From an optimization exercise on the open Yosys and OpenROAD flow, aimed at small area, a short achievable clock period and few clock cycles per item; shortcuts taken in it are not production practice. Only simulation tests tie the RTL to the original design; equivalence was not proved. Not every run is shown, and edits may drop behaviour that the tests do not exercise.

<file path="flow/constraint.sdc">
create_clock -name core_clock -period 8.0 [get_ports {clk}]
set_input_delay 1.6000 -clock core_clock [delete_from_list [all_inputs] [get_ports {clk}]]
set_output_delay 1.6000 -clock core_clock [all_outputs]
set_load 0.01 [all_outputs]
</file>
<file path="flow/run.sh">
#!/bin/bash
# synth_recipe.tcl (not shown) runs the flow's synth.tcl, then flattens the netlist and writes it again
# the make line also repeats each setting of config.mk as NAME=value (left out here)
make -C /OpenROAD-flow-scripts/flow DESIGN_CONFIG=/design/flow/config.mk WORK_HOME=/design/flow/orfs CLKGATE_MAP_FILE= SYNTH_SCRIPT=/design/flow/synth_recipe.tcl finish
</file>
<file path="flow/config.mk">
export PLATFORM = sky130hd
export DESIGN_NAME = systolic_matmul
export DESIGN_NICKNAME = systolic_matmul
export VERILOG_FILES = /design/flow/design.v
export SDC_FILE = /design/flow/constraint.sdc
export NUM_CORES = 4
export LEC_CHECK = 0
export CAP_MARGIN = 20
export CORE_MARGIN = 2
export CORE_UTILIZATION = 40
export PLACE_DENSITY = 0.6
export SLEW_MARGIN = 20
</file>
<file path="flow/design.v">
`timescale 1ns / 1ps
module block #(parameter DATA_WIDTH = 32) (inp_north, inp_west, clk, rst, outp_south, outp_east, result);
    input [DATA_WIDTH-1:0] inp_north, inp_west;
    input clk, rst;
    output reg [DATA_WIDTH-1:0] outp_south, outp_east;
    output reg [2*DATA_WIDTH-1:0] result;
    wire [2*DATA_WIDTH-1:0] multi;
    always @(posedge clk or posedge rst) begin
        if(rst) begin
            result <= 0;
            outp_east <= 0;
            outp_south <= 0;
        end
        else begin
            result <= result + multi;
            outp_east <= inp_west;
            outp_south <= inp_north;
        end
    end
    assign multi = inp_north * inp_west;
endmodule
`timescale 1ns / 1ps
module systolic_array #(parameter DATA_WIDTH = 32) (inp_west0, inp_west4, inp_west8, inp_west12, inp_north0, inp_north1, inp_north2, inp_north3,
                      clk, rst, done,
                      result0, result1, result2, result3, result4, result5, result6, result7,
                      result8, result9, result10, result11, result12, result13, result14, result15);
    input [DATA_WIDTH-1:0] inp_west0, inp_west4, inp_west8, inp_west12, inp_north0, inp_north1, inp_north2, inp_north3;
    output reg done;
    input clk, rst;
    reg [31:0] count;   
    wire [DATA_WIDTH-1:0] outp_south0, outp_south1, outp_south2, outp_south3, outp_south4, outp_south5, outp_south6, outp_south7, outp_south8, outp_south9, outp_south10, outp_south11, outp_south12, outp_south13, outp_south14, outp_south15;
    wire [DATA_WIDTH-1:0] outp_east0, outp_east1, outp_east2, outp_east3, outp_east4, outp_east5, outp_east6, outp_east7, outp_east8, outp_east9, outp_east10, outp_east11, outp_east12, outp_east13, outp_east14, outp_east15;
    output [2*DATA_WIDTH-1:0] result0, result1, result2, result3, result4, result5, result6, result7, result8, result9, result10, result11, result12, result13, result14, result15;
    block #(DATA_WIDTH) P0 (inp_north0, inp_west0, clk, rst, outp_south0, outp_east0, result0);
    block #(DATA_WIDTH) P1 (inp_north1, outp_east0, clk, rst, outp_south1, outp_east1, result1);
    block #(DATA_WIDTH) P2 (inp_north2, outp_east1, clk, rst, outp_south2, outp_east2, result2);
    block #(DATA_WIDTH) P3 (inp_north3, outp_east2, clk, rst, outp_south3, outp_east3, result3);
    block #(DATA_WIDTH) P4 (outp_south0, inp_west4, clk, rst, outp_south4, outp_east4, result4);
    block #(DATA_WIDTH) P5 (outp_south1, outp_east4, clk, rst, outp_south5, outp_east5, result5);
    block #(DATA_WIDTH) P6 (outp_south2, outp_east5, clk, rst, outp_south6, outp_east6, result6);
    block #(DATA_WIDTH) P7 (outp_south3, outp_east6, clk, rst, outp_south7, outp_east7, result7);
    block #(DATA_WIDTH) P8 (outp_south4, inp_west8, clk, rst, outp_south8, outp_east8, result8);
    block #(DATA_WIDTH) P9 (outp_south5, outp_east8, clk, rst, outp_south9, outp_east9, result9);
    block #(DATA_WIDTH) P10 (outp_south6, outp_east9, clk, rst, outp_south10, outp_east10, result10);
    block #(DATA_WIDTH) P11 (outp_south7, outp_east10, clk, rst, outp_south11, outp_east11, result11);
    block #(DATA_WIDTH) P12 (outp_south8, inp_west12, clk, rst, outp_south12, outp_east12, result12);
    block #(DATA_WIDTH) P13 (outp_south9, outp_east12, clk, rst, outp_south13, outp_east13, result13);
    block #(DATA_WIDTH) P14 (outp_south10, outp_east13, clk, rst, outp_south14, outp_east14, result14);
    block #(DATA_WIDTH) P15 (outp_south11, outp_east14, clk, rst, outp_south15, outp_east15, result15);
    always @(posedge clk or posedge rst) begin
        if(rst) begin
            done <= 0;
            count <= 0;
        end
        else begin
            if(count == 11) begin
                done <= 1;
                count <= 0;
            end
            else begin
                done <= 0;
                count <= count + 1;
            end
        end    
    end
endmodule
module systolic_scheduler#(
  parameter DELAY = 10,
  parameter DATA_WIDTH = 32
) (
  input clk,
  input rst,
  input start,
  input [DATA_WIDTH-1:0] mat_a_00, mat_a_01, mat_a_02, mat_a_03,
  input [DATA_WIDTH-1:0] mat_a_10, mat_a_11, mat_a_12, mat_a_13,
  input [DATA_WIDTH-1:0] mat_a_20, mat_a_21, mat_a_22, mat_a_23,
  input [DATA_WIDTH-1:0] mat_a_30, mat_a_31, mat_a_32, mat_a_33,
  input [DATA_WIDTH-1:0] mat_b_00, mat_b_01, mat_b_02, mat_b_03,
  input [DATA_WIDTH-1:0] mat_b_10, mat_b_11, mat_b_12, mat_b_13,
  input [DATA_WIDTH-1:0] mat_b_20, mat_b_21, mat_b_22, mat_b_23,
  input [DATA_WIDTH-1:0] mat_b_30, mat_b_31, mat_b_32, mat_b_33,
  output reg [DATA_WIDTH-1:0] a_out0, a_out1, a_out2, a_out3,
  output reg [DATA_WIDTH-1:0] b_out0, b_out1, b_out2, b_out3,
  output reg valid,
  output reg done
);
  reg [3:0] step;  
  reg [$clog2(DELAY+1)-1:0] delay_counter;  
  reg feeding;  
  wire [DATA_WIDTH-1:0] mat_a [0:3][0:3];
  wire [DATA_WIDTH-1:0] mat_b [0:3][0:3];
  assign mat_a[0][0] = mat_a_00; assign mat_a[0][1] = mat_a_01; assign mat_a[0][2] = mat_a_02; assign mat_a[0][3] = mat_a_03;
  assign mat_a[1][0] = mat_a_10; assign mat_a[1][1] = mat_a_11; assign mat_a[1][2] = mat_a_12; assign mat_a[1][3] = mat_a_13;
  assign mat_a[2][0] = mat_a_20; assign mat_a[2][1] = mat_a_21; assign mat_a[2][2] = mat_a_22; assign mat_a[2][3] = mat_a_23;
  assign mat_a[3][0] = mat_a_30; assign mat_a[3][1] = mat_a_31; assign mat_a[3][2] = mat_a_32; assign mat_a[3][3] = mat_a_33;
  assign mat_b[0][0] = mat_b_00; assign mat_b[0][1] = mat_b_01; assign mat_b[0][2] = mat_b_02; assign mat_b[0][3] = mat_b_03;
  assign mat_b[1][0] = mat_b_10; assign mat_b[1][1] = mat_b_11; assign mat_b[1][2] = mat_b_12; assign mat_b[1][3] = mat_b_13;
  assign mat_b[2][0] = mat_b_20; assign mat_b[2][1] = mat_b_21; assign mat_b[2][2] = mat_b_22; assign mat_b[2][3] = mat_b_23;
  assign mat_b[3][0] = mat_b_30; assign mat_b[3][1] = mat_b_31; assign mat_b[3][2] = mat_b_32; assign mat_b[3][3] = mat_b_33;
  always @(posedge clk or posedge rst) begin
    if (rst) begin
      step <= 0;
      delay_counter <= 0;
      valid <= 0;
      done <= 0;
      feeding <= 0;
      a_out0 <= 0; a_out1 <= 0; a_out2 <= 0; a_out3 <= 0;
      b_out0 <= 0; b_out1 <= 0; b_out2 <= 0; b_out3 <= 0;
    end else begin
    if (start && !feeding) begin
        feeding <= 1;
        step <= 0;
        delay_counter <= 0;
        done <= 0;
        valid <= 0;
      end
      if (feeding) begin
        if (delay_counter == DELAY-1) begin
            delay_counter <= 0;
            valid <= 1;
            if (step <= 3) begin
              a_out0 <= mat_a[0][step];
              b_out0 <= mat_b[step][0];
            end else begin
              a_out0 <= 0;
              b_out0 <= 0;
            end
            if (step >= 1 && step <= 4) begin
              a_out1 <= mat_a[1][step-1];
              b_out1 <= mat_b[step-1][1];
            end else begin
              a_out1 <= 0;
              b_out1 <= 0;
            end
            if (step >= 2 && step <= 5) begin
              a_out2 <= mat_a[2][step-2];
              b_out2 <= mat_b[step-2][2];
            end else begin
              a_out2 <= 0;  
              b_out2 <= 0;
            end
            if (step >= 3 && step <= 6) begin
              a_out3 <= mat_a[3][step-3];
              b_out3 <= mat_b[step-3][3];
            end else begin
              a_out3 <= 0;
              b_out3 <= 0;
            end
            if (step == 7) begin
              feeding <= 0;
              done <= 1;
              valid <= 0;
            end else begin
              step <= step + 1;
            end
        end else begin
          delay_counter <= delay_counter + 1;
          valid <= 0;
        end
      end else if (done) begin
          valid <= 0;
          if (start) begin
              done <= 0;  
          end
      end else begin
        valid <= 0;
      end
    end
  end
endmodule
module systolic_matmul #(
  parameter DATA_WIDTH = 16
) (
  input clk,
  input rst,
  input start,
  input [DATA_WIDTH-1:0] mat_a_00, mat_a_01, mat_a_02, mat_a_03, mat_a_10, mat_a_11, mat_a_12, mat_a_13, mat_a_20, mat_a_21, mat_a_22, mat_a_23, mat_a_30, mat_a_31, mat_a_32, mat_a_33,
  input [DATA_WIDTH-1:0] mat_b_00, mat_b_01, mat_b_02, mat_b_03, mat_b_10, mat_b_11, mat_b_12, mat_b_13, mat_b_20, mat_b_21, mat_b_22, mat_b_23, mat_b_30, mat_b_31, mat_b_32, mat_b_33,
  output [2*DATA_WIDTH-1:0] c_00, c_01, c_02, c_03, c_10, c_11, c_12, c_13, c_20, c_21, c_22, c_23, c_30, c_31, c_32, c_33,
  output reg busy,
  output reg done
);
  localparam LAST = 11;
  wire [DATA_WIDTH-1:0] a_out0, a_out1, a_out2, a_out3;
  wire [DATA_WIDTH-1:0] b_out0, b_out1, b_out2, b_out3;
  wire sched_valid, sched_done, array_done;
  reg [3:0] cnt;
  wire go = start && !busy;
  always @(posedge clk or posedge rst) begin
    if (rst) begin
      busy <= 0;
      done <= 0;
      cnt <= 0;
    end else begin
      done <= 0;
      if (go) begin
        busy <= 1;
        cnt <= 1;
      end else if (busy) begin
        if (cnt == LAST) begin
          busy <= 0;
          done <= 1;
          cnt <= 0;
        end else begin
          cnt <= cnt + 1;
        end
      end
    end
  end
  systolic_scheduler #(
    .DELAY(1),
    .DATA_WIDTH(DATA_WIDTH)
  ) scheduler (
    .clk(clk),
    .rst(rst),
    .start(go),
    .mat_a_00(mat_a_00),
    .mat_a_01(mat_a_01),
    .mat_a_02(mat_a_02),
    .mat_a_03(mat_a_03),
    .mat_a_10(mat_a_10),
    .mat_a_11(mat_a_11),
    .mat_a_12(mat_a_12),
    .mat_a_13(mat_a_13),
    .mat_a_20(mat_a_20),
    .mat_a_21(mat_a_21),
    .mat_a_22(mat_a_22),
    .mat_a_23(mat_a_23),
    .mat_a_30(mat_a_30),
    .mat_a_31(mat_a_31),
    .mat_a_32(mat_a_32),
    .mat_a_33(mat_a_33),
    .mat_b_00(mat_b_00),
    .mat_b_01(mat_b_01),
    .mat_b_02(mat_b_02),
    .mat_b_03(mat_b_03),
    .mat_b_10(mat_b_10),
    .mat_b_11(mat_b_11),
    .mat_b_12(mat_b_12),
    .mat_b_13(mat_b_13),
    .mat_b_20(mat_b_20),
    .mat_b_21(mat_b_21),
    .mat_b_22(mat_b_22),
    .mat_b_23(mat_b_23),
    .mat_b_30(mat_b_30),
    .mat_b_31(mat_b_31),
    .mat_b_32(mat_b_32),
    .mat_b_33(mat_b_33),
    .a_out0(a_out0), .a_out1(a_out1), .a_out2(a_out2), .a_out3(a_out3),
    .b_out0(b_out0), .b_out1(b_out1), .b_out2(b_out2), .b_out3(b_out3),
    .valid(sched_valid),
    .done(sched_done)
  );
  systolic_array #(
    .DATA_WIDTH(DATA_WIDTH)
  ) array (
    .inp_west0(a_out0), .inp_west4(a_out1), .inp_west8(a_out2), .inp_west12(a_out3),
    .inp_north0(b_out0), .inp_north1(b_out1), .inp_north2(b_out2), .inp_north3(b_out3),
    .clk(clk),
    .rst(rst),
    .done(array_done),
    .result0(c_00),
    .result1(c_01),
    .result2(c_02),
    .result3(c_03),
    .result4(c_10),
    .result5(c_11),
    .result6(c_12),
    .result7(c_13),
    .result8(c_20),
    .result9(c_21),
    .result10(c_22),
    .result11(c_23),
    .result12(c_30),
    .result13(c_31),
    .result14(c_32),
    .result15(c_33)
  );
endmodule
</file>
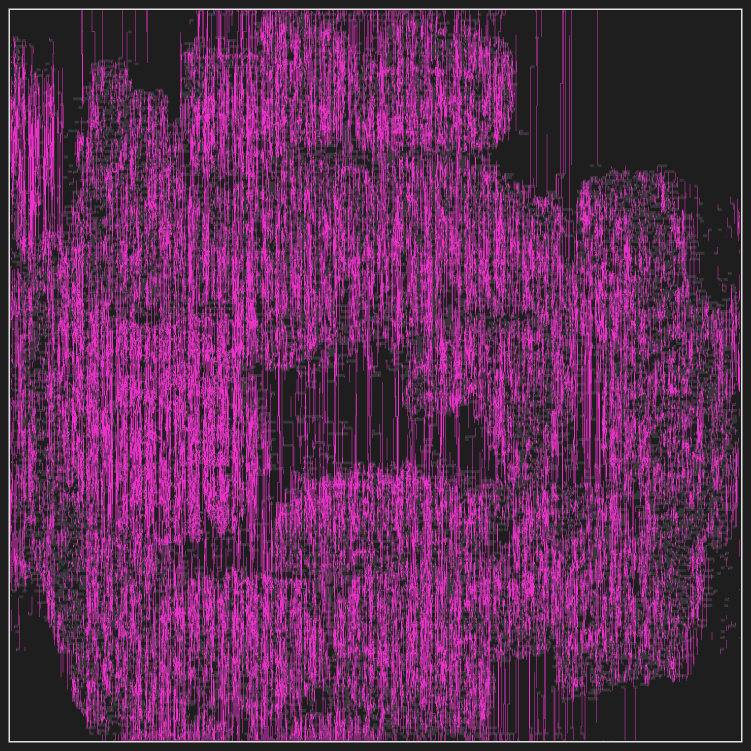
Figure 1: run 1, metal 2.
main direction = vertical
longest straight run = 208 um
wire length on this layer = 317 mm
share of all routed wire = 47%

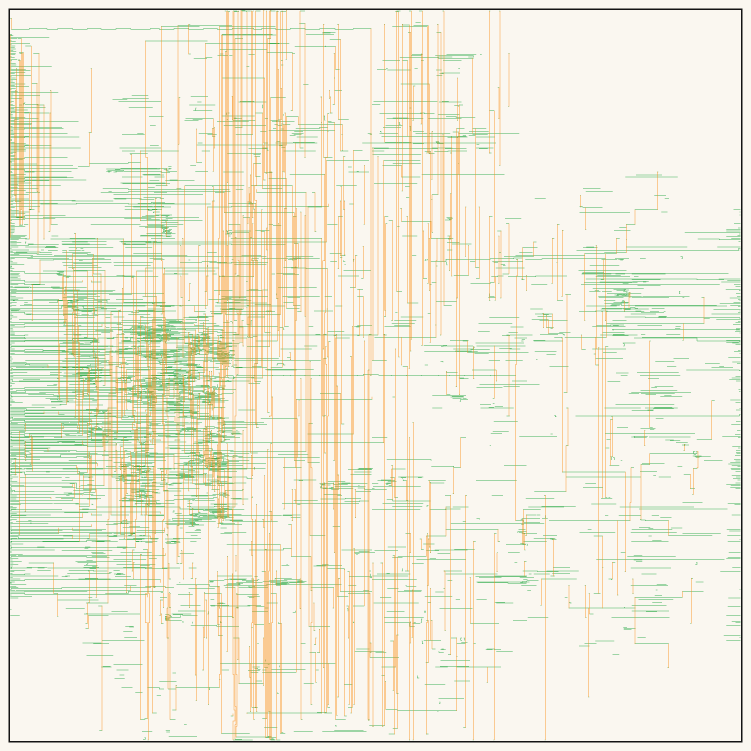
Figure 2: run 1, wiring by layer.
Only two layers are drawn.
M3 -> green  # wire length 54.4 mm
M4 -> orange  # wire length 58.4 mm

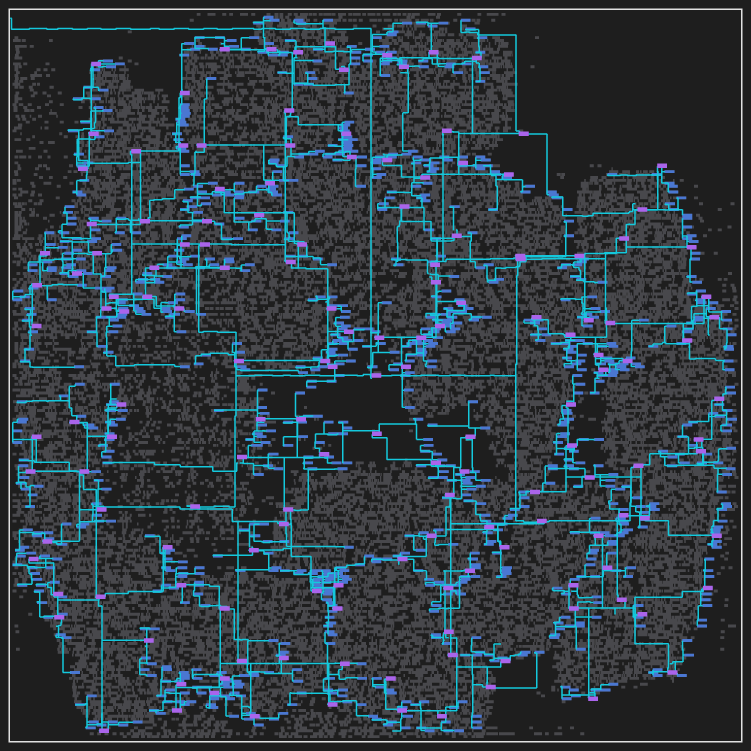
Figure 3: run 1, clock wires, drivers and flops.
clock-net drivers -> purple  # count 156
flip-flops -> blue  # count 1,035
clock wires -> cyan  # length 23.6 mm
routed clock nets = 157

run 1: final cells by class:
| class | instances | area, um2 |
|---|---|---|
| Antenna cell | 106 | 265 |
| Clock inverter | 84 | 972 |
| Inverter | 5518 | 20700 |
| Multi-Input combinational cell | 12800 | 135000 |
| Timing Repair Buffer | 1416 | 13400 |
| Sequential cell | 1035 | 25900 |
| Tap cell | 6149 | 7690 |
| Clock buffer | 196 | 4320 |
| Fill cell | 44800 | 251000 |
run 1: how the worst max path moves through the flow:
stage | endpoint | slack [ns]
3_3_place_gp | array.P4.result[30]$_DFF_PP0_ | 0.43
3_5_place_dp | array.P10.result[28]$_DFF_PP0_ | 0.64
5_1_grt | array.P10.result[31]$_DFF_PP0_ | 0.28
2_1_floorplan | array.P0.outp_east[0]$_DFF_PP0_ | -7.87
6_report | array.P10.result[28]$_DFF_PP0_ | 0.69
4_1_cts | array.P10.result[28]$_DFF_PP0_ | 0.65
==> run notes, run 1 <==
The most common cell after layout, fill and taps aside was inv_1. The path type of the worst min-delay path was flop to flop. The kind of cell with the highest combined delay along the critical path is adder cells.

Global-route usage over all layers: 0.297. The Yosys step of the flow raised 4 warnings. The pre-antenna-repair detailed-routing pass consisted of 9 iterations. The layer flagged by global routing as most heavily used is met2. After synthesis, the largest family of logic cells by area is adder cells. TritonCTS built the clock tree. After clock tree synthesis, the repair step resized 0 gates. In this run, distinct cell masters in the synthesized netlist total 94.

The tools report the maximum clock skew at final layout as 0.0697 ns. The routed design uses 317,000 um of met2 wire. Max-slew violation count: 0. The fraction of synthesized cell area in xor and xnor cells was 0.0221. In the synthesized netlist the dominant register cell turns out to be dfrtp_1. The mapped netlist covers 184,000 um2. For the final non-filler cell total, the log shows 27,300.

The first global-routing pass estimated 1,010,000 um of wire. The total placed instance area is 203,000 um2. In this run, the number of DRC markers left after iteration 0 of detailed routing was 10,800. The critical path runs through a total of 23 cells. The maximum achievable frequency is 137 MHz.

The maximum cell stage delay along the critical path is 1.02 ns. The width of the die was 683 um. The mean cell area of the mapped netlist was 9.16 um2. Entering global routing, the biggest net connects 132 pins. Once layout is done, the placed cells without fillers occupy 208,000 um2.

The tools report the end point of the worst hold path as array.P0.outp_east[4]$_DFF_PP0_. The clock drives 1,035 sinks.

Kind of end point of the critical path: a flop. The met3 usage in global routing was 0.0688; the area added between synthesis and finish was 13.1%. In this design, the critical path's most frequently occurring cell is fa_1. The largest area contributor in the synthesized netlist was fa_1. The synthesized design contains 0 enable-type register cells.

The critical path startpoint category is a flop. Clock-pin slew was measured on the worst setup and hold paths at 0.06 ns. Counting the buffers created by CTS gives 156. Once detail routing completed, the nets flagged for antenna violations numbered 0. Simple-gate share of the synthesized area: 0.138. The total length of routed wires came out at 681,000 um.

The number of placed instances with taps included is 27,000. The run finished with no timing, DRC or antenna violations. The run gives 0.347 as the met1 track utilization from global routing. Slew at the pin with the worst max-slew slack: 1.29 ns. The die is 683 um tall. At the end of routability-driven placement, the weighted congestion stood at 1.02. The final-report hold violation count was 0.
Testbench counts for the RTL of run 1, summed over its fixed seeds: cycles 4,608, items 384.
Figure 4. I/O nets highlighted (run 1).
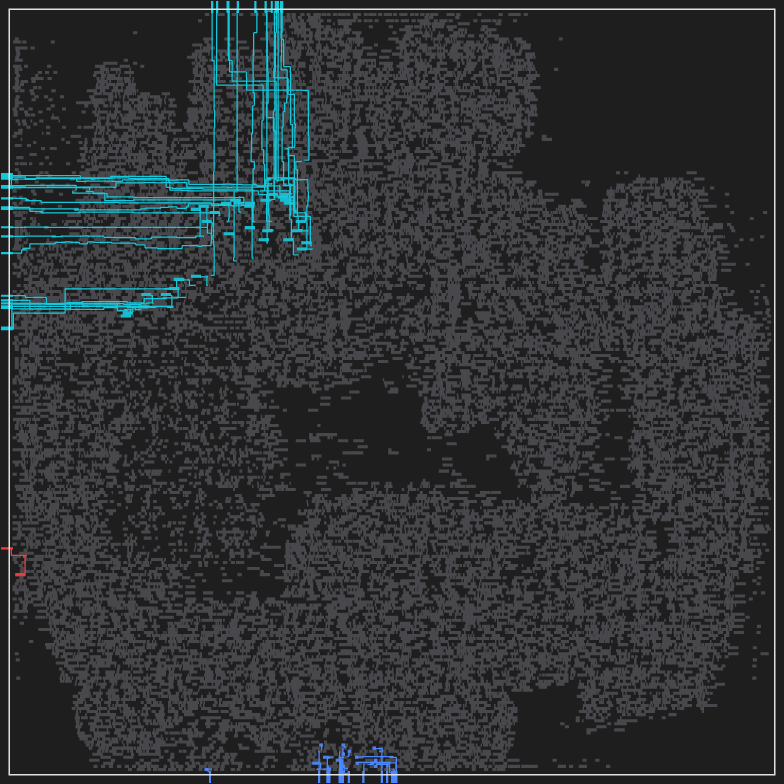

--- run 2 (changed files replaced; the others as in run 1) ---
==> flow/design.v <==
module systolic_matmul #(
  parameter DATA_WIDTH = 16
) (
  input clk,
  input rst,
  input start,
  input [DATA_WIDTH-1:0] mat_a_00, mat_a_01, mat_a_02, mat_a_03, mat_a_10, mat_a_11, mat_a_12, mat_a_13, mat_a_20, mat_a_21, mat_a_22, mat_a_23, mat_a_30, mat_a_31, mat_a_32, mat_a_33,
  input [DATA_WIDTH-1:0] mat_b_00, mat_b_01, mat_b_02, mat_b_03, mat_b_10, mat_b_11, mat_b_12, mat_b_13, mat_b_20, mat_b_21, mat_b_22, mat_b_23, mat_b_30, mat_b_31, mat_b_32, mat_b_33,
  output [2*DATA_WIDTH-1:0] c_00, c_01, c_02, c_03, c_10, c_11, c_12, c_13, c_20, c_21, c_22, c_23, c_30, c_31, c_32, c_33,
  output reg busy,
  output reg done
);
  wire [15:0] a [0:3][0:3];
  wire [15:0] b [0:3][0:3];
  assign a[0][0] = mat_a_00; assign a[0][1] = mat_a_01; assign a[0][2] = mat_a_02; assign a[0][3] = mat_a_03;
  assign a[1][0] = mat_a_10; assign a[1][1] = mat_a_11; assign a[1][2] = mat_a_12; assign a[1][3] = mat_a_13;
  assign a[2][0] = mat_a_20; assign a[2][1] = mat_a_21; assign a[2][2] = mat_a_22; assign a[2][3] = mat_a_23;
  assign a[3][0] = mat_a_30; assign a[3][1] = mat_a_31; assign a[3][2] = mat_a_32; assign a[3][3] = mat_a_33;
  assign b[0][0] = mat_b_00; assign b[0][1] = mat_b_01; assign b[0][2] = mat_b_02; assign b[0][3] = mat_b_03;
  assign b[1][0] = mat_b_10; assign b[1][1] = mat_b_11; assign b[1][2] = mat_b_12; assign b[1][3] = mat_b_13;
  assign b[2][0] = mat_b_20; assign b[2][1] = mat_b_21; assign b[2][2] = mat_b_22; assign b[2][3] = mat_b_23;
  assign b[3][0] = mat_b_30; assign b[3][1] = mat_b_31; assign b[3][2] = mat_b_32; assign b[3][3] = mat_b_33;
  reg [0:0] k;
  wire go = start && !busy;
  always @(posedge clk or posedge rst)
    if (rst) begin
      busy <= 1'b0; done <= 1'b0; k <= 0;
    end else begin
      done <= 1'b0;
      if (go) begin
        busy <= 1'b1; k <= 1;
      end else if (busy) begin
        if (k == 1) begin
          busy <= 1'b0; done <= 1'b1; k <= 0;
        end else
          k <= k + 1'b1;
      end
    end
  wire en = go || busy;
  wire [15:0] na_0_0 = ~((k ? a[0][2] : a[0][0]));
  wire [15:0] nb_0_0 = ~(k ? b[2][0] : b[0][0]);
  wire [15:0] na_0_1 = ~((k ? a[0][3] : a[0][1]));
  wire [15:0] nb_1_0 = ~(k ? b[3][0] : b[1][0]);
  wire [15:0] na_1_0 = ~((k ? a[1][2] : a[1][0]));
  wire [15:0] nb_0_1 = ~(k ? b[2][1] : b[0][1]);
  wire [15:0] na_1_1 = ~((k ? a[1][3] : a[1][1]));
  wire [15:0] nb_1_1 = ~(k ? b[3][1] : b[1][1]);
  wire [15:0] na_2_0 = ~((k ? a[2][2] : a[2][0]));
  wire [15:0] nb_0_2 = ~(k ? b[2][2] : b[0][2]);
  wire [15:0] na_2_1 = ~((k ? a[2][3] : a[2][1]));
  wire [15:0] nb_1_2 = ~(k ? b[3][2] : b[1][2]);
  wire [15:0] na_3_0 = ~((k ? a[3][2] : a[3][0]));
  wire [15:0] nb_0_3 = ~(k ? b[2][3] : b[0][3]);
  wire [15:0] na_3_1 = ~((k ? a[3][3] : a[3][1]));
  wire [15:0] nb_1_3 = ~(k ? b[3][3] : b[1][3]);
  reg [31:0] cs [0:3][0:3];
  reg [31:0] cc [0:3][0:3];
  wire [31:0] ns [0:3][0:3];
  wire [31:0] nc [0:3][0:3];
  mac m00 (na_0_0, nb_0_0, na_0_1, nb_1_0, cs[0][0], cc[0][0], ns[0][0], nc[0][0]);
  cpa a00 (cs[0][0], cc[0][0], c_00);
  mac m01 (na_0_0, nb_0_1, na_0_1, nb_1_1, cs[0][1], cc[0][1], ns[0][1], nc[0][1]);
  cpa a01 (cs[0][1], cc[0][1], c_01);
  mac m02 (na_0_0, nb_0_2, na_0_1, nb_1_2, cs[0][2], cc[0][2], ns[0][2], nc[0][2]);
  cpa a02 (cs[0][2], cc[0][2], c_02);
  mac m03 (na_0_0, nb_0_3, na_0_1, nb_1_3, cs[0][3], cc[0][3], ns[0][3], nc[0][3]);
  cpa a03 (cs[0][3], cc[0][3], c_03);
  mac m10 (na_1_0, nb_0_0, na_1_1, nb_1_0, cs[1][0], cc[1][0], ns[1][0], nc[1][0]);
  cpa a10 (cs[1][0], cc[1][0], c_10);
  mac m11 (na_1_0, nb_0_1, na_1_1, nb_1_1, cs[1][1], cc[1][1], ns[1][1], nc[1][1]);
  cpa a11 (cs[1][1], cc[1][1], c_11);
  mac m12 (na_1_0, nb_0_2, na_1_1, nb_1_2, cs[1][2], cc[1][2], ns[1][2], nc[1][2]);
  cpa a12 (cs[1][2], cc[1][2], c_12);
  mac m13 (na_1_0, nb_0_3, na_1_1, nb_1_3, cs[1][3], cc[1][3], ns[1][3], nc[1][3]);
  cpa a13 (cs[1][3], cc[1][3], c_13);
  mac m20 (na_2_0, nb_0_0, na_2_1, nb_1_0, cs[2][0], cc[2][0], ns[2][0], nc[2][0]);
  cpa a20 (cs[2][0], cc[2][0], c_20);
  mac m21 (na_2_0, nb_0_1, na_2_1, nb_1_1, cs[2][1], cc[2][1], ns[2][1], nc[2][1]);
  cpa a21 (cs[2][1], cc[2][1], c_21);
  mac m22 (na_2_0, nb_0_2, na_2_1, nb_1_2, cs[2][2], cc[2][2], ns[2][2], nc[2][2]);
  cpa a22 (cs[2][2], cc[2][2], c_22);
  mac m23 (na_2_0, nb_0_3, na_2_1, nb_1_3, cs[2][3], cc[2][3], ns[2][3], nc[2][3]);
  cpa a23 (cs[2][3], cc[2][3], c_23);
  mac m30 (na_3_0, nb_0_0, na_3_1, nb_1_0, cs[3][0], cc[3][0], ns[3][0], nc[3][0]);
  cpa a30 (cs[3][0], cc[3][0], c_30);
  mac m31 (na_3_0, nb_0_1, na_3_1, nb_1_1, cs[3][1], cc[3][1], ns[3][1], nc[3][1]);
  cpa a31 (cs[3][1], cc[3][1], c_31);
  mac m32 (na_3_0, nb_0_2, na_3_1, nb_1_2, cs[3][2], cc[3][2], ns[3][2], nc[3][2]);
  cpa a32 (cs[3][2], cc[3][2], c_32);
  mac m33 (na_3_0, nb_0_3, na_3_1, nb_1_3, cs[3][3], cc[3][3], ns[3][3], nc[3][3]);
  cpa a33 (cs[3][3], cc[3][3], c_33);
  always @(posedge clk or posedge rst)
    if (rst) begin
      cs[0][0] <= 32'd0; cc[0][0] <= 32'd0;
      cs[0][1] <= 32'd0; cc[0][1] <= 32'd0;
      cs[0][2] <= 32'd0; cc[0][2] <= 32'd0;
      cs[0][3] <= 32'd0; cc[0][3] <= 32'd0;
      cs[1][0] <= 32'd0; cc[1][0] <= 32'd0;
      cs[1][1] <= 32'd0; cc[1][1] <= 32'd0;
      cs[1][2] <= 32'd0; cc[1][2] <= 32'd0;
      cs[1][3] <= 32'd0; cc[1][3] <= 32'd0;
      cs[2][0] <= 32'd0; cc[2][0] <= 32'd0;
      cs[2][1] <= 32'd0; cc[2][1] <= 32'd0;
      cs[2][2] <= 32'd0; cc[2][2] <= 32'd0;
      cs[2][3] <= 32'd0; cc[2][3] <= 32'd0;
      cs[3][0] <= 32'd0; cc[3][0] <= 32'd0;
      cs[3][1] <= 32'd0; cc[3][1] <= 32'd0;
      cs[3][2] <= 32'd0; cc[3][2] <= 32'd0;
      cs[3][3] <= 32'd0; cc[3][3] <= 32'd0;
    end else if (en) begin
      cs[0][0] <= ns[0][0]; cc[0][0] <= nc[0][0];
      cs[0][1] <= ns[0][1]; cc[0][1] <= nc[0][1];
      cs[0][2] <= ns[0][2]; cc[0][2] <= nc[0][2];
      cs[0][3] <= ns[0][3]; cc[0][3] <= nc[0][3];
      cs[1][0] <= ns[1][0]; cc[1][0] <= nc[1][0];
      cs[1][1] <= ns[1][1]; cc[1][1] <= nc[1][1];
      cs[1][2] <= ns[1][2]; cc[1][2] <= nc[1][2];
      cs[1][3] <= ns[1][3]; cc[1][3] <= nc[1][3];
      cs[2][0] <= ns[2][0]; cc[2][0] <= nc[2][0];
      cs[2][1] <= ns[2][1]; cc[2][1] <= nc[2][1];
      cs[2][2] <= ns[2][2]; cc[2][2] <= nc[2][2];
      cs[2][3] <= ns[2][3]; cc[2][3] <= nc[2][3];
      cs[3][0] <= ns[3][0]; cc[3][0] <= nc[3][0];
      cs[3][1] <= ns[3][1]; cc[3][1] <= nc[3][1];
      cs[3][2] <= ns[3][2]; cc[3][2] <= nc[3][2];
      cs[3][3] <= ns[3][3]; cc[3][3] <= nc[3][3];
    end
endmodule
module mac (input [15:0] na0, input [15:0] nb0, input [15:0] na1, input [15:0] nb1, input [31:0] r0, input [31:0] r1, output [31:0] s, output [31:0] c);
  wire [255:0] pp0;
  assign pp0[15:0] = ~(na0 | {16{nb0[0]}});
  assign pp0[31:16] = ~(na0 | {16{nb0[1]}});
  assign pp0[47:32] = ~(na0 | {16{nb0[2]}});
  assign pp0[63:48] = ~(na0 | {16{nb0[3]}});
  assign pp0[79:64] = ~(na0 | {16{nb0[4]}});
  assign pp0[95:80] = ~(na0 | {16{nb0[5]}});
  assign pp0[111:96] = ~(na0 | {16{nb0[6]}});
  assign pp0[127:112] = ~(na0 | {16{nb0[7]}});
  assign pp0[143:128] = ~(na0 | {16{nb0[8]}});
  assign pp0[159:144] = ~(na0 | {16{nb0[9]}});
  assign pp0[175:160] = ~(na0 | {16{nb0[10]}});
  assign pp0[191:176] = ~(na0 | {16{nb0[11]}});
  assign pp0[207:192] = ~(na0 | {16{nb0[12]}});
  assign pp0[223:208] = ~(na0 | {16{nb0[13]}});
  assign pp0[239:224] = ~(na0 | {16{nb0[14]}});
  assign pp0[255:240] = ~(na0 | {16{nb0[15]}});
  wire [255:0] pp1;
  assign pp1[15:0] = ~(na1 | {16{nb1[0]}});
  assign pp1[31:16] = ~(na1 | {16{nb1[1]}});
  assign pp1[47:32] = ~(na1 | {16{nb1[2]}});
  assign pp1[63:48] = ~(na1 | {16{nb1[3]}});
  assign pp1[79:64] = ~(na1 | {16{nb1[4]}});
  assign pp1[95:80] = ~(na1 | {16{nb1[5]}});
  assign pp1[111:96] = ~(na1 | {16{nb1[6]}});
  assign pp1[127:112] = ~(na1 | {16{nb1[7]}});
  assign pp1[143:128] = ~(na1 | {16{nb1[8]}});
  assign pp1[159:144] = ~(na1 | {16{nb1[9]}});
  assign pp1[175:160] = ~(na1 | {16{nb1[10]}});
  assign pp1[191:176] = ~(na1 | {16{nb1[11]}});
  assign pp1[207:192] = ~(na1 | {16{nb1[12]}});
  assign pp1[223:208] = ~(na1 | {16{nb1[13]}});
  assign pp1[239:224] = ~(na1 | {16{nb1[14]}});
  assign pp1[255:240] = ~(na1 | {16{nb1[15]}});
  wire [15:0] fs0, fc0;
  fa_vec #(16) f0 ({pp0[78], r0[18], pp0[107], pp0[62], r0[17], pp0[136], pp0[91], pp0[46], r0[16], pp0[120], pp0[75], pp0[30], r0[15], pp0[29], r0[14], r0[13]}, {pp0[93], r1[18], pp0[122], pp0[77], r1[17], pp0[151], pp0[106], pp0[61], r1[16], pp0[135], pp0[90], pp0[45], r1[15], pp0[44], r1[14], r1[13]}, {pp0[108], pp0[63], pp0[137], pp0[92], pp0[47], pp0[166], pp0[121], pp0[76], pp0[31], pp0[150], pp0[105], pp0[60], pp0[15], pp0[59], pp0[14], pp0[13]}, fs0, fc0);
  wire [3:0] hs0, hc0;
  ha_vec #(4) h0 ({pp0[152], pp0[181], pp0[165], pp0[74]}, {pp0[167], pp0[196], pp0[180], pp0[89]}, hs0, hc0);
  wire [94:0] fs1, fc1;
  fa_vec #(95) f1 ({r0[23], pp0[187], pp0[142], r0[22], pp1[111], pp0[216], pp0[171], pp0[126], r0[21], pp1[170], pp1[125], pp0[245], pp0[200], pp0[155], pp0[110], r0[20], pp1[229], pp1[184], pp1[139], pp1[94], pp0[229], pp0[184], pp0[139], pp0[94], r0[19], fc0[13], pp1[243], pp1[198], pp1[153], pp1[108], pp1[63], pp0[213], pp0[168], pp0[123], fs0[11], fc0[9], pp1[242], pp1[197], pp1[152], pp1[107], pp1[62], pp0[227], pp0[182], fs0[8], fc0[6], fc0[3], pp1[211], pp1[166], pp1[121], pp1[76], pp1[31], pp0[211], fs0[4], fc0[2], pp1[225], pp1[180], pp1[135], pp1[90], pp1[45], pp0[240], pp0[195], fc0[0], pp1[194], pp1[149], pp1[104], pp1[59], pp1[14], pp0[194], pp0[149], pp0[104], pp1[133], pp1[88], pp1[43], pp0[208], pp0[163], pp0[118], pp0[73], pp0[28], pp1[57], pp1[12], pp0[162], pp0[117], pp0[72], pp0[27], r0[12], pp0[161], pp0[116], pp0[71], pp0[26], r0[11], pp0[70], pp0[25], r0[10], pp0[24], r0[9]}, {r1[23], pp0[202], pp0[157], r1[22], pp1[126], pp0[231], pp0[186], pp0[141], r1[21], pp1[185], pp1[140], pp1[95], pp0[215], pp0[170], pp0[125], r1[20], pp1[244], pp1[199], pp1[154], pp1[109], pp0[244], pp0[199], pp0[154], pp0[109], r1[19], hc0[3], fc0[11], pp1[213], pp1[168], pp1[123], pp1[78], pp0[228], pp0[183], pp0[138], fs0[12], fc0[10], fc0[7], pp1[212], pp1[167], pp1[122], pp1[77], pp0[242], pp0[197], fs0[9], hc0[1], fc0[4], pp1[226], pp1[181], pp1[136], pp1[91], pp1[46], pp0[226], fs0[5], hc0[0], pp1[240], pp1[195], pp1[150], pp1[105], pp1[60], pp1[15], pp0[210], fs0[1], pp1[209], pp1[164], pp1[119], pp1[74], pp1[29], pp0[209], pp0[164], pp0[119], pp1[148], pp1[103], pp1[58], pp1[13], pp0[178], pp0[133], pp0[88], pp0[43], pp1[72], pp1[27], pp0[177], pp0[132], pp0[87], pp0[42], r1[12], pp0[176], pp0[131], pp0[86], pp0[41], r1[11], pp0[85], pp0[40], r1[10], pp0[39], r1[9]}, {pp0[143], pp0[217], pp0[172], pp0[127], pp1[141], pp0[246], pp0[201], pp0[156], pp0[111], pp1[200], pp1[155], pp1[110], pp0[230], pp0[185], pp0[140], pp0[95], fc0[14], pp1[214], pp1[169], pp1[124], pp1[79], pp0[214], pp0[169], pp0[124], pp0[79], fs0[14], fc0[12], pp1[228], pp1[183], pp1[138], pp1[93], pp0[243], pp0[198], pp0[153], fs0[13], hc0[2], fc0[8], pp1[227], pp1[182], pp1[137], pp1[92], pp1[47], pp0[212], fs0[10], fs0[7], fc0[5], pp1[241], pp1[196], pp1[151], pp1[106], pp1[61], pp0[241], fs0[6], fs0[3], fc0[1], pp1[210], pp1[165], pp1[120], pp1[75], pp1[30], pp0[225], fs0[2], pp1[224], pp1[179], pp1[134], pp1[89], pp1[44], pp0[224], pp0[179], pp0[134], pp1[163], pp1[118], pp1[73], pp1[28], pp0[193], pp0[148], pp0[103], pp0[58], pp1[87], pp1[42], pp0[192], pp0[147], pp0[102], pp0[57], pp0[12], pp1[11], pp0[146], pp0[101], pp0[56], pp0[11], pp0[100], pp0[55], pp0[10], pp0[54], pp0[9]}, fs1, fc1);
  wire [4:0] hs1, hc1;
  ha_vec #(5) h1 ({pp1[178], pp1[102], pp1[26], pp0[115], r0[8]}, {pp1[193], pp1[117], pp1[41], pp0[130], r1[8]}, hs1, hc1);
  wire [107:0] fs2, fc2;
  fa_vec #(108) f2 ({r0[26], pp0[235], pp0[190], r0[25], pp1[204], pp1[159], pp0[219], pp0[174], r0[24], fc1[91], pp1[218], pp1[173], pp0[248], pp0[203], pp0[158], fc1[90], fc1[87], pp1[232], pp1[187], pp1[142], pp0[232], fs1[87], fc1[84], fc1[81], pp1[246], pp1[201], pp1[156], fs1[82], fs1[79], fc1[76], fc1[73], fc1[70], pp1[215], fs1[75], fs1[72], fc1[69], fc1[66], fc1[63], fc0[15], fs1[66], fs1[63], fc1[60], fc1[57], fc1[54], fs0[15], fs1[57], fs1[54], fc1[51], fc1[48], fc1[45], hs0[3], fs1[48], fs1[45], fc1[42], fc1[39], fc1[36], hs0[2], fs1[39], fs1[36], fc1[33], fc1[30], fc1[27], hs0[1], fs1[30], fs1[27], hc1[4], fc1[22], fc1[19], hs0[0], fs1[22], fs1[19], hc1[3], fc1[14], fc1[11], pp1[208], fs1[14], fs1[11], fc1[9], fc1[6], pp1[177], pp1[132], fs1[7], hc1[1], fc1[2], pp1[146], pp1[101], pp1[56], fs1[2], pp1[160], pp1[115], pp1[70], pp1[25], pp0[145], pp1[99], pp1[54], pp1[9], pp0[114], pp0[69], pp1[53], pp1[8], pp0[98], pp0[53], pp0[8], pp0[67], pp0[22], r0[7], pp0[21], r0[6]}, {r1[26], pp0[250], pp0[205], r1[25], pp1[219], pp1[174], pp0[234], pp0[189], r1[24], fc1[92], pp1[233], pp1[188], pp1[143], pp0[218], pp0[173], fs1[91], fc1[88], pp1[247], pp1[202], pp1[157], pp0[247], fs1[88], fc1[85], fc1[82], fc1[79], pp1[216], pp1[171], fs1[83], fs1[80], fc1[77], fc1[74], fc1[71], pp1[230], fs1[76], fs1[73], fs1[70], fc1[67], fc1[64], fc1[61], fs1[67], fs1[64], fs1[61], fc1[58], fc1[55], fc1[52], fs1[58], fs1[55], fs1[52], fc1[49], fc1[46], fc1[43], fs1[49], fs1[46], fs1[43], fc1[40], fc1[37], fc1[34], fs1[40], fs1[37], fs1[34], fc1[31], fc1[28], fc1[25], fs1[31], fs1[28], fs1[25], fc1[23], fc1[20], fc1[17], fs1[23], fs1[20], fs1[17], fc1[15], fc1[12], fs0[0], fs1[15], fs1[12], hc1[2], fc1[7], pp1[192], pp1[147], fs1[8], fs1[5], fc1[3], pp1[161], pp1[116], pp1[71], fs1[3], fc1[0], pp1[130], pp1[85], pp1[40], pp0[160], pp1[114], pp1[69], pp1[24], pp0[129], pp0[84], pp1[68], pp1[23], pp0[113], pp0[68], pp0[23], pp0[82], pp0[37], r1[7], pp0[36], r1[6]}, {pp0[191], pp1[175], pp0[220], pp0[175], pp1[234], pp1[189], pp0[249], pp0[204], pp0[159], fc1[93], pp1[248], pp1[203], pp1[158], pp0[233], pp0[188], fs1[92], fc1[89], fc1[86], pp1[217], pp1[172], pp1[127], fs1[89], fs1[86], fc1[83], fc1[80], pp1[231], pp1[186], fs1[84], fs1[81], fc1[78], fc1[75], fc1[72], pp1[245], fs1[77], fs1[74], fs1[71], fc1[68], fc1[65], fc1[62], fs1[68], fs1[65], fs1[62], fc1[59], fc1[56], fc1[53], fs1[59], fs1[56], fs1[53], fc1[50], fc1[47], fc1[44], fs1[50], fs1[47], fs1[44], fc1[41], fc1[38], fc1[35], fs1[41], fs1[38], fs1[35], fc1[32], fc1[29], fc1[26], fs1[32], fs1[29], fs1[26], fc1[24], fc1[21], fc1[18], fs1[24], fs1[21], fs1[18], fc1[16], fc1[13], fc1[10], fs1[16], fs1[13], fs1[10], fc1[8], fc1[5], pp1[162], fs1[9], fs1[6], fc1[4], pp1[176], pp1[131], pp1[86], fs1[4], fc1[1], pp1[145], pp1[100], pp1[55], pp1[10], pp1[129], pp1[84], pp1[39], pp0[144], pp0[99], pp1[83], pp1[38], pp0[128], pp0[83], pp0[38], pp0[97], pp0[52], pp0[7], pp0[51], pp0[6]}, fs2, fc2);
  wire [2:0] hs2, hc2;
  ha_vec #(3) h2 ({pp1[144], pp0[112], r0[5]}, {hc1[0], pp1[7], r1[5]}, hs2, hc2);
  wire [91:0] fs3, fc3;
  fa_vec #(92) f3 ({r0[28], pp1[207], pp0[222], r0[27], fc2[104], pp1[221], pp0[251], pp0[206], fc2[103], fc2[100], pp1[235], pp1[190], fs2[100], fc2[97], fc2[94], pp1[249], fs2[95], fc2[92], fc2[89], fs1[94], fs2[89], fc2[86], fc2[83], fs1[93], fs2[83], fc2[80], fc2[77], fs1[90], fs2[77], fc2[74], fc2[71], fs1[85], fs2[71], fc2[68], fc2[65], fs1[78], fs2[65], fc2[62], fc2[59], fs1[69], fs2[59], fc2[56], fc2[53], fs1[60], fs2[53], fc2[50], fc2[47], fs1[51], fs2[47], fc2[44], fc2[41], fs1[42], fs2[41], fc2[38], fc2[35], fs1[33], fs2[35], fc2[32], fc2[29], hs1[4], fs2[29], fc2[26], fc2[23], hs1[3], fs2[23], fc2[20], fc2[17], hs1[2], fs2[17], hc2[2], fc2[12], hs1[1], fs2[12], fc2[9], fc2[6], fs1[0], fs2[6], fc2[4], hs1[0], pp1[98], fs2[2], pp1[112], pp1[67], pp1[22], pp1[51], pp1[6], pp0[66], pp1[5], pp0[50], pp0[5], pp0[19], r0[4]}, {r1[28], pp1[222], pp0[237], r1[27], fc2[105], pp1[236], pp1[191], pp0[221], fs2[104], fc2[101], pp1[250], pp1[205], fs2[101], fc2[98], fc2[95], fc1[94], fs2[96], fs2[93], fc2[90], fc2[87], fs2[90], fs2[87], fc2[84], fc2[81], fs2[84], fs2[81], fc2[78], fc2[75], fs2[78], fs2[75], fc2[72], fc2[69], fs2[72], fs2[69], fc2[66], fc2[63], fs2[66], fs2[63], fc2[60], fc2[57], fs2[60], fs2[57], fc2[54], fc2[51], fs2[54], fs2[51], fc2[48], fc2[45], fs2[48], fs2[45], fc2[42], fc2[39], fs2[42], fs2[39], fc2[36], fc2[33], fs2[36], fs2[33], fc2[30], fc2[27], fs2[30], fs2[27], fc2[24], fc2[21], fs2[24], fs2[21], fc2[18], fc2[15], fs2[18], fs2[15], fc2[13], fc2[10], fs2[13], fs2[10], fc2[7], fs1[1], fs2[7], hc2[1], fc2[2], pp1[113], fs2[3], fc2[0], pp1[82], pp1[37], pp1[66], pp1[21], pp0[81], pp1[20], pp0[65], pp0[20], pp0[34], r1[4]}, {pp0[223], pp1[237], pp0[252], pp0[207], fc2[106], pp1[251], pp1[206], pp0[236], fs2[105], fc2[102], fc2[99], pp1[220], fs2[102], fs2[99], fc2[96], fc2[93], fs2[97], fs2[94], fc2[91], fc2[88], fs2[91], fs2[88], fc2[85], fc2[82], fs2[85], fs2[82], fc2[79], fc2[76], fs2[79], fs2[76], fc2[73], fc2[70], fs2[73], fs2[70], fc2[67], fc2[64], fs2[67], fs2[64], fc2[61], fc2[58], fs2[61], fs2[58], fc2[55], fc2[52], fs2[55], fs2[52], fc2[49], fc2[46], fs2[49], fs2[46], fc2[43], fc2[40], fs2[43], fs2[40], fc2[37], fc2[34], fs2[37], fs2[34], fc2[31], fc2[28], fs2[31], fs2[28], fc2[25], fc2[22], fs2[25], fs2[22], fc2[19], fc2[16], fs2[19], fs2[16], fc2[14], fc2[11], fs2[14], fs2[11], fc2[8], fc2[5], fs2[8], fs2[5], fc2[3], pp1[128], fs2[4], fc2[1], pp1[97], pp1[52], pp1[81], pp1[36], pp0[96], pp1[35], pp0[80], pp0[35], pp0[49], pp0[4]}, fs3, fc3);
  wire [1:0] hs3, hc3;
  ha_vec #(2) h3 ({pp1[96], r0[3]}, {hc2[0], r1[3]}, hs3, hc3);
  wire [78:0] fs4, fc4;
  fa_vec #(79) f4 ({pp0[254], r0[29], fc3[89], pp1[238], pp0[238], fs3[88], fc3[85], pp1[252], fs3[85], fc3[82], fs2[107], fs3[81], fc3[78], fs2[106], fs3[77], fc3[74], fs2[103], fs3[73], fc3[70], fs2[98], fs3[69], fc3[66], fs2[92], fs3[65], fc3[62], fs2[86], fs3[61], fc3[58], fs2[80], fs3[57], fc3[54], fs2[74], fs3[53], fc3[50], fs2[68], fs3[49], fc3[46], fs2[62], fs3[45], fc3[42], fs2[56], fs3[41], fc3[38], fs2[50], fs3[37], fc3[34], fs2[44], fs3[33], fc3[30], fs2[38], fs3[29], fc3[26], fs2[32], fs3[25], fc3[22], fs2[26], fs3[21], fc3[18], fs2[20], fs3[17], fc3[14], hs2[2], fs3[13], fc3[10], fs2[9], fs3[9], fc3[7], hs2[1], fs3[6], fc3[3], fs2[0], fs3[2], hs2[0], pp1[50], pp1[34], pp0[64], pp0[48], pp0[3], r0[2]}, {pp1[239], r1[29], fc3[90], pp1[253], pp0[253], fs3[89], fc3[86], fc2[107], fs3[86], fc3[83], fc3[80], fs3[82], fc3[79], fc3[76], fs3[78], fc3[75], fc3[72], fs3[74], fc3[71], fc3[68], fs3[70], fc3[67], fc3[64], fs3[66], fc3[63], fc3[60], fs3[62], fc3[59], fc3[56], fs3[58], fc3[55], fc3[52], fs3[54], fc3[51], fc3[48], fs3[50], fc3[47], fc3[44], fs3[46], fc3[43], fc3[40], fs3[42], fc3[39], fc3[36], fs3[38], fc3[35], fc3[32], fs3[34], fc3[31], fc3[28], fs3[30], fc3[27], fc3[24], fs3[26], fc3[23], fc3[20], fs3[22], fc3[19], fc3[16], fs3[18], fc3[15], fc3[12], fs3[14], fc3[11], fc3[8], fs3[10], hc3[1], fc3[5], fs3[7], fc3[4], fs2[1], fs3[3], fc3[0], pp1[65], pp1[49], pp1[4], pp1[3], pp0[18], r1[2]}, {pp1[254], pp0[239], fs3[91], fc3[88], pp1[223], fs3[90], fc3[87], fc3[84], fs3[87], fs3[84], fc3[81], fs3[83], fs3[80], fc3[77], fs3[79], fs3[76], fc3[73], fs3[75], fs3[72], fc3[69], fs3[71], fs3[68], fc3[65], fs3[67], fs3[64], fc3[61], fs3[63], fs3[60], fc3[57], fs3[59], fs3[56], fc3[53], fs3[55], fs3[52], fc3[49], fs3[51], fs3[48], fc3[45], fs3[47], fs3[44], fc3[41], fs3[43], fs3[40], fc3[37], fs3[39], fs3[36], fc3[33], fs3[35], fs3[32], fc3[29], fs3[31], fs3[28], fc3[25], fs3[27], fs3[24], fc3[21], fs3[23], fs3[20], fc3[17], fs3[19], fs3[16], fc3[13], fs3[15], fs3[12], fc3[9], fs3[11], fs3[8], fc3[6], hs3[1], fs3[5], fc3[2], fs3[4], fc3[1], pp1[80], pp1[64], pp1[19], pp1[18], pp0[33], pp0[2]}, fs4, fc4);
  wire [0:0] hs4, hc4;
  ha_vec #(1) h4 ({hc3[0]}, {fs3[0]}, hs4, hc4);
  wire [57:0] fs5, fc5;
  fa_vec #(58) f5 ({pp1[255], r0[30], fc4[76], fc3[91], fs4[74], fc4[71], fs4[71], fc4[68], fs4[68], fc4[65], fs4[65], fc4[62], fs4[62], fc4[59], fs4[59], fc4[56], fs4[56], fc4[53], fs4[53], fc4[50], fs4[50], fc4[47], fs4[47], fc4[44], fs4[44], fc4[41], fs4[41], fc4[38], fs4[38], fc4[35], fs4[35], fc4[32], fs4[32], fc4[29], fs4[29], fc4[26], fs4[26], fc4[23], fs4[23], fc4[20], fs4[20], fc4[17], fs4[17], fc4[14], fs4[14], fc4[11], fs4[11], fc4[8], fs4[8], fc4[5], fs4[5], fc4[3], fs4[3], fs3[1], fc4[0], pp1[33], pp0[17], r0[1]}, {fc4[77], r1[30], fs4[77], fc4[74], fs4[75], fc4[72], fs4[72], fc4[69], fs4[69], fc4[66], fs4[66], fc4[63], fs4[63], fc4[60], fs4[60], fc4[57], fs4[57], fc4[54], fs4[54], fc4[51], fs4[51], fc4[48], fs4[48], fc4[45], fs4[45], fc4[42], fs4[42], fc4[39], fs4[39], fc4[36], fs4[36], fc4[33], fs4[33], fc4[30], fs4[30], fc4[27], fs4[27], fc4[24], fs4[24], fc4[21], fs4[21], fc4[18], fs4[18], fc4[15], fs4[15], fc4[12], fs4[12], fc4[9], fs4[9], fc4[6], fs4[6], fc4[4], fs4[4], fc4[1], fs4[1], pp1[48], pp0[32], r1[1]}, {fc4[78], pp0[255], fs4[78], fc4[75], fs4[76], fc4[73], fs4[73], fc4[70], fs4[70], fc4[67], fs4[67], fc4[64], fs4[64], fc4[61], fs4[61], fc4[58], fs4[58], fc4[55], fs4[55], fc4[52], fs4[52], fc4[49], fs4[49], fc4[46], fs4[46], fc4[43], fs4[43], fc4[40], fs4[40], fc4[37], fs4[37], fc4[34], fs4[34], fc4[31], fs4[31], fc4[28], fs4[28], fc4[25], fs4[25], fc4[22], fs4[22], fc4[19], fs4[19], fc4[16], fs4[16], fc4[13], fs4[13], fc4[10], fs4[10], fc4[7], fs4[7], hc4[0], hs4[0], fc4[2], fs4[2], hs3[0], pp1[2], pp0[1]}, fs5, fc5);
  wire [0:0] hs5, hc5;
  ha_vec #(1) h5 ({pp1[17]}, {pp1[32]}, hs5, hc5);
  wire [30:0] fs6, fc6;
  fa_vec #(31) f6 ({r0[31], fc5[54], fc5[52], fc5[50], fc5[48], fc5[46], fc5[44], fc5[42], fc5[40], fc5[38], fc5[36], fc5[34], fc5[32], fc5[30], fc5[28], fc5[26], fc5[24], fc5[22], fc5[20], fc5[18], fc5[16], fc5[14], fc5[12], fc5[10], fc5[8], fc5[6], fc5[4], fc5[2], fc5[1], fs4[0], pp0[16]}, {r1[31], fc5[55], fc5[53], fc5[51], fc5[49], fc5[47], fc5[45], fc5[43], fc5[41], fc5[39], fc5[37], fc5[35], fc5[33], fc5[31], fc5[29], fc5[27], fc5[25], fc5[23], fc5[21], fc5[19], fc5[17], fc5[15], fc5[13], fc5[11], fc5[9], fc5[7], fc5[5], fc5[3], hc5[0], fc5[0], pp1[1]}, {fc5[56], fs5[56], fs5[54], fs5[52], fs5[50], fs5[48], fs5[46], fs5[44], fs5[42], fs5[40], fs5[38], fs5[36], fs5[34], fs5[32], fs5[30], fs5[28], fs5[26], fs5[24], fs5[22], fs5[20], fs5[18], fs5[16], fs5[14], fs5[12], fs5[10], fs5[8], fs5[6], fs5[4], fs5[2], fs5[1], pp1[16]}, fs6, fc6);
  wire [0:0] hs6, hc6;
  ha_vec #(1) h6 ({r0[0]}, {r1[0]}, hs6, hc6);
  wire [30:0] fs7, fc7;
  fa_vec #(31) f7 ({fc5[57], fs5[57], fs5[55], fs5[53], fs5[51], fs5[49], fs5[47], fs5[45], fs5[43], fs5[41], fs5[39], fs5[37], fs5[35], fs5[33], fs5[31], fs5[29], fs5[27], fs5[25], fs5[23], fs5[21], fs5[19], fs5[17], fs5[15], fs5[13], fs5[11], fs5[9], fs5[7], fs5[5], fs5[3], hs5[0], fs5[0]}, {fc6[29], fc6[28], fc6[27], fc6[26], fc6[25], fc6[24], fc6[23], fc6[22], fc6[21], fc6[20], fc6[19], fc6[18], fc6[17], fc6[16], fc6[15], fc6[14], fc6[13], fc6[12], fc6[11], fc6[10], fc6[9], fc6[8], fc6[7], fc6[6], fc6[5], fc6[4], fc6[3], fc6[2], fc6[1], fc6[0], hc6[0]}, {fs6[30], fs6[29], fs6[28], fs6[27], fs6[26], fs6[25], fs6[24], fs6[23], fs6[22], fs6[21], fs6[20], fs6[19], fs6[18], fs6[17], fs6[16], fs6[15], fs6[14], fs6[13], fs6[12], fs6[11], fs6[10], fs6[9], fs6[8], fs6[7], fs6[6], fs6[5], fs6[4], fs6[3], fs6[2], fs6[1], fs6[0]}, fs7, fc7);
  wire [0:0] hs7, hc7;
  ha_vec #(1) h7 ({pp0[0]}, {pp1[0]}, hs7, hc7);
  assign s = {fc7[29], fc7[28], fc7[27], fc7[26], fc7[25], fc7[24], fc7[23], fc7[22], fc7[21], fc7[20], fc7[19], fc7[18], fc7[17], fc7[16], fc7[15], fc7[14], fc7[13], fc7[12], fc7[11], fc7[10], fc7[9], fc7[8], fc7[7], fc7[6], fc7[5], fc7[4], fc7[3], fc7[2], fc7[1], fc7[0], hc7[0], hs6[0]};
  assign c = {fs7[30], fs7[29], fs7[28], fs7[27], fs7[26], fs7[25], fs7[24], fs7[23], fs7[22], fs7[21], fs7[20], fs7[19], fs7[18], fs7[17], fs7[16], fs7[15], fs7[14], fs7[13], fs7[12], fs7[11], fs7[10], fs7[9], fs7[8], fs7[7], fs7[6], fs7[5], fs7[4], fs7[3], fs7[2], fs7[1], fs7[0], hs7[0]};
endmodule
module cpa (input [31:0] x, input [31:0] y, output [31:0] z);
  wire [31:0] g0, p0;
  ha_cell pg0 (x[0], y[0], p0[0], g0[0]);
  ha_cell pg1 (x[1], y[1], p0[1], g0[1]);
  ha_cell pg2 (x[2], y[2], p0[2], g0[2]);
  ha_cell pg3 (x[3], y[3], p0[3], g0[3]);
  ha_cell pg4 (x[4], y[4], p0[4], g0[4]);
  ha_cell pg5 (x[5], y[5], p0[5], g0[5]);
  ha_cell pg6 (x[6], y[6], p0[6], g0[6]);
  ha_cell pg7 (x[7], y[7], p0[7], g0[7]);
  ha_cell pg8 (x[8], y[8], p0[8], g0[8]);
  ha_cell pg9 (x[9], y[9], p0[9], g0[9]);
  ha_cell pg10 (x[10], y[10], p0[10], g0[10]);
  ha_cell pg11 (x[11], y[11], p0[11], g0[11]);
  ha_cell pg12 (x[12], y[12], p0[12], g0[12]);
  ha_cell pg13 (x[13], y[13], p0[13], g0[13]);
  ha_cell pg14 (x[14], y[14], p0[14], g0[14]);
  ha_cell pg15 (x[15], y[15], p0[15], g0[15]);
  ha_cell pg16 (x[16], y[16], p0[16], g0[16]);
  ha_cell pg17 (x[17], y[17], p0[17], g0[17]);
  ha_cell pg18 (x[18], y[18], p0[18], g0[18]);
  ha_cell pg19 (x[19], y[19], p0[19], g0[19]);
  ha_cell pg20 (x[20], y[20], p0[20], g0[20]);
  ha_cell pg21 (x[21], y[21], p0[21], g0[21]);
  ha_cell pg22 (x[22], y[22], p0[22], g0[22]);
  ha_cell pg23 (x[23], y[23], p0[23], g0[23]);
  ha_cell pg24 (x[24], y[24], p0[24], g0[24]);
  ha_cell pg25 (x[25], y[25], p0[25], g0[25]);
  ha_cell pg26 (x[26], y[26], p0[26], g0[26]);
  ha_cell pg27 (x[27], y[27], p0[27], g0[27]);
  ha_cell pg28 (x[28], y[28], p0[28], g0[28]);
  ha_cell pg29 (x[29], y[29], p0[29], g0[29]);
  ha_cell pg30 (x[30], y[30], p0[30], g0[30]);
  ha_cell pg31 (x[31], y[31], p0[31], g0[31]);
  wire g1_1;
  ao_cell c1_1 (g0[1], p0[1], g0[0], g1_1);
  wire g1_3;
  ao_cell c1_3 (g0[3], p0[3], g0[2], g1_3);
  wire p1_3;
  and_cell d1_3 (p0[3], p0[2], p1_3);
  wire g1_5;
  ao_cell c1_5 (g0[5], p0[5], g0[4], g1_5);
  wire p1_5;
  and_cell d1_5 (p0[5], p0[4], p1_5);
  wire g1_7;
  ao_cell c1_7 (g0[7], p0[7], g0[6], g1_7);
  wire p1_7;
  and_cell d1_7 (p0[7], p0[6], p1_7);
  wire g1_9;
  ao_cell c1_9 (g0[9], p0[9], g0[8], g1_9);
  wire p1_9;
  and_cell d1_9 (p0[9], p0[8], p1_9);
  wire g1_11;
  ao_cell c1_11 (g0[11], p0[11], g0[10], g1_11);
  wire p1_11;
  and_cell d1_11 (p0[11], p0[10], p1_11);
  wire g1_13;
  ao_cell c1_13 (g0[13], p0[13], g0[12], g1_13);
  wire p1_13;
  and_cell d1_13 (p0[13], p0[12], p1_13);
  wire g1_15;
  ao_cell c1_15 (g0[15], p0[15], g0[14], g1_15);
  wire p1_15;
  and_cell d1_15 (p0[15], p0[14], p1_15);
  wire g1_17;
  ao_cell c1_17 (g0[17], p0[17], g0[16], g1_17);
  wire p1_17;
  and_cell d1_17 (p0[17], p0[16], p1_17);
  wire g1_19;
  ao_cell c1_19 (g0[19], p0[19], g0[18], g1_19);
  wire p1_19;
  and_cell d1_19 (p0[19], p0[18], p1_19);
  wire g1_21;
  ao_cell c1_21 (g0[21], p0[21], g0[20], g1_21);
  wire p1_21;
  and_cell d1_21 (p0[21], p0[20], p1_21);
  wire g1_23;
  ao_cell c1_23 (g0[23], p0[23], g0[22], g1_23);
  wire p1_23;
  and_cell d1_23 (p0[23], p0[22], p1_23);
  wire g1_25;
  ao_cell c1_25 (g0[25], p0[25], g0[24], g1_25);
  wire p1_25;
  and_cell d1_25 (p0[25], p0[24], p1_25);
  wire g1_27;
  ao_cell c1_27 (g0[27], p0[27], g0[26], g1_27);
  wire p1_27;
  and_cell d1_27 (p0[27], p0[26], p1_27);
  wire g1_29;
  ao_cell c1_29 (g0[29], p0[29], g0[28], g1_29);
  wire p1_29;
  and_cell d1_29 (p0[29], p0[28], p1_29);
  wire g2_2;
  ao_cell c2_2 (g0[2], p0[2], g1_1, g2_2);
  wire g2_3;
  ao_cell c2_3 (g1_3, p1_3, g1_1, g2_3);
  wire g2_6;
  ao_cell c2_6 (g0[6], p0[6], g1_5, g2_6);
  wire p2_6;
  and_cell d2_6 (p0[6], p1_5, p2_6);
  wire g2_7;
  ao_cell c2_7 (g1_7, p1_7, g1_5, g2_7);
  wire p2_7;
  and_cell d2_7 (p1_7, p1_5, p2_7);
  wire g2_10;
  ao_cell c2_10 (g0[10], p0[10], g1_9, g2_10);
  wire p2_10;
  and_cell d2_10 (p0[10], p1_9, p2_10);
  wire g2_11;
  ao_cell c2_11 (g1_11, p1_11, g1_9, g2_11);
  wire p2_11;
  and_cell d2_11 (p1_11, p1_9, p2_11);
  wire g2_14;
  ao_cell c2_14 (g0[14], p0[14], g1_13, g2_14);
  wire p2_14;
  and_cell d2_14 (p0[14], p1_13, p2_14);
  wire g2_15;
  ao_cell c2_15 (g1_15, p1_15, g1_13, g2_15);
  wire p2_15;
  and_cell d2_15 (p1_15, p1_13, p2_15);
  wire g2_18;
  ao_cell c2_18 (g0[18], p0[18], g1_17, g2_18);
  wire p2_18;
  and_cell d2_18 (p0[18], p1_17, p2_18);
  wire g2_19;
  ao_cell c2_19 (g1_19, p1_19, g1_17, g2_19);
  wire p2_19;
  and_cell d2_19 (p1_19, p1_17, p2_19);
  wire g2_22;
  ao_cell c2_22 (g0[22], p0[22], g1_21, g2_22);
  wire p2_22;
  and_cell d2_22 (p0[22], p1_21, p2_22);
  wire g2_23;
  ao_cell c2_23 (g1_23, p1_23, g1_21, g2_23);
  wire p2_23;
  and_cell d2_23 (p1_23, p1_21, p2_23);
  wire g2_26;
  ao_cell c2_26 (g0[26], p0[26], g1_25, g2_26);
  wire p2_26;
  and_cell d2_26 (p0[26], p1_25, p2_26);
  wire g2_27;
  ao_cell c2_27 (g1_27, p1_27, g1_25, g2_27);
  wire p2_27;
  and_cell d2_27 (p1_27, p1_25, p2_27);
  wire g2_30;
  ao_cell c2_30 (g0[30], p0[30], g1_29, g2_30);
  wire p2_30;
  and_cell d2_30 (p0[30], p1_29, p2_30);
  wire g3_4;
  ao_cell c3_4 (g0[4], p0[4], g2_3, g3_4);
  wire g3_5;
  ao_cell c3_5 (g1_5, p1_5, g2_3, g3_5);
  wire g3_6;
  ao_cell c3_6 (g2_6, p2_6, g2_3, g3_6);
  wire g3_7;
  ao_cell c3_7 (g2_7, p2_7, g2_3, g3_7);
  wire g3_12;
  ao_cell c3_12 (g0[12], p0[12], g2_11, g3_12);
  wire p3_12;
  and_cell d3_12 (p0[12], p2_11, p3_12);
  wire g3_13;
  ao_cell c3_13 (g1_13, p1_13, g2_11, g3_13);
  wire p3_13;
  and_cell d3_13 (p1_13, p2_11, p3_13);
  wire g3_14;
  ao_cell c3_14 (g2_14, p2_14, g2_11, g3_14);
  wire p3_14;
  and_cell d3_14 (p2_14, p2_11, p3_14);
  wire g3_15;
  ao_cell c3_15 (g2_15, p2_15, g2_11, g3_15);
  wire p3_15;
  and_cell d3_15 (p2_15, p2_11, p3_15);
  wire g3_20;
  ao_cell c3_20 (g0[20], p0[20], g2_19, g3_20);
  wire p3_20;
  and_cell d3_20 (p0[20], p2_19, p3_20);
  wire g3_21;
  ao_cell c3_21 (g1_21, p1_21, g2_19, g3_21);
  wire p3_21;
  and_cell d3_21 (p1_21, p2_19, p3_21);
  wire g3_22;
  ao_cell c3_22 (g2_22, p2_22, g2_19, g3_22);
  wire p3_22;
  and_cell d3_22 (p2_22, p2_19, p3_22);
  wire g3_23;
  ao_cell c3_23 (g2_23, p2_23, g2_19, g3_23);
  wire p3_23;
  and_cell d3_23 (p2_23, p2_19, p3_23);
  wire g3_28;
  ao_cell c3_28 (g0[28], p0[28], g2_27, g3_28);
  wire p3_28;
  and_cell d3_28 (p0[28], p2_27, p3_28);
  wire g3_29;
  ao_cell c3_29 (g1_29, p1_29, g2_27, g3_29);
  wire p3_29;
  and_cell d3_29 (p1_29, p2_27, p3_29);
  wire g3_30;
  ao_cell c3_30 (g2_30, p2_30, g2_27, g3_30);
  wire p3_30;
  and_cell d3_30 (p2_30, p2_27, p3_30);
  wire g4_8;
  ao_cell c4_8 (g0[8], p0[8], g3_7, g4_8);
  wire g4_9;
  ao_cell c4_9 (g1_9, p1_9, g3_7, g4_9);
  wire g4_10;
  ao_cell c4_10 (g2_10, p2_10, g3_7, g4_10);
  wire g4_11;
  ao_cell c4_11 (g2_11, p2_11, g3_7, g4_11);
  wire g4_12;
  ao_cell c4_12 (g3_12, p3_12, g3_7, g4_12);
  wire g4_13;
  ao_cell c4_13 (g3_13, p3_13, g3_7, g4_13);
  wire g4_14;
  ao_cell c4_14 (g3_14, p3_14, g3_7, g4_14);
  wire g4_15;
  ao_cell c4_15 (g3_15, p3_15, g3_7, g4_15);
  wire g4_24;
  ao_cell c4_24 (g0[24], p0[24], g3_23, g4_24);
  wire p4_24;
  and_cell d4_24 (p0[24], p3_23, p4_24);
  wire g4_25;
  ao_cell c4_25 (g1_25, p1_25, g3_23, g4_25);
  wire p4_25;
  and_cell d4_25 (p1_25, p3_23, p4_25);
  wire g4_26;
  ao_cell c4_26 (g2_26, p2_26, g3_23, g4_26);
  wire p4_26;
  and_cell d4_26 (p2_26, p3_23, p4_26);
  wire g4_27;
  ao_cell c4_27 (g2_27, p2_27, g3_23, g4_27);
  wire p4_27;
  and_cell d4_27 (p2_27, p3_23, p4_27);
  wire g4_28;
  ao_cell c4_28 (g3_28, p3_28, g3_23, g4_28);
  wire p4_28;
  and_cell d4_28 (p3_28, p3_23, p4_28);
  wire g4_29;
  ao_cell c4_29 (g3_29, p3_29, g3_23, g4_29);
  wire p4_29;
  and_cell d4_29 (p3_29, p3_23, p4_29);
  wire g4_30;
  ao_cell c4_30 (g3_30, p3_30, g3_23, g4_30);
  wire p4_30;
  and_cell d4_30 (p3_30, p3_23, p4_30);
  wire g5_16;
  ao_cell c5_16 (g0[16], p0[16], g4_15, g5_16);
  wire g5_17;
  ao_cell c5_17 (g1_17, p1_17, g4_15, g5_17);
  wire g5_18;
  ao_cell c5_18 (g2_18, p2_18, g4_15, g5_18);
  wire g5_19;
  ao_cell c5_19 (g2_19, p2_19, g4_15, g5_19);
  wire g5_20;
  ao_cell c5_20 (g3_20, p3_20, g4_15, g5_20);
  wire g5_21;
  ao_cell c5_21 (g3_21, p3_21, g4_15, g5_21);
  wire g5_22;
  ao_cell c5_22 (g3_22, p3_22, g4_15, g5_22);
  wire g5_23;
  ao_cell c5_23 (g3_23, p3_23, g4_15, g5_23);
  wire g5_24;
  ao_cell c5_24 (g4_24, p4_24, g4_15, g5_24);
  wire g5_25;
  ao_cell c5_25 (g4_25, p4_25, g4_15, g5_25);
  wire g5_26;
  ao_cell c5_26 (g4_26, p4_26, g4_15, g5_26);
  wire g5_27;
  ao_cell c5_27 (g4_27, p4_27, g4_15, g5_27);
  wire g5_28;
  ao_cell c5_28 (g4_28, p4_28, g4_15, g5_28);
  wire g5_29;
  ao_cell c5_29 (g4_29, p4_29, g4_15, g5_29);
  wire g5_30;
  ao_cell c5_30 (g4_30, p4_30, g4_15, g5_30);
  assign z[0] = p0[0];
  xor_cell s1 (p0[1], g0[0], z[1]);
  xor_cell s2 (p0[2], g1_1, z[2]);
  xor_cell s3 (p0[3], g2_2, z[3]);
  xor_cell s4 (p0[4], g2_3, z[4]);
  xor_cell s5 (p0[5], g3_4, z[5]);
  xor_cell s6 (p0[6], g3_5, z[6]);
  xor_cell s7 (p0[7], g3_6, z[7]);
  xor_cell s8 (p0[8], g3_7, z[8]);
  xor_cell s9 (p0[9], g4_8, z[9]);
  xor_cell s10 (p0[10], g4_9, z[10]);
  xor_cell s11 (p0[11], g4_10, z[11]);
  xor_cell s12 (p0[12], g4_11, z[12]);
  xor_cell s13 (p0[13], g4_12, z[13]);
  xor_cell s14 (p0[14], g4_13, z[14]);
  xor_cell s15 (p0[15], g4_14, z[15]);
  xor_cell s16 (p0[16], g4_15, z[16]);
  xor_cell s17 (p0[17], g5_16, z[17]);
  xor_cell s18 (p0[18], g5_17, z[18]);
  xor_cell s19 (p0[19], g5_18, z[19]);
  xor_cell s20 (p0[20], g5_19, z[20]);
  xor_cell s21 (p0[21], g5_20, z[21]);
  xor_cell s22 (p0[22], g5_21, z[22]);
  xor_cell s23 (p0[23], g5_22, z[23]);
  xor_cell s24 (p0[24], g5_23, z[24]);
  xor_cell s25 (p0[25], g5_24, z[25]);
  xor_cell s26 (p0[26], g5_25, z[26]);
  xor_cell s27 (p0[27], g5_26, z[27]);
  xor_cell s28 (p0[28], g5_27, z[28]);
  xor_cell s29 (p0[29], g5_28, z[29]);
  xor_cell s30 (p0[30], g5_29, z[30]);
  xor_cell s31 (p0[31], g5_30, z[31]);
endmodule
module fa_cell (input a, input b, input ci, output s, output co);
  assign s = a ^ b ^ ci;
  assign co = (a & b) | (ci & (a ^ b));
endmodule
module ha_cell (input a, input b, output s, output co);
  assign s = a ^ b;
  assign co = a & b;
endmodule
module ao_cell (input g, input p, input gl, output go);
  assign go = g | (p & gl);
endmodule
module and_cell (input a, input b, output y);
  assign y = a & b;
endmodule
module xor_cell (input a, input b, output y);
  assign y = a ^ b;
endmodule
module fa_vec #(parameter N = 1) (input [N-1:0] a, input [N-1:0] b, input [N-1:0] ci, output [N-1:0] s, output [N-1:0] co);
  assign s = a ^ b ^ ci;
  assign co = (a & b) | (ci & (a ^ b));
endmodule
module ha_vec #(parameter N = 1) (input [N-1:0] a, input [N-1:0] b, output [N-1:0] s, output [N-1:0] co);
  assign s = a ^ b;
  assign co = a & b;
endmodule
==> flow/config.mk <==
export PLATFORM = sky130hd
export DESIGN_NAME = systolic_matmul
export DESIGN_NICKNAME = systolic_matmul
export VERILOG_FILES = /design/flow/design.v
export SDC_FILE = /design/flow/constraint.sdc
export NUM_CORES = 4
export LEC_CHECK = 0
export CAP_MARGIN = 20
export CORE_MARGIN = 2
export CORE_UTILIZATION = 40
export PLACE_DENSITY = 0.6
export SETUP_SLACK_MARGIN = 0.1
export SLEW_MARGIN = 20
export SYNTH_HIERARCHICAL = 1
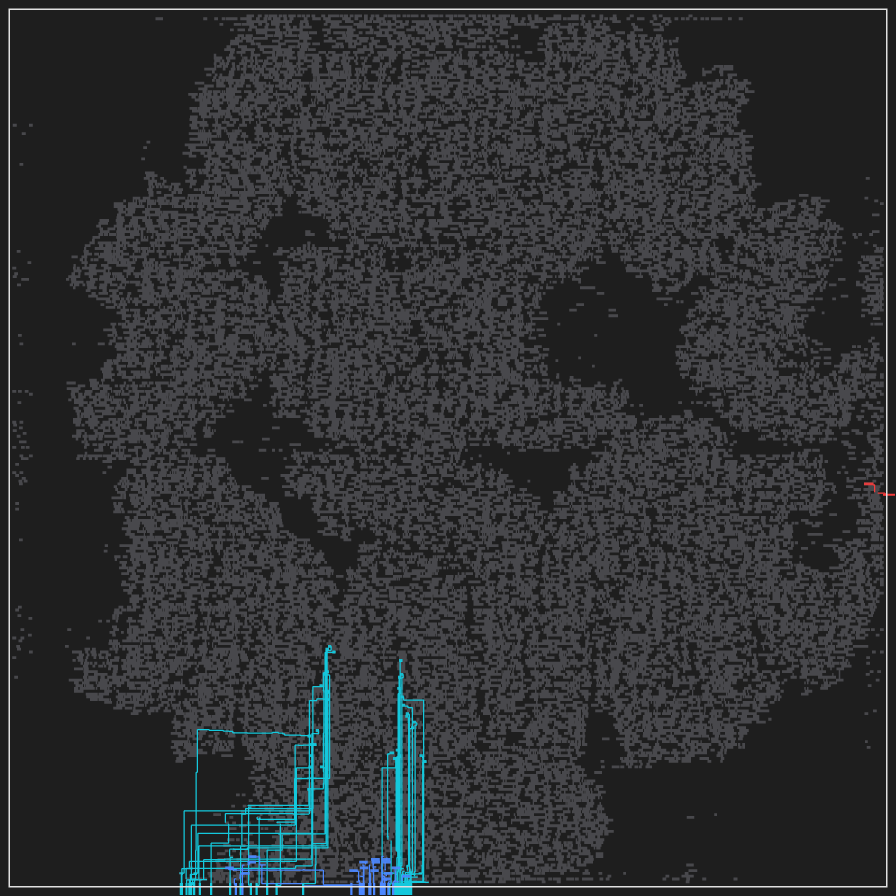
Figure 5: run 2, I/O nets highlighted.
`mat_b_33` -> blue  # direction input, edge south, end cells 16, buffers 16, wire 574 um
`c_02` -> cyan  # direction output, edge south, end cells 32, buffers 32, wire 7,080 um
`done` -> red  # direction output, edge east, end cells 1, buffers 1, wire 17.2 um

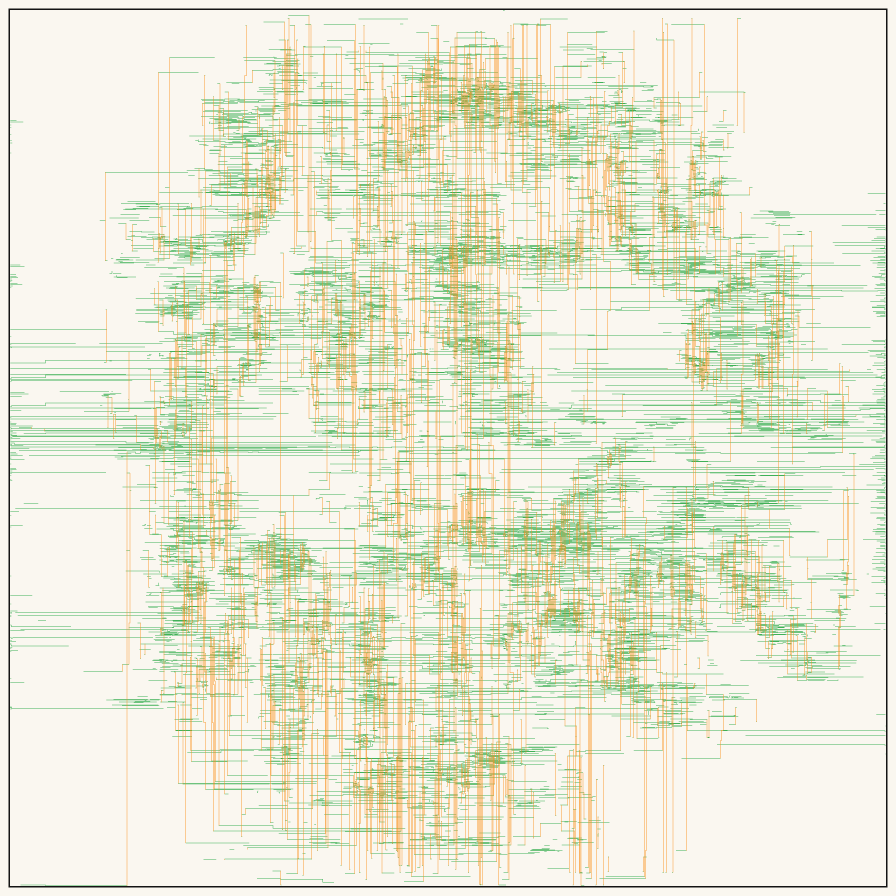
Figure 6: run 2, wiring by layer.
Only two layers are drawn.
M3 -> green  # wire length 147 mm
M4 -> orange  # wire length 95.8 mm

==> run 2 against run 1 <==
Against the previous run: still clean; area after synthesis grew 55%; final area grew 47%; die area up 55%; largest cell class unchanged.
==> run notes, run 2 <==
The area growth from synthesis to layout is 7.04%. Of all cell types, the one taking the most synthesized area is fa_1. The flow ran to the end and the layout has no timing, DRC or antenna violations. The CTS buffer count is 169 (+8.3%), and the number of flip-flops and latches is 1,027 (-0.77%).

Ranked by total area, the top cell class in this layout is multi-input gates. The mean cell area of the mapped netlist was 11.9 um2 (+30%); the clock buffer and inverter area fraction after layout was 0.0196 (-0.00579). The number of tap instances is 9,516 (+55%), and the global-route wire length before repair is 1,640,000 um (+62%). For the number of DRC markers in iteration 0, the log shows 20,600 (+91%). The critical path startpoint category was a flop. The non-clock buffer share of cell area came out at 0.0712 (+0.00717). For the maximum achievable frequency, the log shows 143 MHz (+4.7%). The number of placed instances with taps included is 33,400 (+24%).

The worst hold path belongs to the class flop to flop. The sequential portion of the cell area was 0.0838 (-0.0405). The post-CTS resize count is 0 (unchanged).

The antenna violation net count after detailed routing is 0 (unchanged), and the maximum clock skew at final layout is 0.0770 ns (+0.00733 ns). Area of the multi-input gates: 241,000 um2 (+78%). The run gives 287,000 um2 (+55%) as the synthesized cell area. The most common cell after layout, fill and taps aside was fa_1.

The tools report the number of fill cells as 65,900 (+47%). The number of enable-type register cells in the synthesized netlist works out to 0 (unchanged). Count of plain and timing-repair buffers: 1,970 (+39%). The dominant register cell in the synthesized netlist is dfrtp_1.

The number of detailed-route iterations in the first pass is 8 (-1). The tools report the met3 usage in global routing as 0.111 (+0.0426). The run gives 25,700 um2 (-0.79%) as the area used by sequential logic in the layout. The total length of routed wires came out at 1,120,000 um (+65%). Clock-pin slew reported for the worst setup and hold paths after clock tree synthesis: 0.06 ns (about the same). The multi-input gate share of the layout cell area works out to 0.786 (+0.138).

The path with the worst hold slack has its endpoint at cc[15][0]$_DFFE_PP0P_. Non-clock inverter count in the final layout: 2 (-100%). The tools report the detailed-routed wire length on met2 as 488,000 um (+54%). The final-report hold violation count came out at 0 (unchanged).

The tools report the weighted congestion at the end of routability-driven global placement as 0.949 (-7.4%). The logs give 307,000 um2 (+47%) for the post-route standard cell area excluding fillers and 300,000 um2 (+48%) for the total placed instance area. The total number of yosys warnings is 11 (+7), and the maximum number of pins on one net before global-route repair is 135 (+2.3%). The overall die height is 850 um (+25%).
Testbench counts for the RTL of run 2, summed over its fixed seeds: cycles 768, items 384.
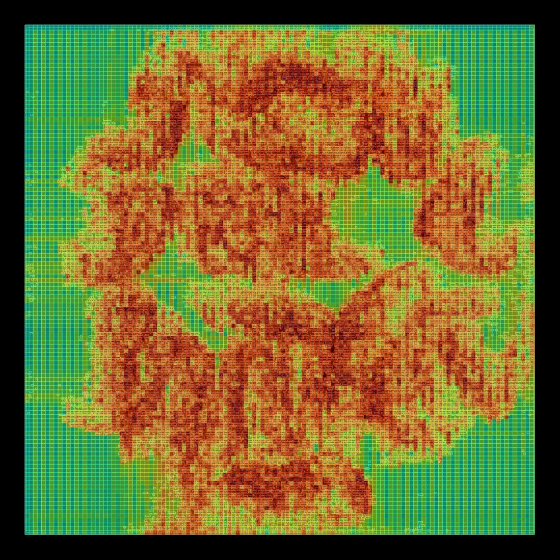
Figure 7: run 2, track usage over the die.
global-route total usage across every layer: 0.315
average wire per cell in the routed design: 33.3 um

==> run 2: cell types whose count changed after synthesis, sizes merged, moves of 1042 or more <==
cell / delta
buf: +2210
and2: -1113
fa: +4560
nor2: +7836
nand2: -2566
a21o: +1042
inv: -5510
==> run 2: logic make-up (layout without fill, tap and decap cells) <==
kind of cell / count (synthesis) / after routing / synth area share
AO/OA/AOI/OAI: 1201 / 1201 / 0.0315
XOR/XNOR: 496 / 496 / 0.0152
adder cells (fa/ha/maj): 8960 / 8960 / 0.605
buffers and inverters: 2256 / 2278 / 0.0802
flip-flops: 1027 / 1027 / 0.0897
multiplexers: 1281 / 1281 / 0.0492
other: 0 / 33 / 0
AND/OR/NAND/NOR: 8914 / 8914 / 0.129
==> run 2: critical path, stage by stage, from the launching register on <==
cell	delay, ns
dfrtp_1	0.42
ha_1	0.33
a21o_1	0.17
a21o_1	0.23
a21o_1	0.50
a21o_1	0.84
a21o_1	0.24
xor2_2	0.88
clkdlybuf4s50_1	0.73
Figure 8. Metal 2 (run 2).
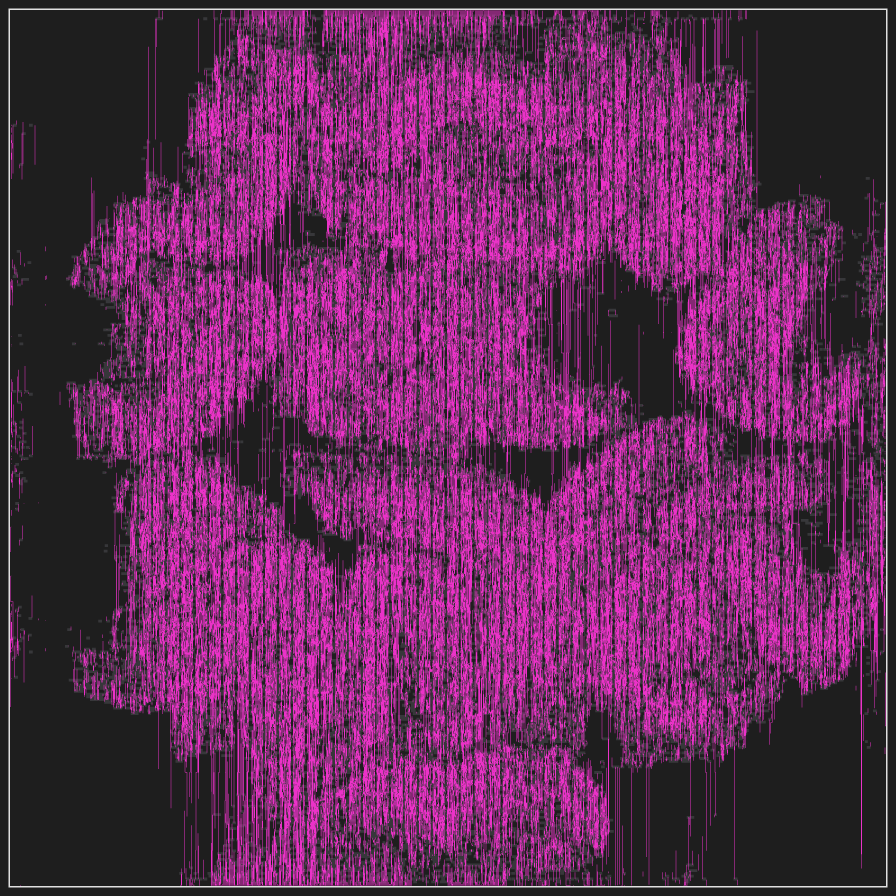

==> run 3: changes to the inputs <==
--- a/flow/config.mk
+++ b/flow/config.mk
@@ -7,8 +7,8 @@
 export LEC_CHECK = 0
 export CAP_MARGIN = 20
 export CORE_MARGIN = 2
-export CORE_UTILIZATION = 40
-export PLACE_DENSITY = 0.6
+export CORE_UTILIZATION = 55
+export PLACE_DENSITY = 0.65
 export SETUP_SLACK_MARGIN = 0.1
 export SLEW_MARGIN = 20
 export SYNTH_HIERARCHICAL = 1
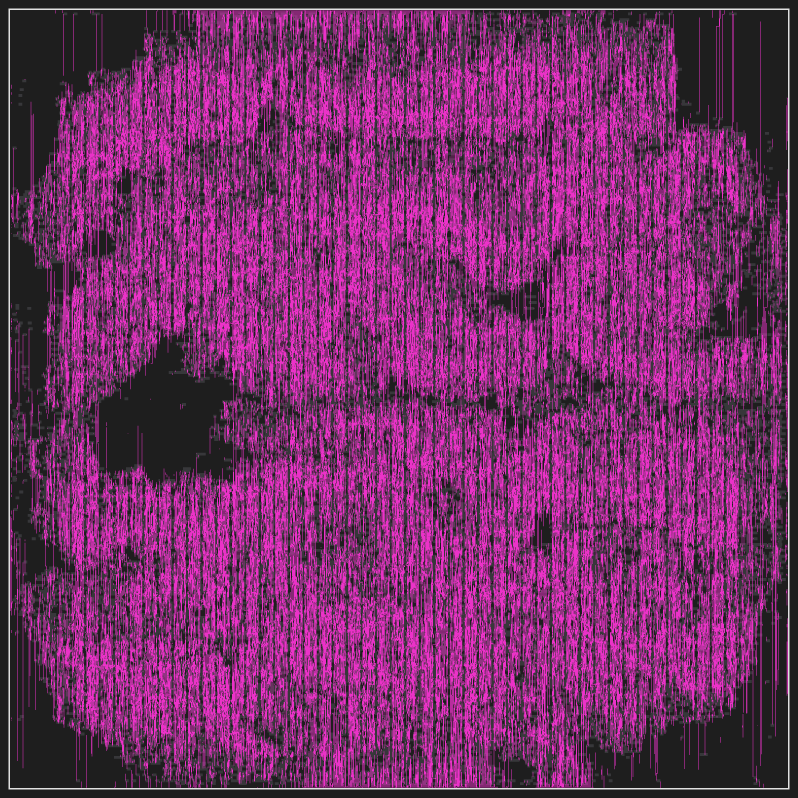
Figure 9: run 3, metal 2.
share of all routed wire = 42%
main direction = vertical
wire length on this layer = 445 mm
nets with wire on the layer = 30,126

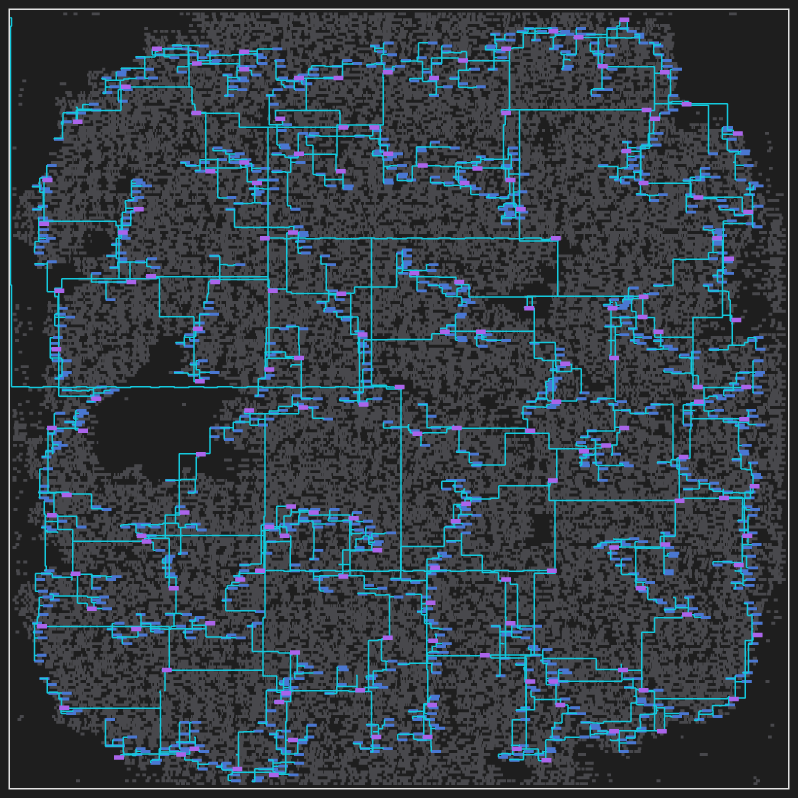
Figure 10: run 3, clock wires, drivers and flops.
flip-flops -> blue  # count 1,027
clock wires -> cyan  # length 24.0 mm
clock-net drivers -> purple  # count 160
flops lie = spread over the die

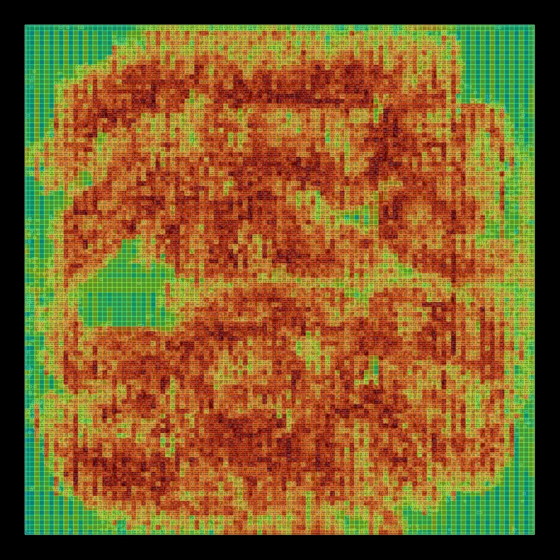
Figure 11: run 3, track usage over the die.
met3 usage: 0.163
met2 Resource Use GR: 0.594

==> run 3 against run 2 <==
Against the previous run: clock skew is 0.043 ns lower; fmax is 2.3% lower; register-to-register slack worse by 0.02 ns; utilization is 15 points higher; non-clock buffer count is 4 lower; worst setup slack worse by 0.16 ns; wire length is 6.4% lower; final cell count is 7.7% lower; critical path depth stayed put; largest cell class unchanged; highest routed layer unchanged.
==> run notes, run 3 <==
The run finished with no timing, DRC or antenna violations. The total length of routed wires is 1,050,000 um (-6.4%), and the clock buffer and inverter area fraction after layout is 0.0185 (-0.00114). On the critical path, the stage with the largest delay is an instance of xor2_1. The area used by sequential logic in the layout is 25,700 um2 (unchanged), and the non-clock inverter count in the final layout is 2 (unchanged). The count of plain and timing-repair buffers was 1,966 (-0.20%); the number of flip-flops and latches was 1,027 (unchanged).

The logs give 42,600 (-35%) for the number of fill cells and 8 (unchanged) for the number of detailed-route iterations in the first pass. The post-CTS resize count is 0 (unchanged). The tools report the synthesized cell area as 287,000 um2 (unchanged). Maximum cell stage delay along the critical path: 0.97 ns (+0.09 ns). Walking the worst path, the cells encountered are ha_1, a21o_1, a21o_1, a21o_1, a21o_1, a21o_1, xor2_1, clkdlybuf4s50_1. Number of placed instances with taps included: 30,800 (-7.7%).

Maximum number of pins on one net before global-route repair: 133 (-1.5%). The final-report hold violation count was 0 (unchanged). For the global-route usage over all layers, the log shows 0.412 (+0.0971). The area of the multi-input gates was 241,000 um2 (about the same); the clock-pin slew reported for the worst setup and hold paths after clock tree synthesis was 0.05 ns (about the same).

The weighted congestion at the end of routability-driven global placement came out at 0.980 (+3.3%). Broken down by cell family, the worst path's largest delay share belongs to compound AO/OA/AOI/OAI gates. The path type of the worst min-delay path is flop to flop.

The run gives 11 (unchanged) as the total number of yosys warnings. The number of enable-type register cells in the synthesized netlist was 0 (unchanged); the antenna violation net count after detailed routing was 0 (unchanged). Relative to the synthesized area, the layout overhead comes to 5.74%. The multi-input gate share of the layout cell area is 0.796 (+0.00940), and the number of tap instances is 6,942 (-27%). The maximum clock skew at final layout was 0.0337 ns (-0.0433 ns). The average wire per cell in the routed design is 33.8 um (+1.4%). By area, the class that comes first in the final layout consists of multi-input gates. The sequential portion of the cell area works out to 0.0848 (+0.00103).

The worst path buffer plus inverter count was 1 (unchanged). The dominant register cell in the synthesized netlist was dfrtp_1. The overall die height came out at 726 um (-15%).

The cell depth of the worst setup path is 8 (unchanged). The cell seen most often among critical-path stages was a21o_1. Critical path startpoint category: a flop. The largest area contributor in the synthesized netlist was fa_1. The non-clock buffer share of cell area came out at 0.0721 (+0.000814).
-- run 3: kinds of logic (layout without fill, tap and decap cells) --
| family | count (synthesis) | in the layout | synth area share |
|---|---|---|---|
| adder cells (fa/ha/maj) | 8960 | 8960 | 0.605 |
| AND/OR/NAND/NOR | 8914 | 8914 | 0.129 |
| buffers and inverters | 2256 | 2257 | 0.0802 |
| multiplexers | 1281 | 1281 | 0.0492 |
| AO/OA/AOI/OAI | 1201 | 1201 | 0.0315 |
| flip-flops | 1027 | 1027 | 0.0897 |
| XOR/XNOR | 496 | 496 | 0.0152 |
| other | 0 | 39 | 0 |
-- run 3: metrics by stage --
step | instance area (um2) | setup slack [ns]
after detailed placement | 297000 | 0.552
final | 303000 | 0.859
after floorplan | 287000 | -7.76
after global placement | 297000 | 0.617
after global routing | 303000 | 0.879
after CTS | 303000 | 1.03
-- run 3: layer usage --
metal	track usage	share of wire	vias to the layer above	routed length, um
met1	0.513	0.34	105000	355000
met4	0.276	0.091	54	95200
met5	0.00472	0.00067	-	708
met3	0.163	0.15	4869	156000
li1	-	-	73700	-
met2	0.594	0.42	16300	445000
Figure 12. I/O nets highlighted (run 3).
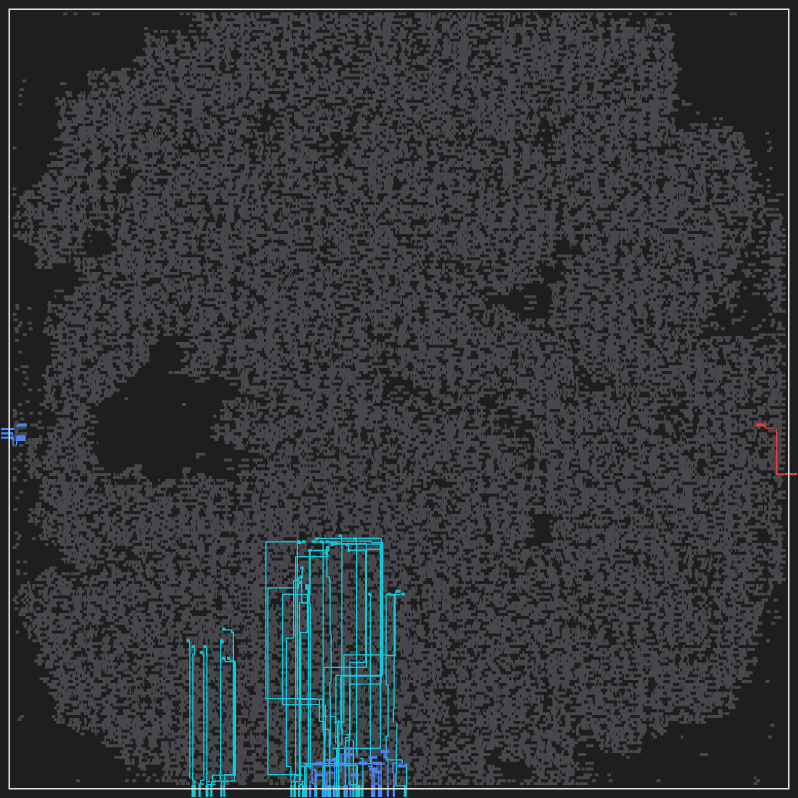

==> run 4: changes to the inputs <==
--- a/flow/design.v
+++ b/flow/design.v
@@ -37,21 +37,21 @@
       end
     end
   wire en = go || busy;
-  wire [15:0] na_0_0 = ~((k ? a[0][2] : a[0][0]));
+  wire [15:0] na_0_0 = ~((k ? a[0][2] : a[0][0]) & {16{en}});
   wire [15:0] nb_0_0 = ~(k ? b[2][0] : b[0][0]);
-  wire [15:0] na_0_1 = ~((k ? a[0][3] : a[0][1]));
+  wire [15:0] na_0_1 = ~((k ? a[0][3] : a[0][1]) & {16{en}});
   wire [15:0] nb_1_0 = ~(k ? b[3][0] : b[1][0]);
-  wire [15:0] na_1_0 = ~((k ? a[1][2] : a[1][0]));
+  wire [15:0] na_1_0 = ~((k ? a[1][2] : a[1][0]) & {16{en}});
   wire [15:0] nb_0_1 = ~(k ? b[2][1] : b[0][1]);
-  wire [15:0] na_1_1 = ~((k ? a[1][3] : a[1][1]));
+  wire [15:0] na_1_1 = ~((k ? a[1][3] : a[1][1]) & {16{en}});
   wire [15:0] nb_1_1 = ~(k ? b[3][1] : b[1][1]);
-  wire [15:0] na_2_0 = ~((k ? a[2][2] : a[2][0]));
+  wire [15:0] na_2_0 = ~((k ? a[2][2] : a[2][0]) & {16{en}});
   wire [15:0] nb_0_2 = ~(k ? b[2][2] : b[0][2]);
-  wire [15:0] na_2_1 = ~((k ? a[2][3] : a[2][1]));
+  wire [15:0] na_2_1 = ~((k ? a[2][3] : a[2][1]) & {16{en}});
   wire [15:0] nb_1_2 = ~(k ? b[3][2] : b[1][2]);
-  wire [15:0] na_3_0 = ~((k ? a[3][2] : a[3][0]));
+  wire [15:0] na_3_0 = ~((k ? a[3][2] : a[3][0]) & {16{en}});
   wire [15:0] nb_0_3 = ~(k ? b[2][3] : b[0][3]);
-  wire [15:0] na_3_1 = ~((k ? a[3][3] : a[3][1]));
+  wire [15:0] na_3_1 = ~((k ? a[3][3] : a[3][1]) & {16{en}});
   wire [15:0] nb_1_3 = ~(k ? b[3][3] : b[1][3]);
   reg [31:0] cs [0:3][0:3];
   reg [31:0] cc [0:3][0:3];
@@ -107,7 +107,7 @@
       cs[3][1] <= 32'd0; cc[3][1] <= 32'd0;
       cs[3][2] <= 32'd0; cc[3][2] <= 32'd0;
       cs[3][3] <= 32'd0; cc[3][3] <= 32'd0;
-    end else if (en) begin
+    end else begin
       cs[0][0] <= ns[0][0]; cc[0][0] <= nc[0][0];
       cs[0][1] <= ns[0][1]; cc[0][1] <= nc[0][1];
       cs[0][2] <= ns[0][2]; cc[0][2] <= nc[0][2];
--- a/flow/config.mk
+++ b/flow/config.mk
@@ -7,8 +7,8 @@
 export LEC_CHECK = 0
 export CAP_MARGIN = 20
 export CORE_MARGIN = 2
-export CORE_UTILIZATION = 55
-export PLACE_DENSITY = 0.65
-export SETUP_SLACK_MARGIN = 0.1
+export CORE_UTILIZATION = 40
+export PLACE_DENSITY = 0.6
+export SETUP_SLACK_MARGIN = 1.3
 export SLEW_MARGIN = 20
 export SYNTH_HIERARCHICAL = 1
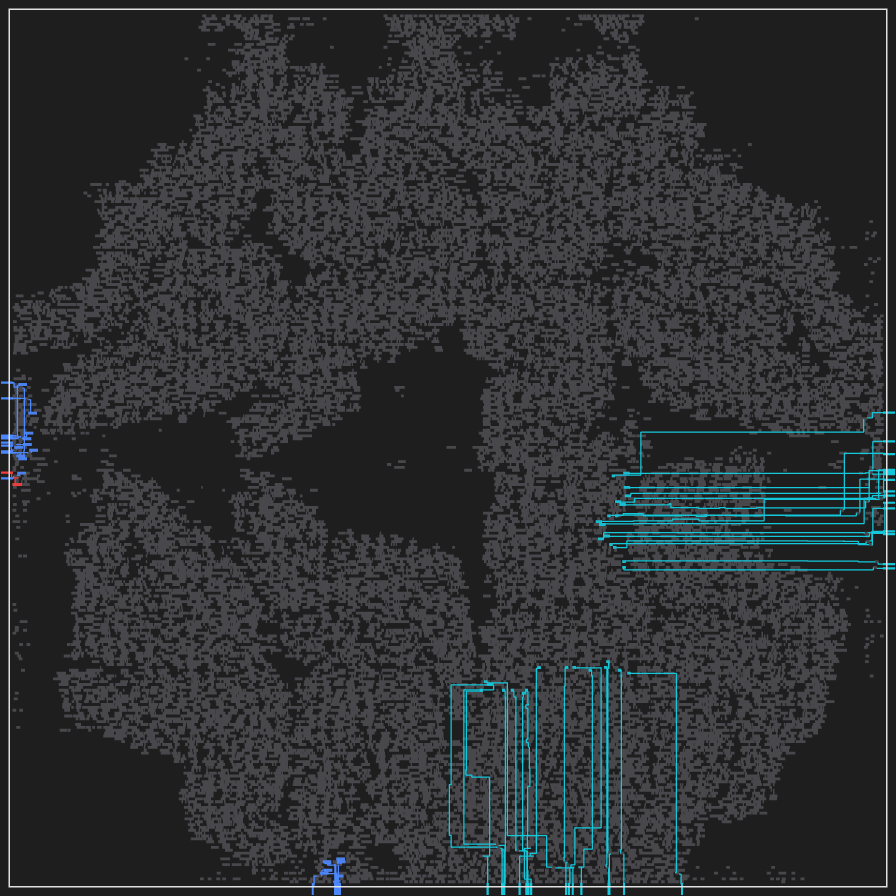
Figure 13: run 4, I/O nets highlighted.
`c_02` -> cyan  # direction output, edge 16 south, 16 east, end cells 32, buffers 32, wire 8,100 um
`done` -> red  # direction output, edge west, end cells 1, buffers 1, wire 25.4 um
`mat_b_33` -> blue  # direction input, edge 10 west, 6 south, end cells 16, buffers 16, wire 416 um

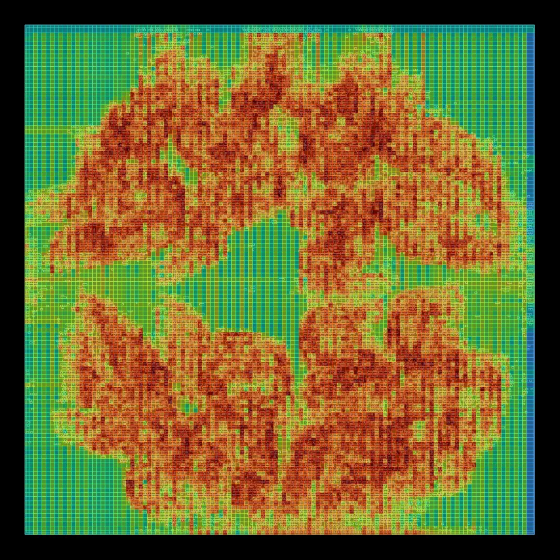
Figure 14: run 4, track usage over the die.
met2 Resource Use GR: 0.468
GRT Max-Usage Layer: met2

==> run 4 against run 3 <==
Against the previous run: still clean; hold slack got worse by 0.038 ns; sequential share of layout area increased by 0.23 points; fmax increased by 8.0%; wire length increased by 1.1%; highest routed layer unchanged; die area increased by 32%; synthesized cell count decreased by 4.1%; clock-buffer cell count decreased by 15; non-clock buffer count increased by 36; sequential cell count unchanged; utilization decreased by 15 points; critical path depth increased by 6; final cell count increased by 4.4%.
==> run notes, run 4 <==
The tightest hold path in the finished design has a slack of 0.496 ns. The cell depth of the worst setup path is 14 (+6). The total number of yosys warnings was 11 (unchanged). The run gives 0.162 ns (-0.389 ns) as the worst-case setup slack after placement.

The remaining routing DRC violations was 0; the clock-pin slew reported for the worst setup and hold paths after clock tree synthesis was 0.06 ns (about the same). The ratio of final minimum period to clock period is 0.827. For the pin with the worst max-slew slack, the measured transition is 1.20 ns. STA classifies the critical path startpoint as an input port. Path type of the worst min-delay path: flop to flop. The initialized floorplan defines 304 standard-cell rows. The dominant register cell in the synthesized netlist was dfrtp_1.

The run gives 0.0946 ns (+0.0609 ns) as the maximum clock skew at final layout. Among the stages of the critical path, the cell type that occurs most often is fa_1. The number of enable-type register cells in the synthesized netlist came out at 0 (unchanged). The critical path's top delay family was adder cells. The overall die height was 834 um (+15%); the final-report hold violation count was 0 (unchanged).

Of all cell types, the one taking the most synthesized area is fa_1. The mux contribution to synthesized area works out to 0.0108 (-0.0384). On the critical path, the stage with the largest delay is an instance of fa_1. The flow ran to the end and the layout has no timing, DRC or antenna violations. The dominant combinational cell family by area after synthesis is adder cells. In the final layout, the registers with the most flip-flops are cc: 512 flops, cs: 512 flops.

The average wire per cell in the routed design was 32.7 um (-3.1%). The maximum number of pins on one net before global-route repair was 123 (-7.5%); the number of placed instances with taps included was 32,100 (+4.4%). The core region is 686,000 um2.

The worst path buffer plus inverter count is 3 (+2). For the global-route usage over all layers, the log shows 0.311 (-0.100). The antenna violation net count after detailed routing was 0 (unchanged); the max-slew headroom at the worst pin was 0.181. Relative to the synthesized area, the layout overhead comes to 7.09%. The synthesized cell area was 275,000 um2 (-3.9%). The maximum cell stage delay along the critical path is 0.57 ns (-0.40 ns).

The weighted congestion at the end of routability-driven global placement is 0.944 (-3.7%). For the number of detailed-route iterations in the first pass, the log shows 7 (-1). Launch point of the worst reg-to-reg path: k$_DFFE_PP0P_. The count of port buffers added during placement came out at 1,028.

The required arrival time at the worst endpoint was 8.80 ns; the setup slack of the critical path after layout was 1.39 ns (+0.529 ns). Setup violations remaining at the end of the flow were counted as 0. The initial antenna violation count is 43, and the total length of routed wires is 1,060,000 um (+1.1%). The fraction of synthesized cell area in xor and xnor cells was 0.0158 (+0.000609).

The run gives 295,000 um2 (-2.6%) as the post-route standard cell area excluding fillers. The fraction of the mapped netlist area in adder cells came out at 0.629 (+0.0243). The routed layout has 189,000 vias. The total placed instance area was 289,000 um2 (-2.9%). The timing endpoint of the critical path is cc[10][17]$_DFF_PP0_. The critical path goes through clkdlybuf4s50_1, or2_4, buf_16, buf_12, nand2_4, nor2_1, fa_1, fa_1, fa_1, fa_1, fa_1, fa_1, fa_1, fa_1. Simple-gate share of the synthesized area: 0.136 (+0.00698). The share of the synthesized area in compound gates (AO/OA/AOI/OAI) was 0.0327 (+0.00125).
Testbench counts for the RTL of run 4, summed over its fixed seeds: cycles 768, items 384.
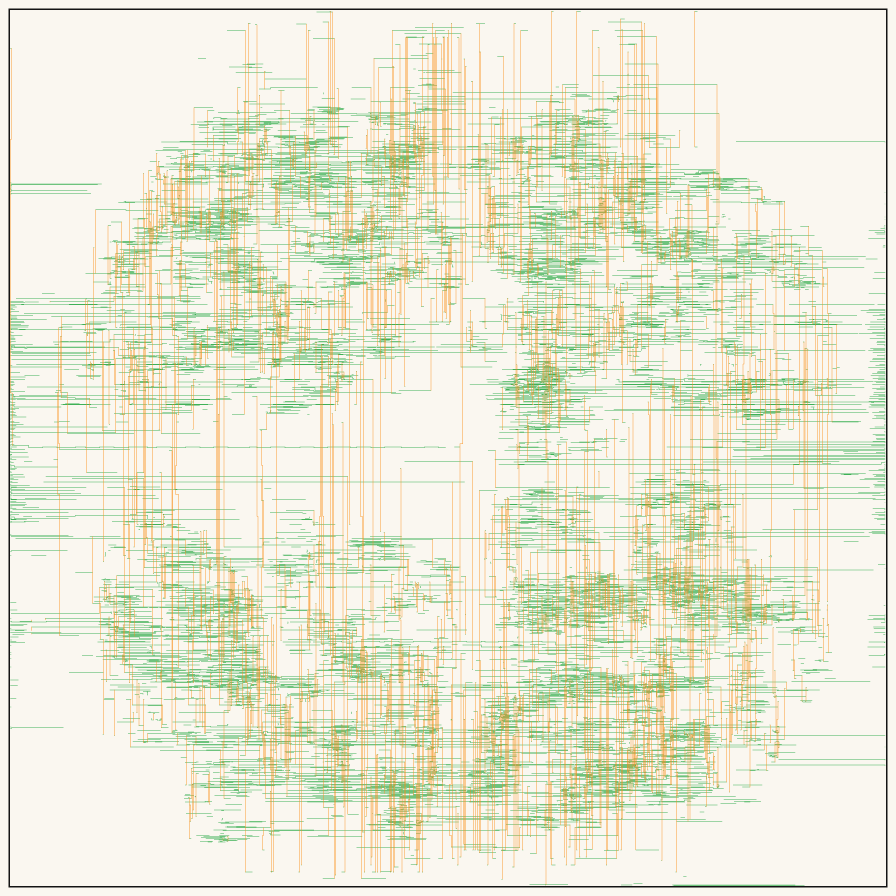
Figure 15: run 4, wiring by layer.
Only two layers are drawn.
M4 -> orange  # wire length 94.5 mm
M3 -> green  # wire length 139 mm

run 4: cell count changes after synthesis, moves of 22 or more:
cell	delta
mux2_2	-758
nand2_1	+128
mux2_4	+66
buf_2	-94
buf_6	+22
mux2i_1	-127
mux2_1	-205
buf_4	-28
run 4: layout make-up:
cell class              instances  area (um2)
clock inverters                78        1050
well taps                    9180       11500
diodes                         25        62.6
fillers                     63000      391000
repair buffers               2002       22100
clock buffers                 208        4590
multi-input cells           20000      230000
flip-flops and latches       1027       25700
inverters                       2        11.3
run 4: layer usage:
layer  vias up  GRT usage  share of wire
li1      70000          -              -
met1    101000      0.378           0.34
met2     14200      0.468           0.44
met3      4189      0.110           0.13
met4        30      0.209          0.089
met5         -   0.000615        0.00025
run 4: timing repair:
item,CTS,global route
setup endpoints to repair,148,213
resized for setup,2,37
pin swaps,0,1
setup buffers,6,25
gates cloned,1,2
hold buffers,0,0
Figure 16. Clock wires, drivers and flops (run 4).
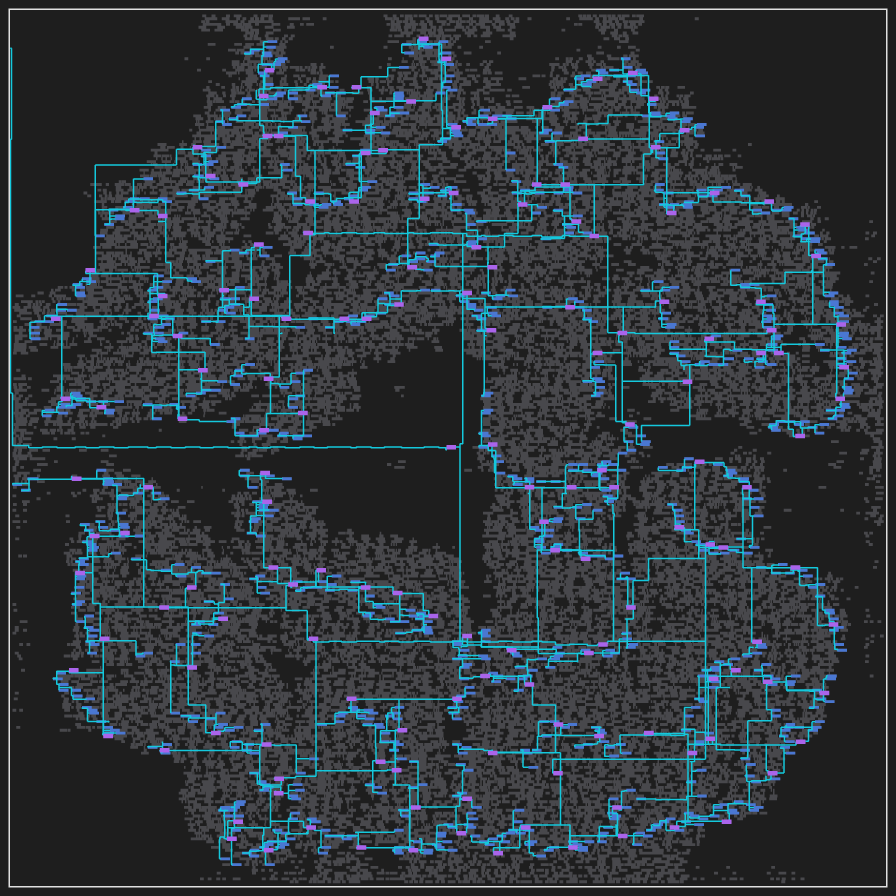

==> run 5: changes to the inputs <==
--- a/flow/config.mk
+++ b/flow/config.mk
@@ -9,6 +9,6 @@
 export CORE_MARGIN = 2
 export CORE_UTILIZATION = 40
 export PLACE_DENSITY = 0.6
-export SETUP_SLACK_MARGIN = 1.3
+export SETUP_SLACK_MARGIN = 1.8
 export SLEW_MARGIN = 20
 export SYNTH_HIERARCHICAL = 1
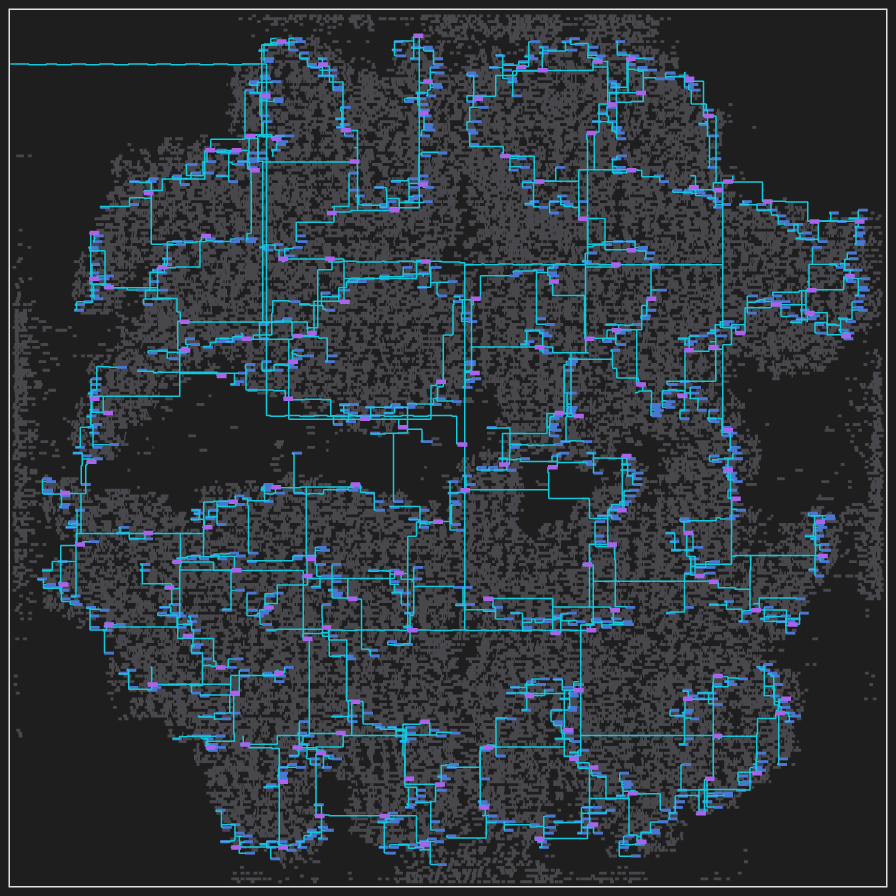
Figure 17: run 5, clock wires, drivers and flops.
flip-flops -> blue  # count 1,027
clock-net drivers -> purple  # count 163
clock wires -> cyan  # length 25.4 mm
routed clock nets = 164
flops lie = spread over the die

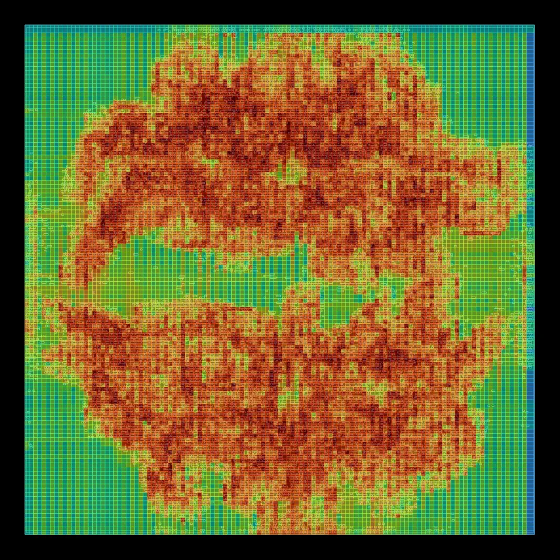
Figure 18: run 5, track usage over the die.
met3 usage: 0.133
Global Route met1 Usage: 0.397
met2 Resource Use GR: 0.477
final design utilization: 0.441

==> run 5 against run 4 <==
Against the previous run: first-iteration DRC count is 11% higher; critical path depth is 3 lower; largest cell class unchanged; highest routed layer unchanged.
==> run notes, run 5 <==
The setup slack of the critical path after layout was 1.83 ns (+0.445 ns); the overall die height was 834 um (unchanged). The total length of routed wires is 1,150,000 um (+8.0%). The non-clock buffer share of cell area works out to 0.0922 (+0.0174). The run finished with no timing, DRC or antenna violations. The ratio of final minimum period to clock period came out at 0.771 (-0.0556). The clock buffer and inverter area fraction after layout was 0.0184 (-0.000731).

Critical path's top delay family: adder cells. Routing layer with the top usage in global route: met2. The slew at the pin with the worst max-slew slack is 1.27 ns (+0.0695 ns). Average wire per cell in the routed design: 35.0 um (+6.9%). The area of the multi-input gates is 232,000 um2 (+0.71%). The non-clock inverter count in the final layout is 2 (unchanged).

The number of enable-type register cells in the synthesized netlist is 0 (unchanged). The slowest stage of the critical path is the clkdlybuf4s50_1 cell. The number of flip-flops and latches was 1,027 (unchanged). The maximum cell stage delay along the critical path was 0.80 ns (+0.23 ns); the maximum number of pins on one net before global-route repair was 134 (+8.9%). Area of the core region: 686,000 um2 (unchanged).

The tools report the cts-stage hold buffer count as 0 (unchanged). The area added between synthesis and finish works out to 9.79%. The count of plain and timing-repair buffers is 2,288 (+14%), and the synthesized cell area is 275,000 um2 (unchanged). The dominant register cell in the synthesized netlist was dfrtp_1. Clock-pin slew reported for the worst setup and hold paths after clock tree synthesis: 0.07 ns (about the same). The multi-input gate share of the layout cell area came out at 0.766 (-0.0138). The run gives 20,000 (+0.015%) as the total number of multi-input combinational cells.
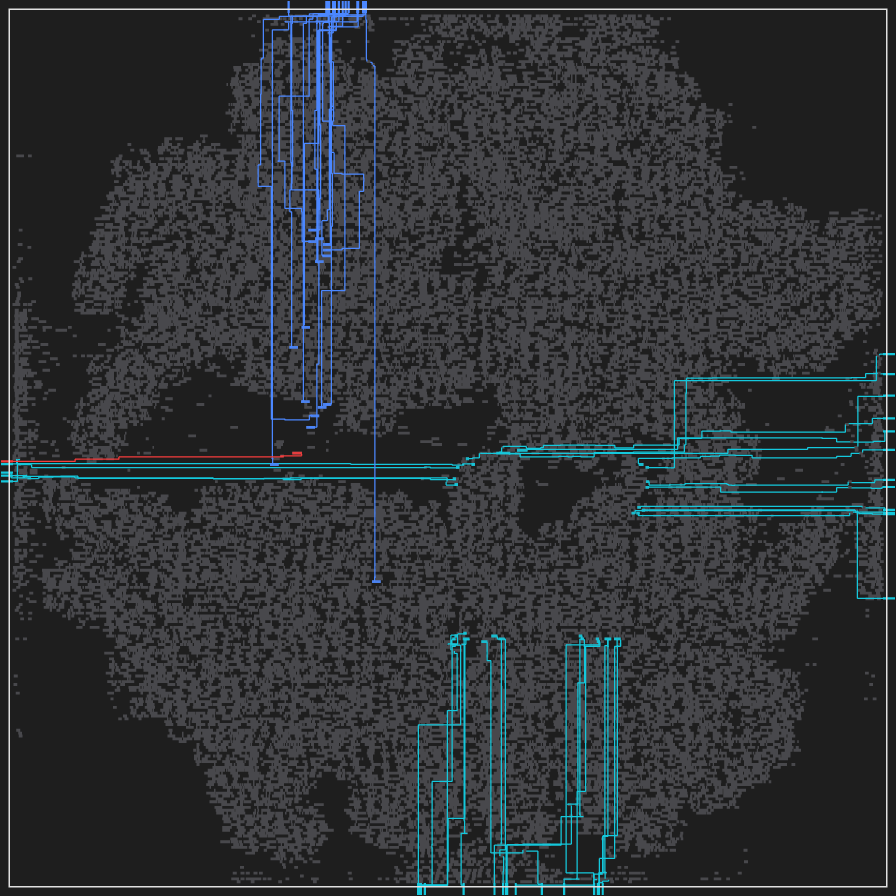
Figure 19: run 5, I/O nets highlighted.
`mat_b_33` -> blue  # direction input, edge north, end cells 16, buffers 17, wire 5,880 um
`done` -> red  # direction output, edge west, end cells 1, buffers 1, wire 286 um
`c_02` -> cyan  # direction output, edge 16 south, 12 east, 4 west, end cells 32, buffers 38, wire 9,950 um

==> run 5: cell types whose count changed in the layout (fill, tap and decap cells not counted), moves of 47 or more <==
cell and delta:
clkbuf_16 +47, fa_2 +227, buf_16 +72, fa_1 -227
buf_12 +49, nand2_8 +47
==> run 5: what timing repair did <==
action,in CTS,in global routing
setup endpoints to repair,585,345
pin swaps,34,81
buffers inserted,81,122
cloned,38,53
resized for setup,211,278
==> run 5: stage by stage <==
step	hold WS [ns]	cell area (um2)	setup TNS [ns]	util
global route	0.515	302000	0	0.441
finish	0.488	302000	0	0.441
global placement	0.480	290000	0	0.422
CTS	0.501	298000	0	0.435
detailed placement	0.491	290000	0	0.422
floorplan	0.558	276000	-7965.31	-
==> run 5: cells by family (layout without fill, tap and decap cells) <==
logic type,after synthesis,after routing,synth area share
muxes,257,257,0.0108
buffers and inverters,2157,2579,0.0819
AOI/OAI and AO/OA,1200,1200,0.0327
xor gates and xnor gates,496,496,0.0158
DFF,1027,1027,0.0933
adders and majority gates,8960,8960,0.629
and+or+nand+nor,9044,9047,0.136
other,0,54,0

==> separate check: timing with driven ports <==
Ports are ideal in the flow. The routed layouts listed here were re-timed in OpenROAD. Step 1 sets driving cells, clkbuf_16 on the clock port and buf_2 on the other inputs (assumed; they add their load-dependent delay and slew). Step 2 moves the port delays by t, midway between the first and last clock arrival at a register: inputs arrive t later, outputs are due t later. That takes back most of the time a late clock gives input paths. Three values: ideal ports, drivers, drivers and shift; two values: the first two.
| run | t (ns) | setup slack, ns | worst setup path at the end |
|---|---|---|---|
| run 1 | 1.031 | 0.690 / 0.690 / 0.690 | register to register |
| run 2 | 1.124 | 1.020 / 0.879 / 0.549 | input to register |
| run 3 | 1.069 | 0.859 / 0.739 / 0.436 | input to register |
| run 4 | 1.102 | 1.388 / 1.272 / 0.396 | input to register |
| run 5 | 1.103 | 1.833 / 1.737 / 0.830 | input to register |
After both steps every run listed still meets setup and hold. The setup slack of run 5, which loses most, moves by -0.096 ns with the drivers and by -1.003 ns with both steps.
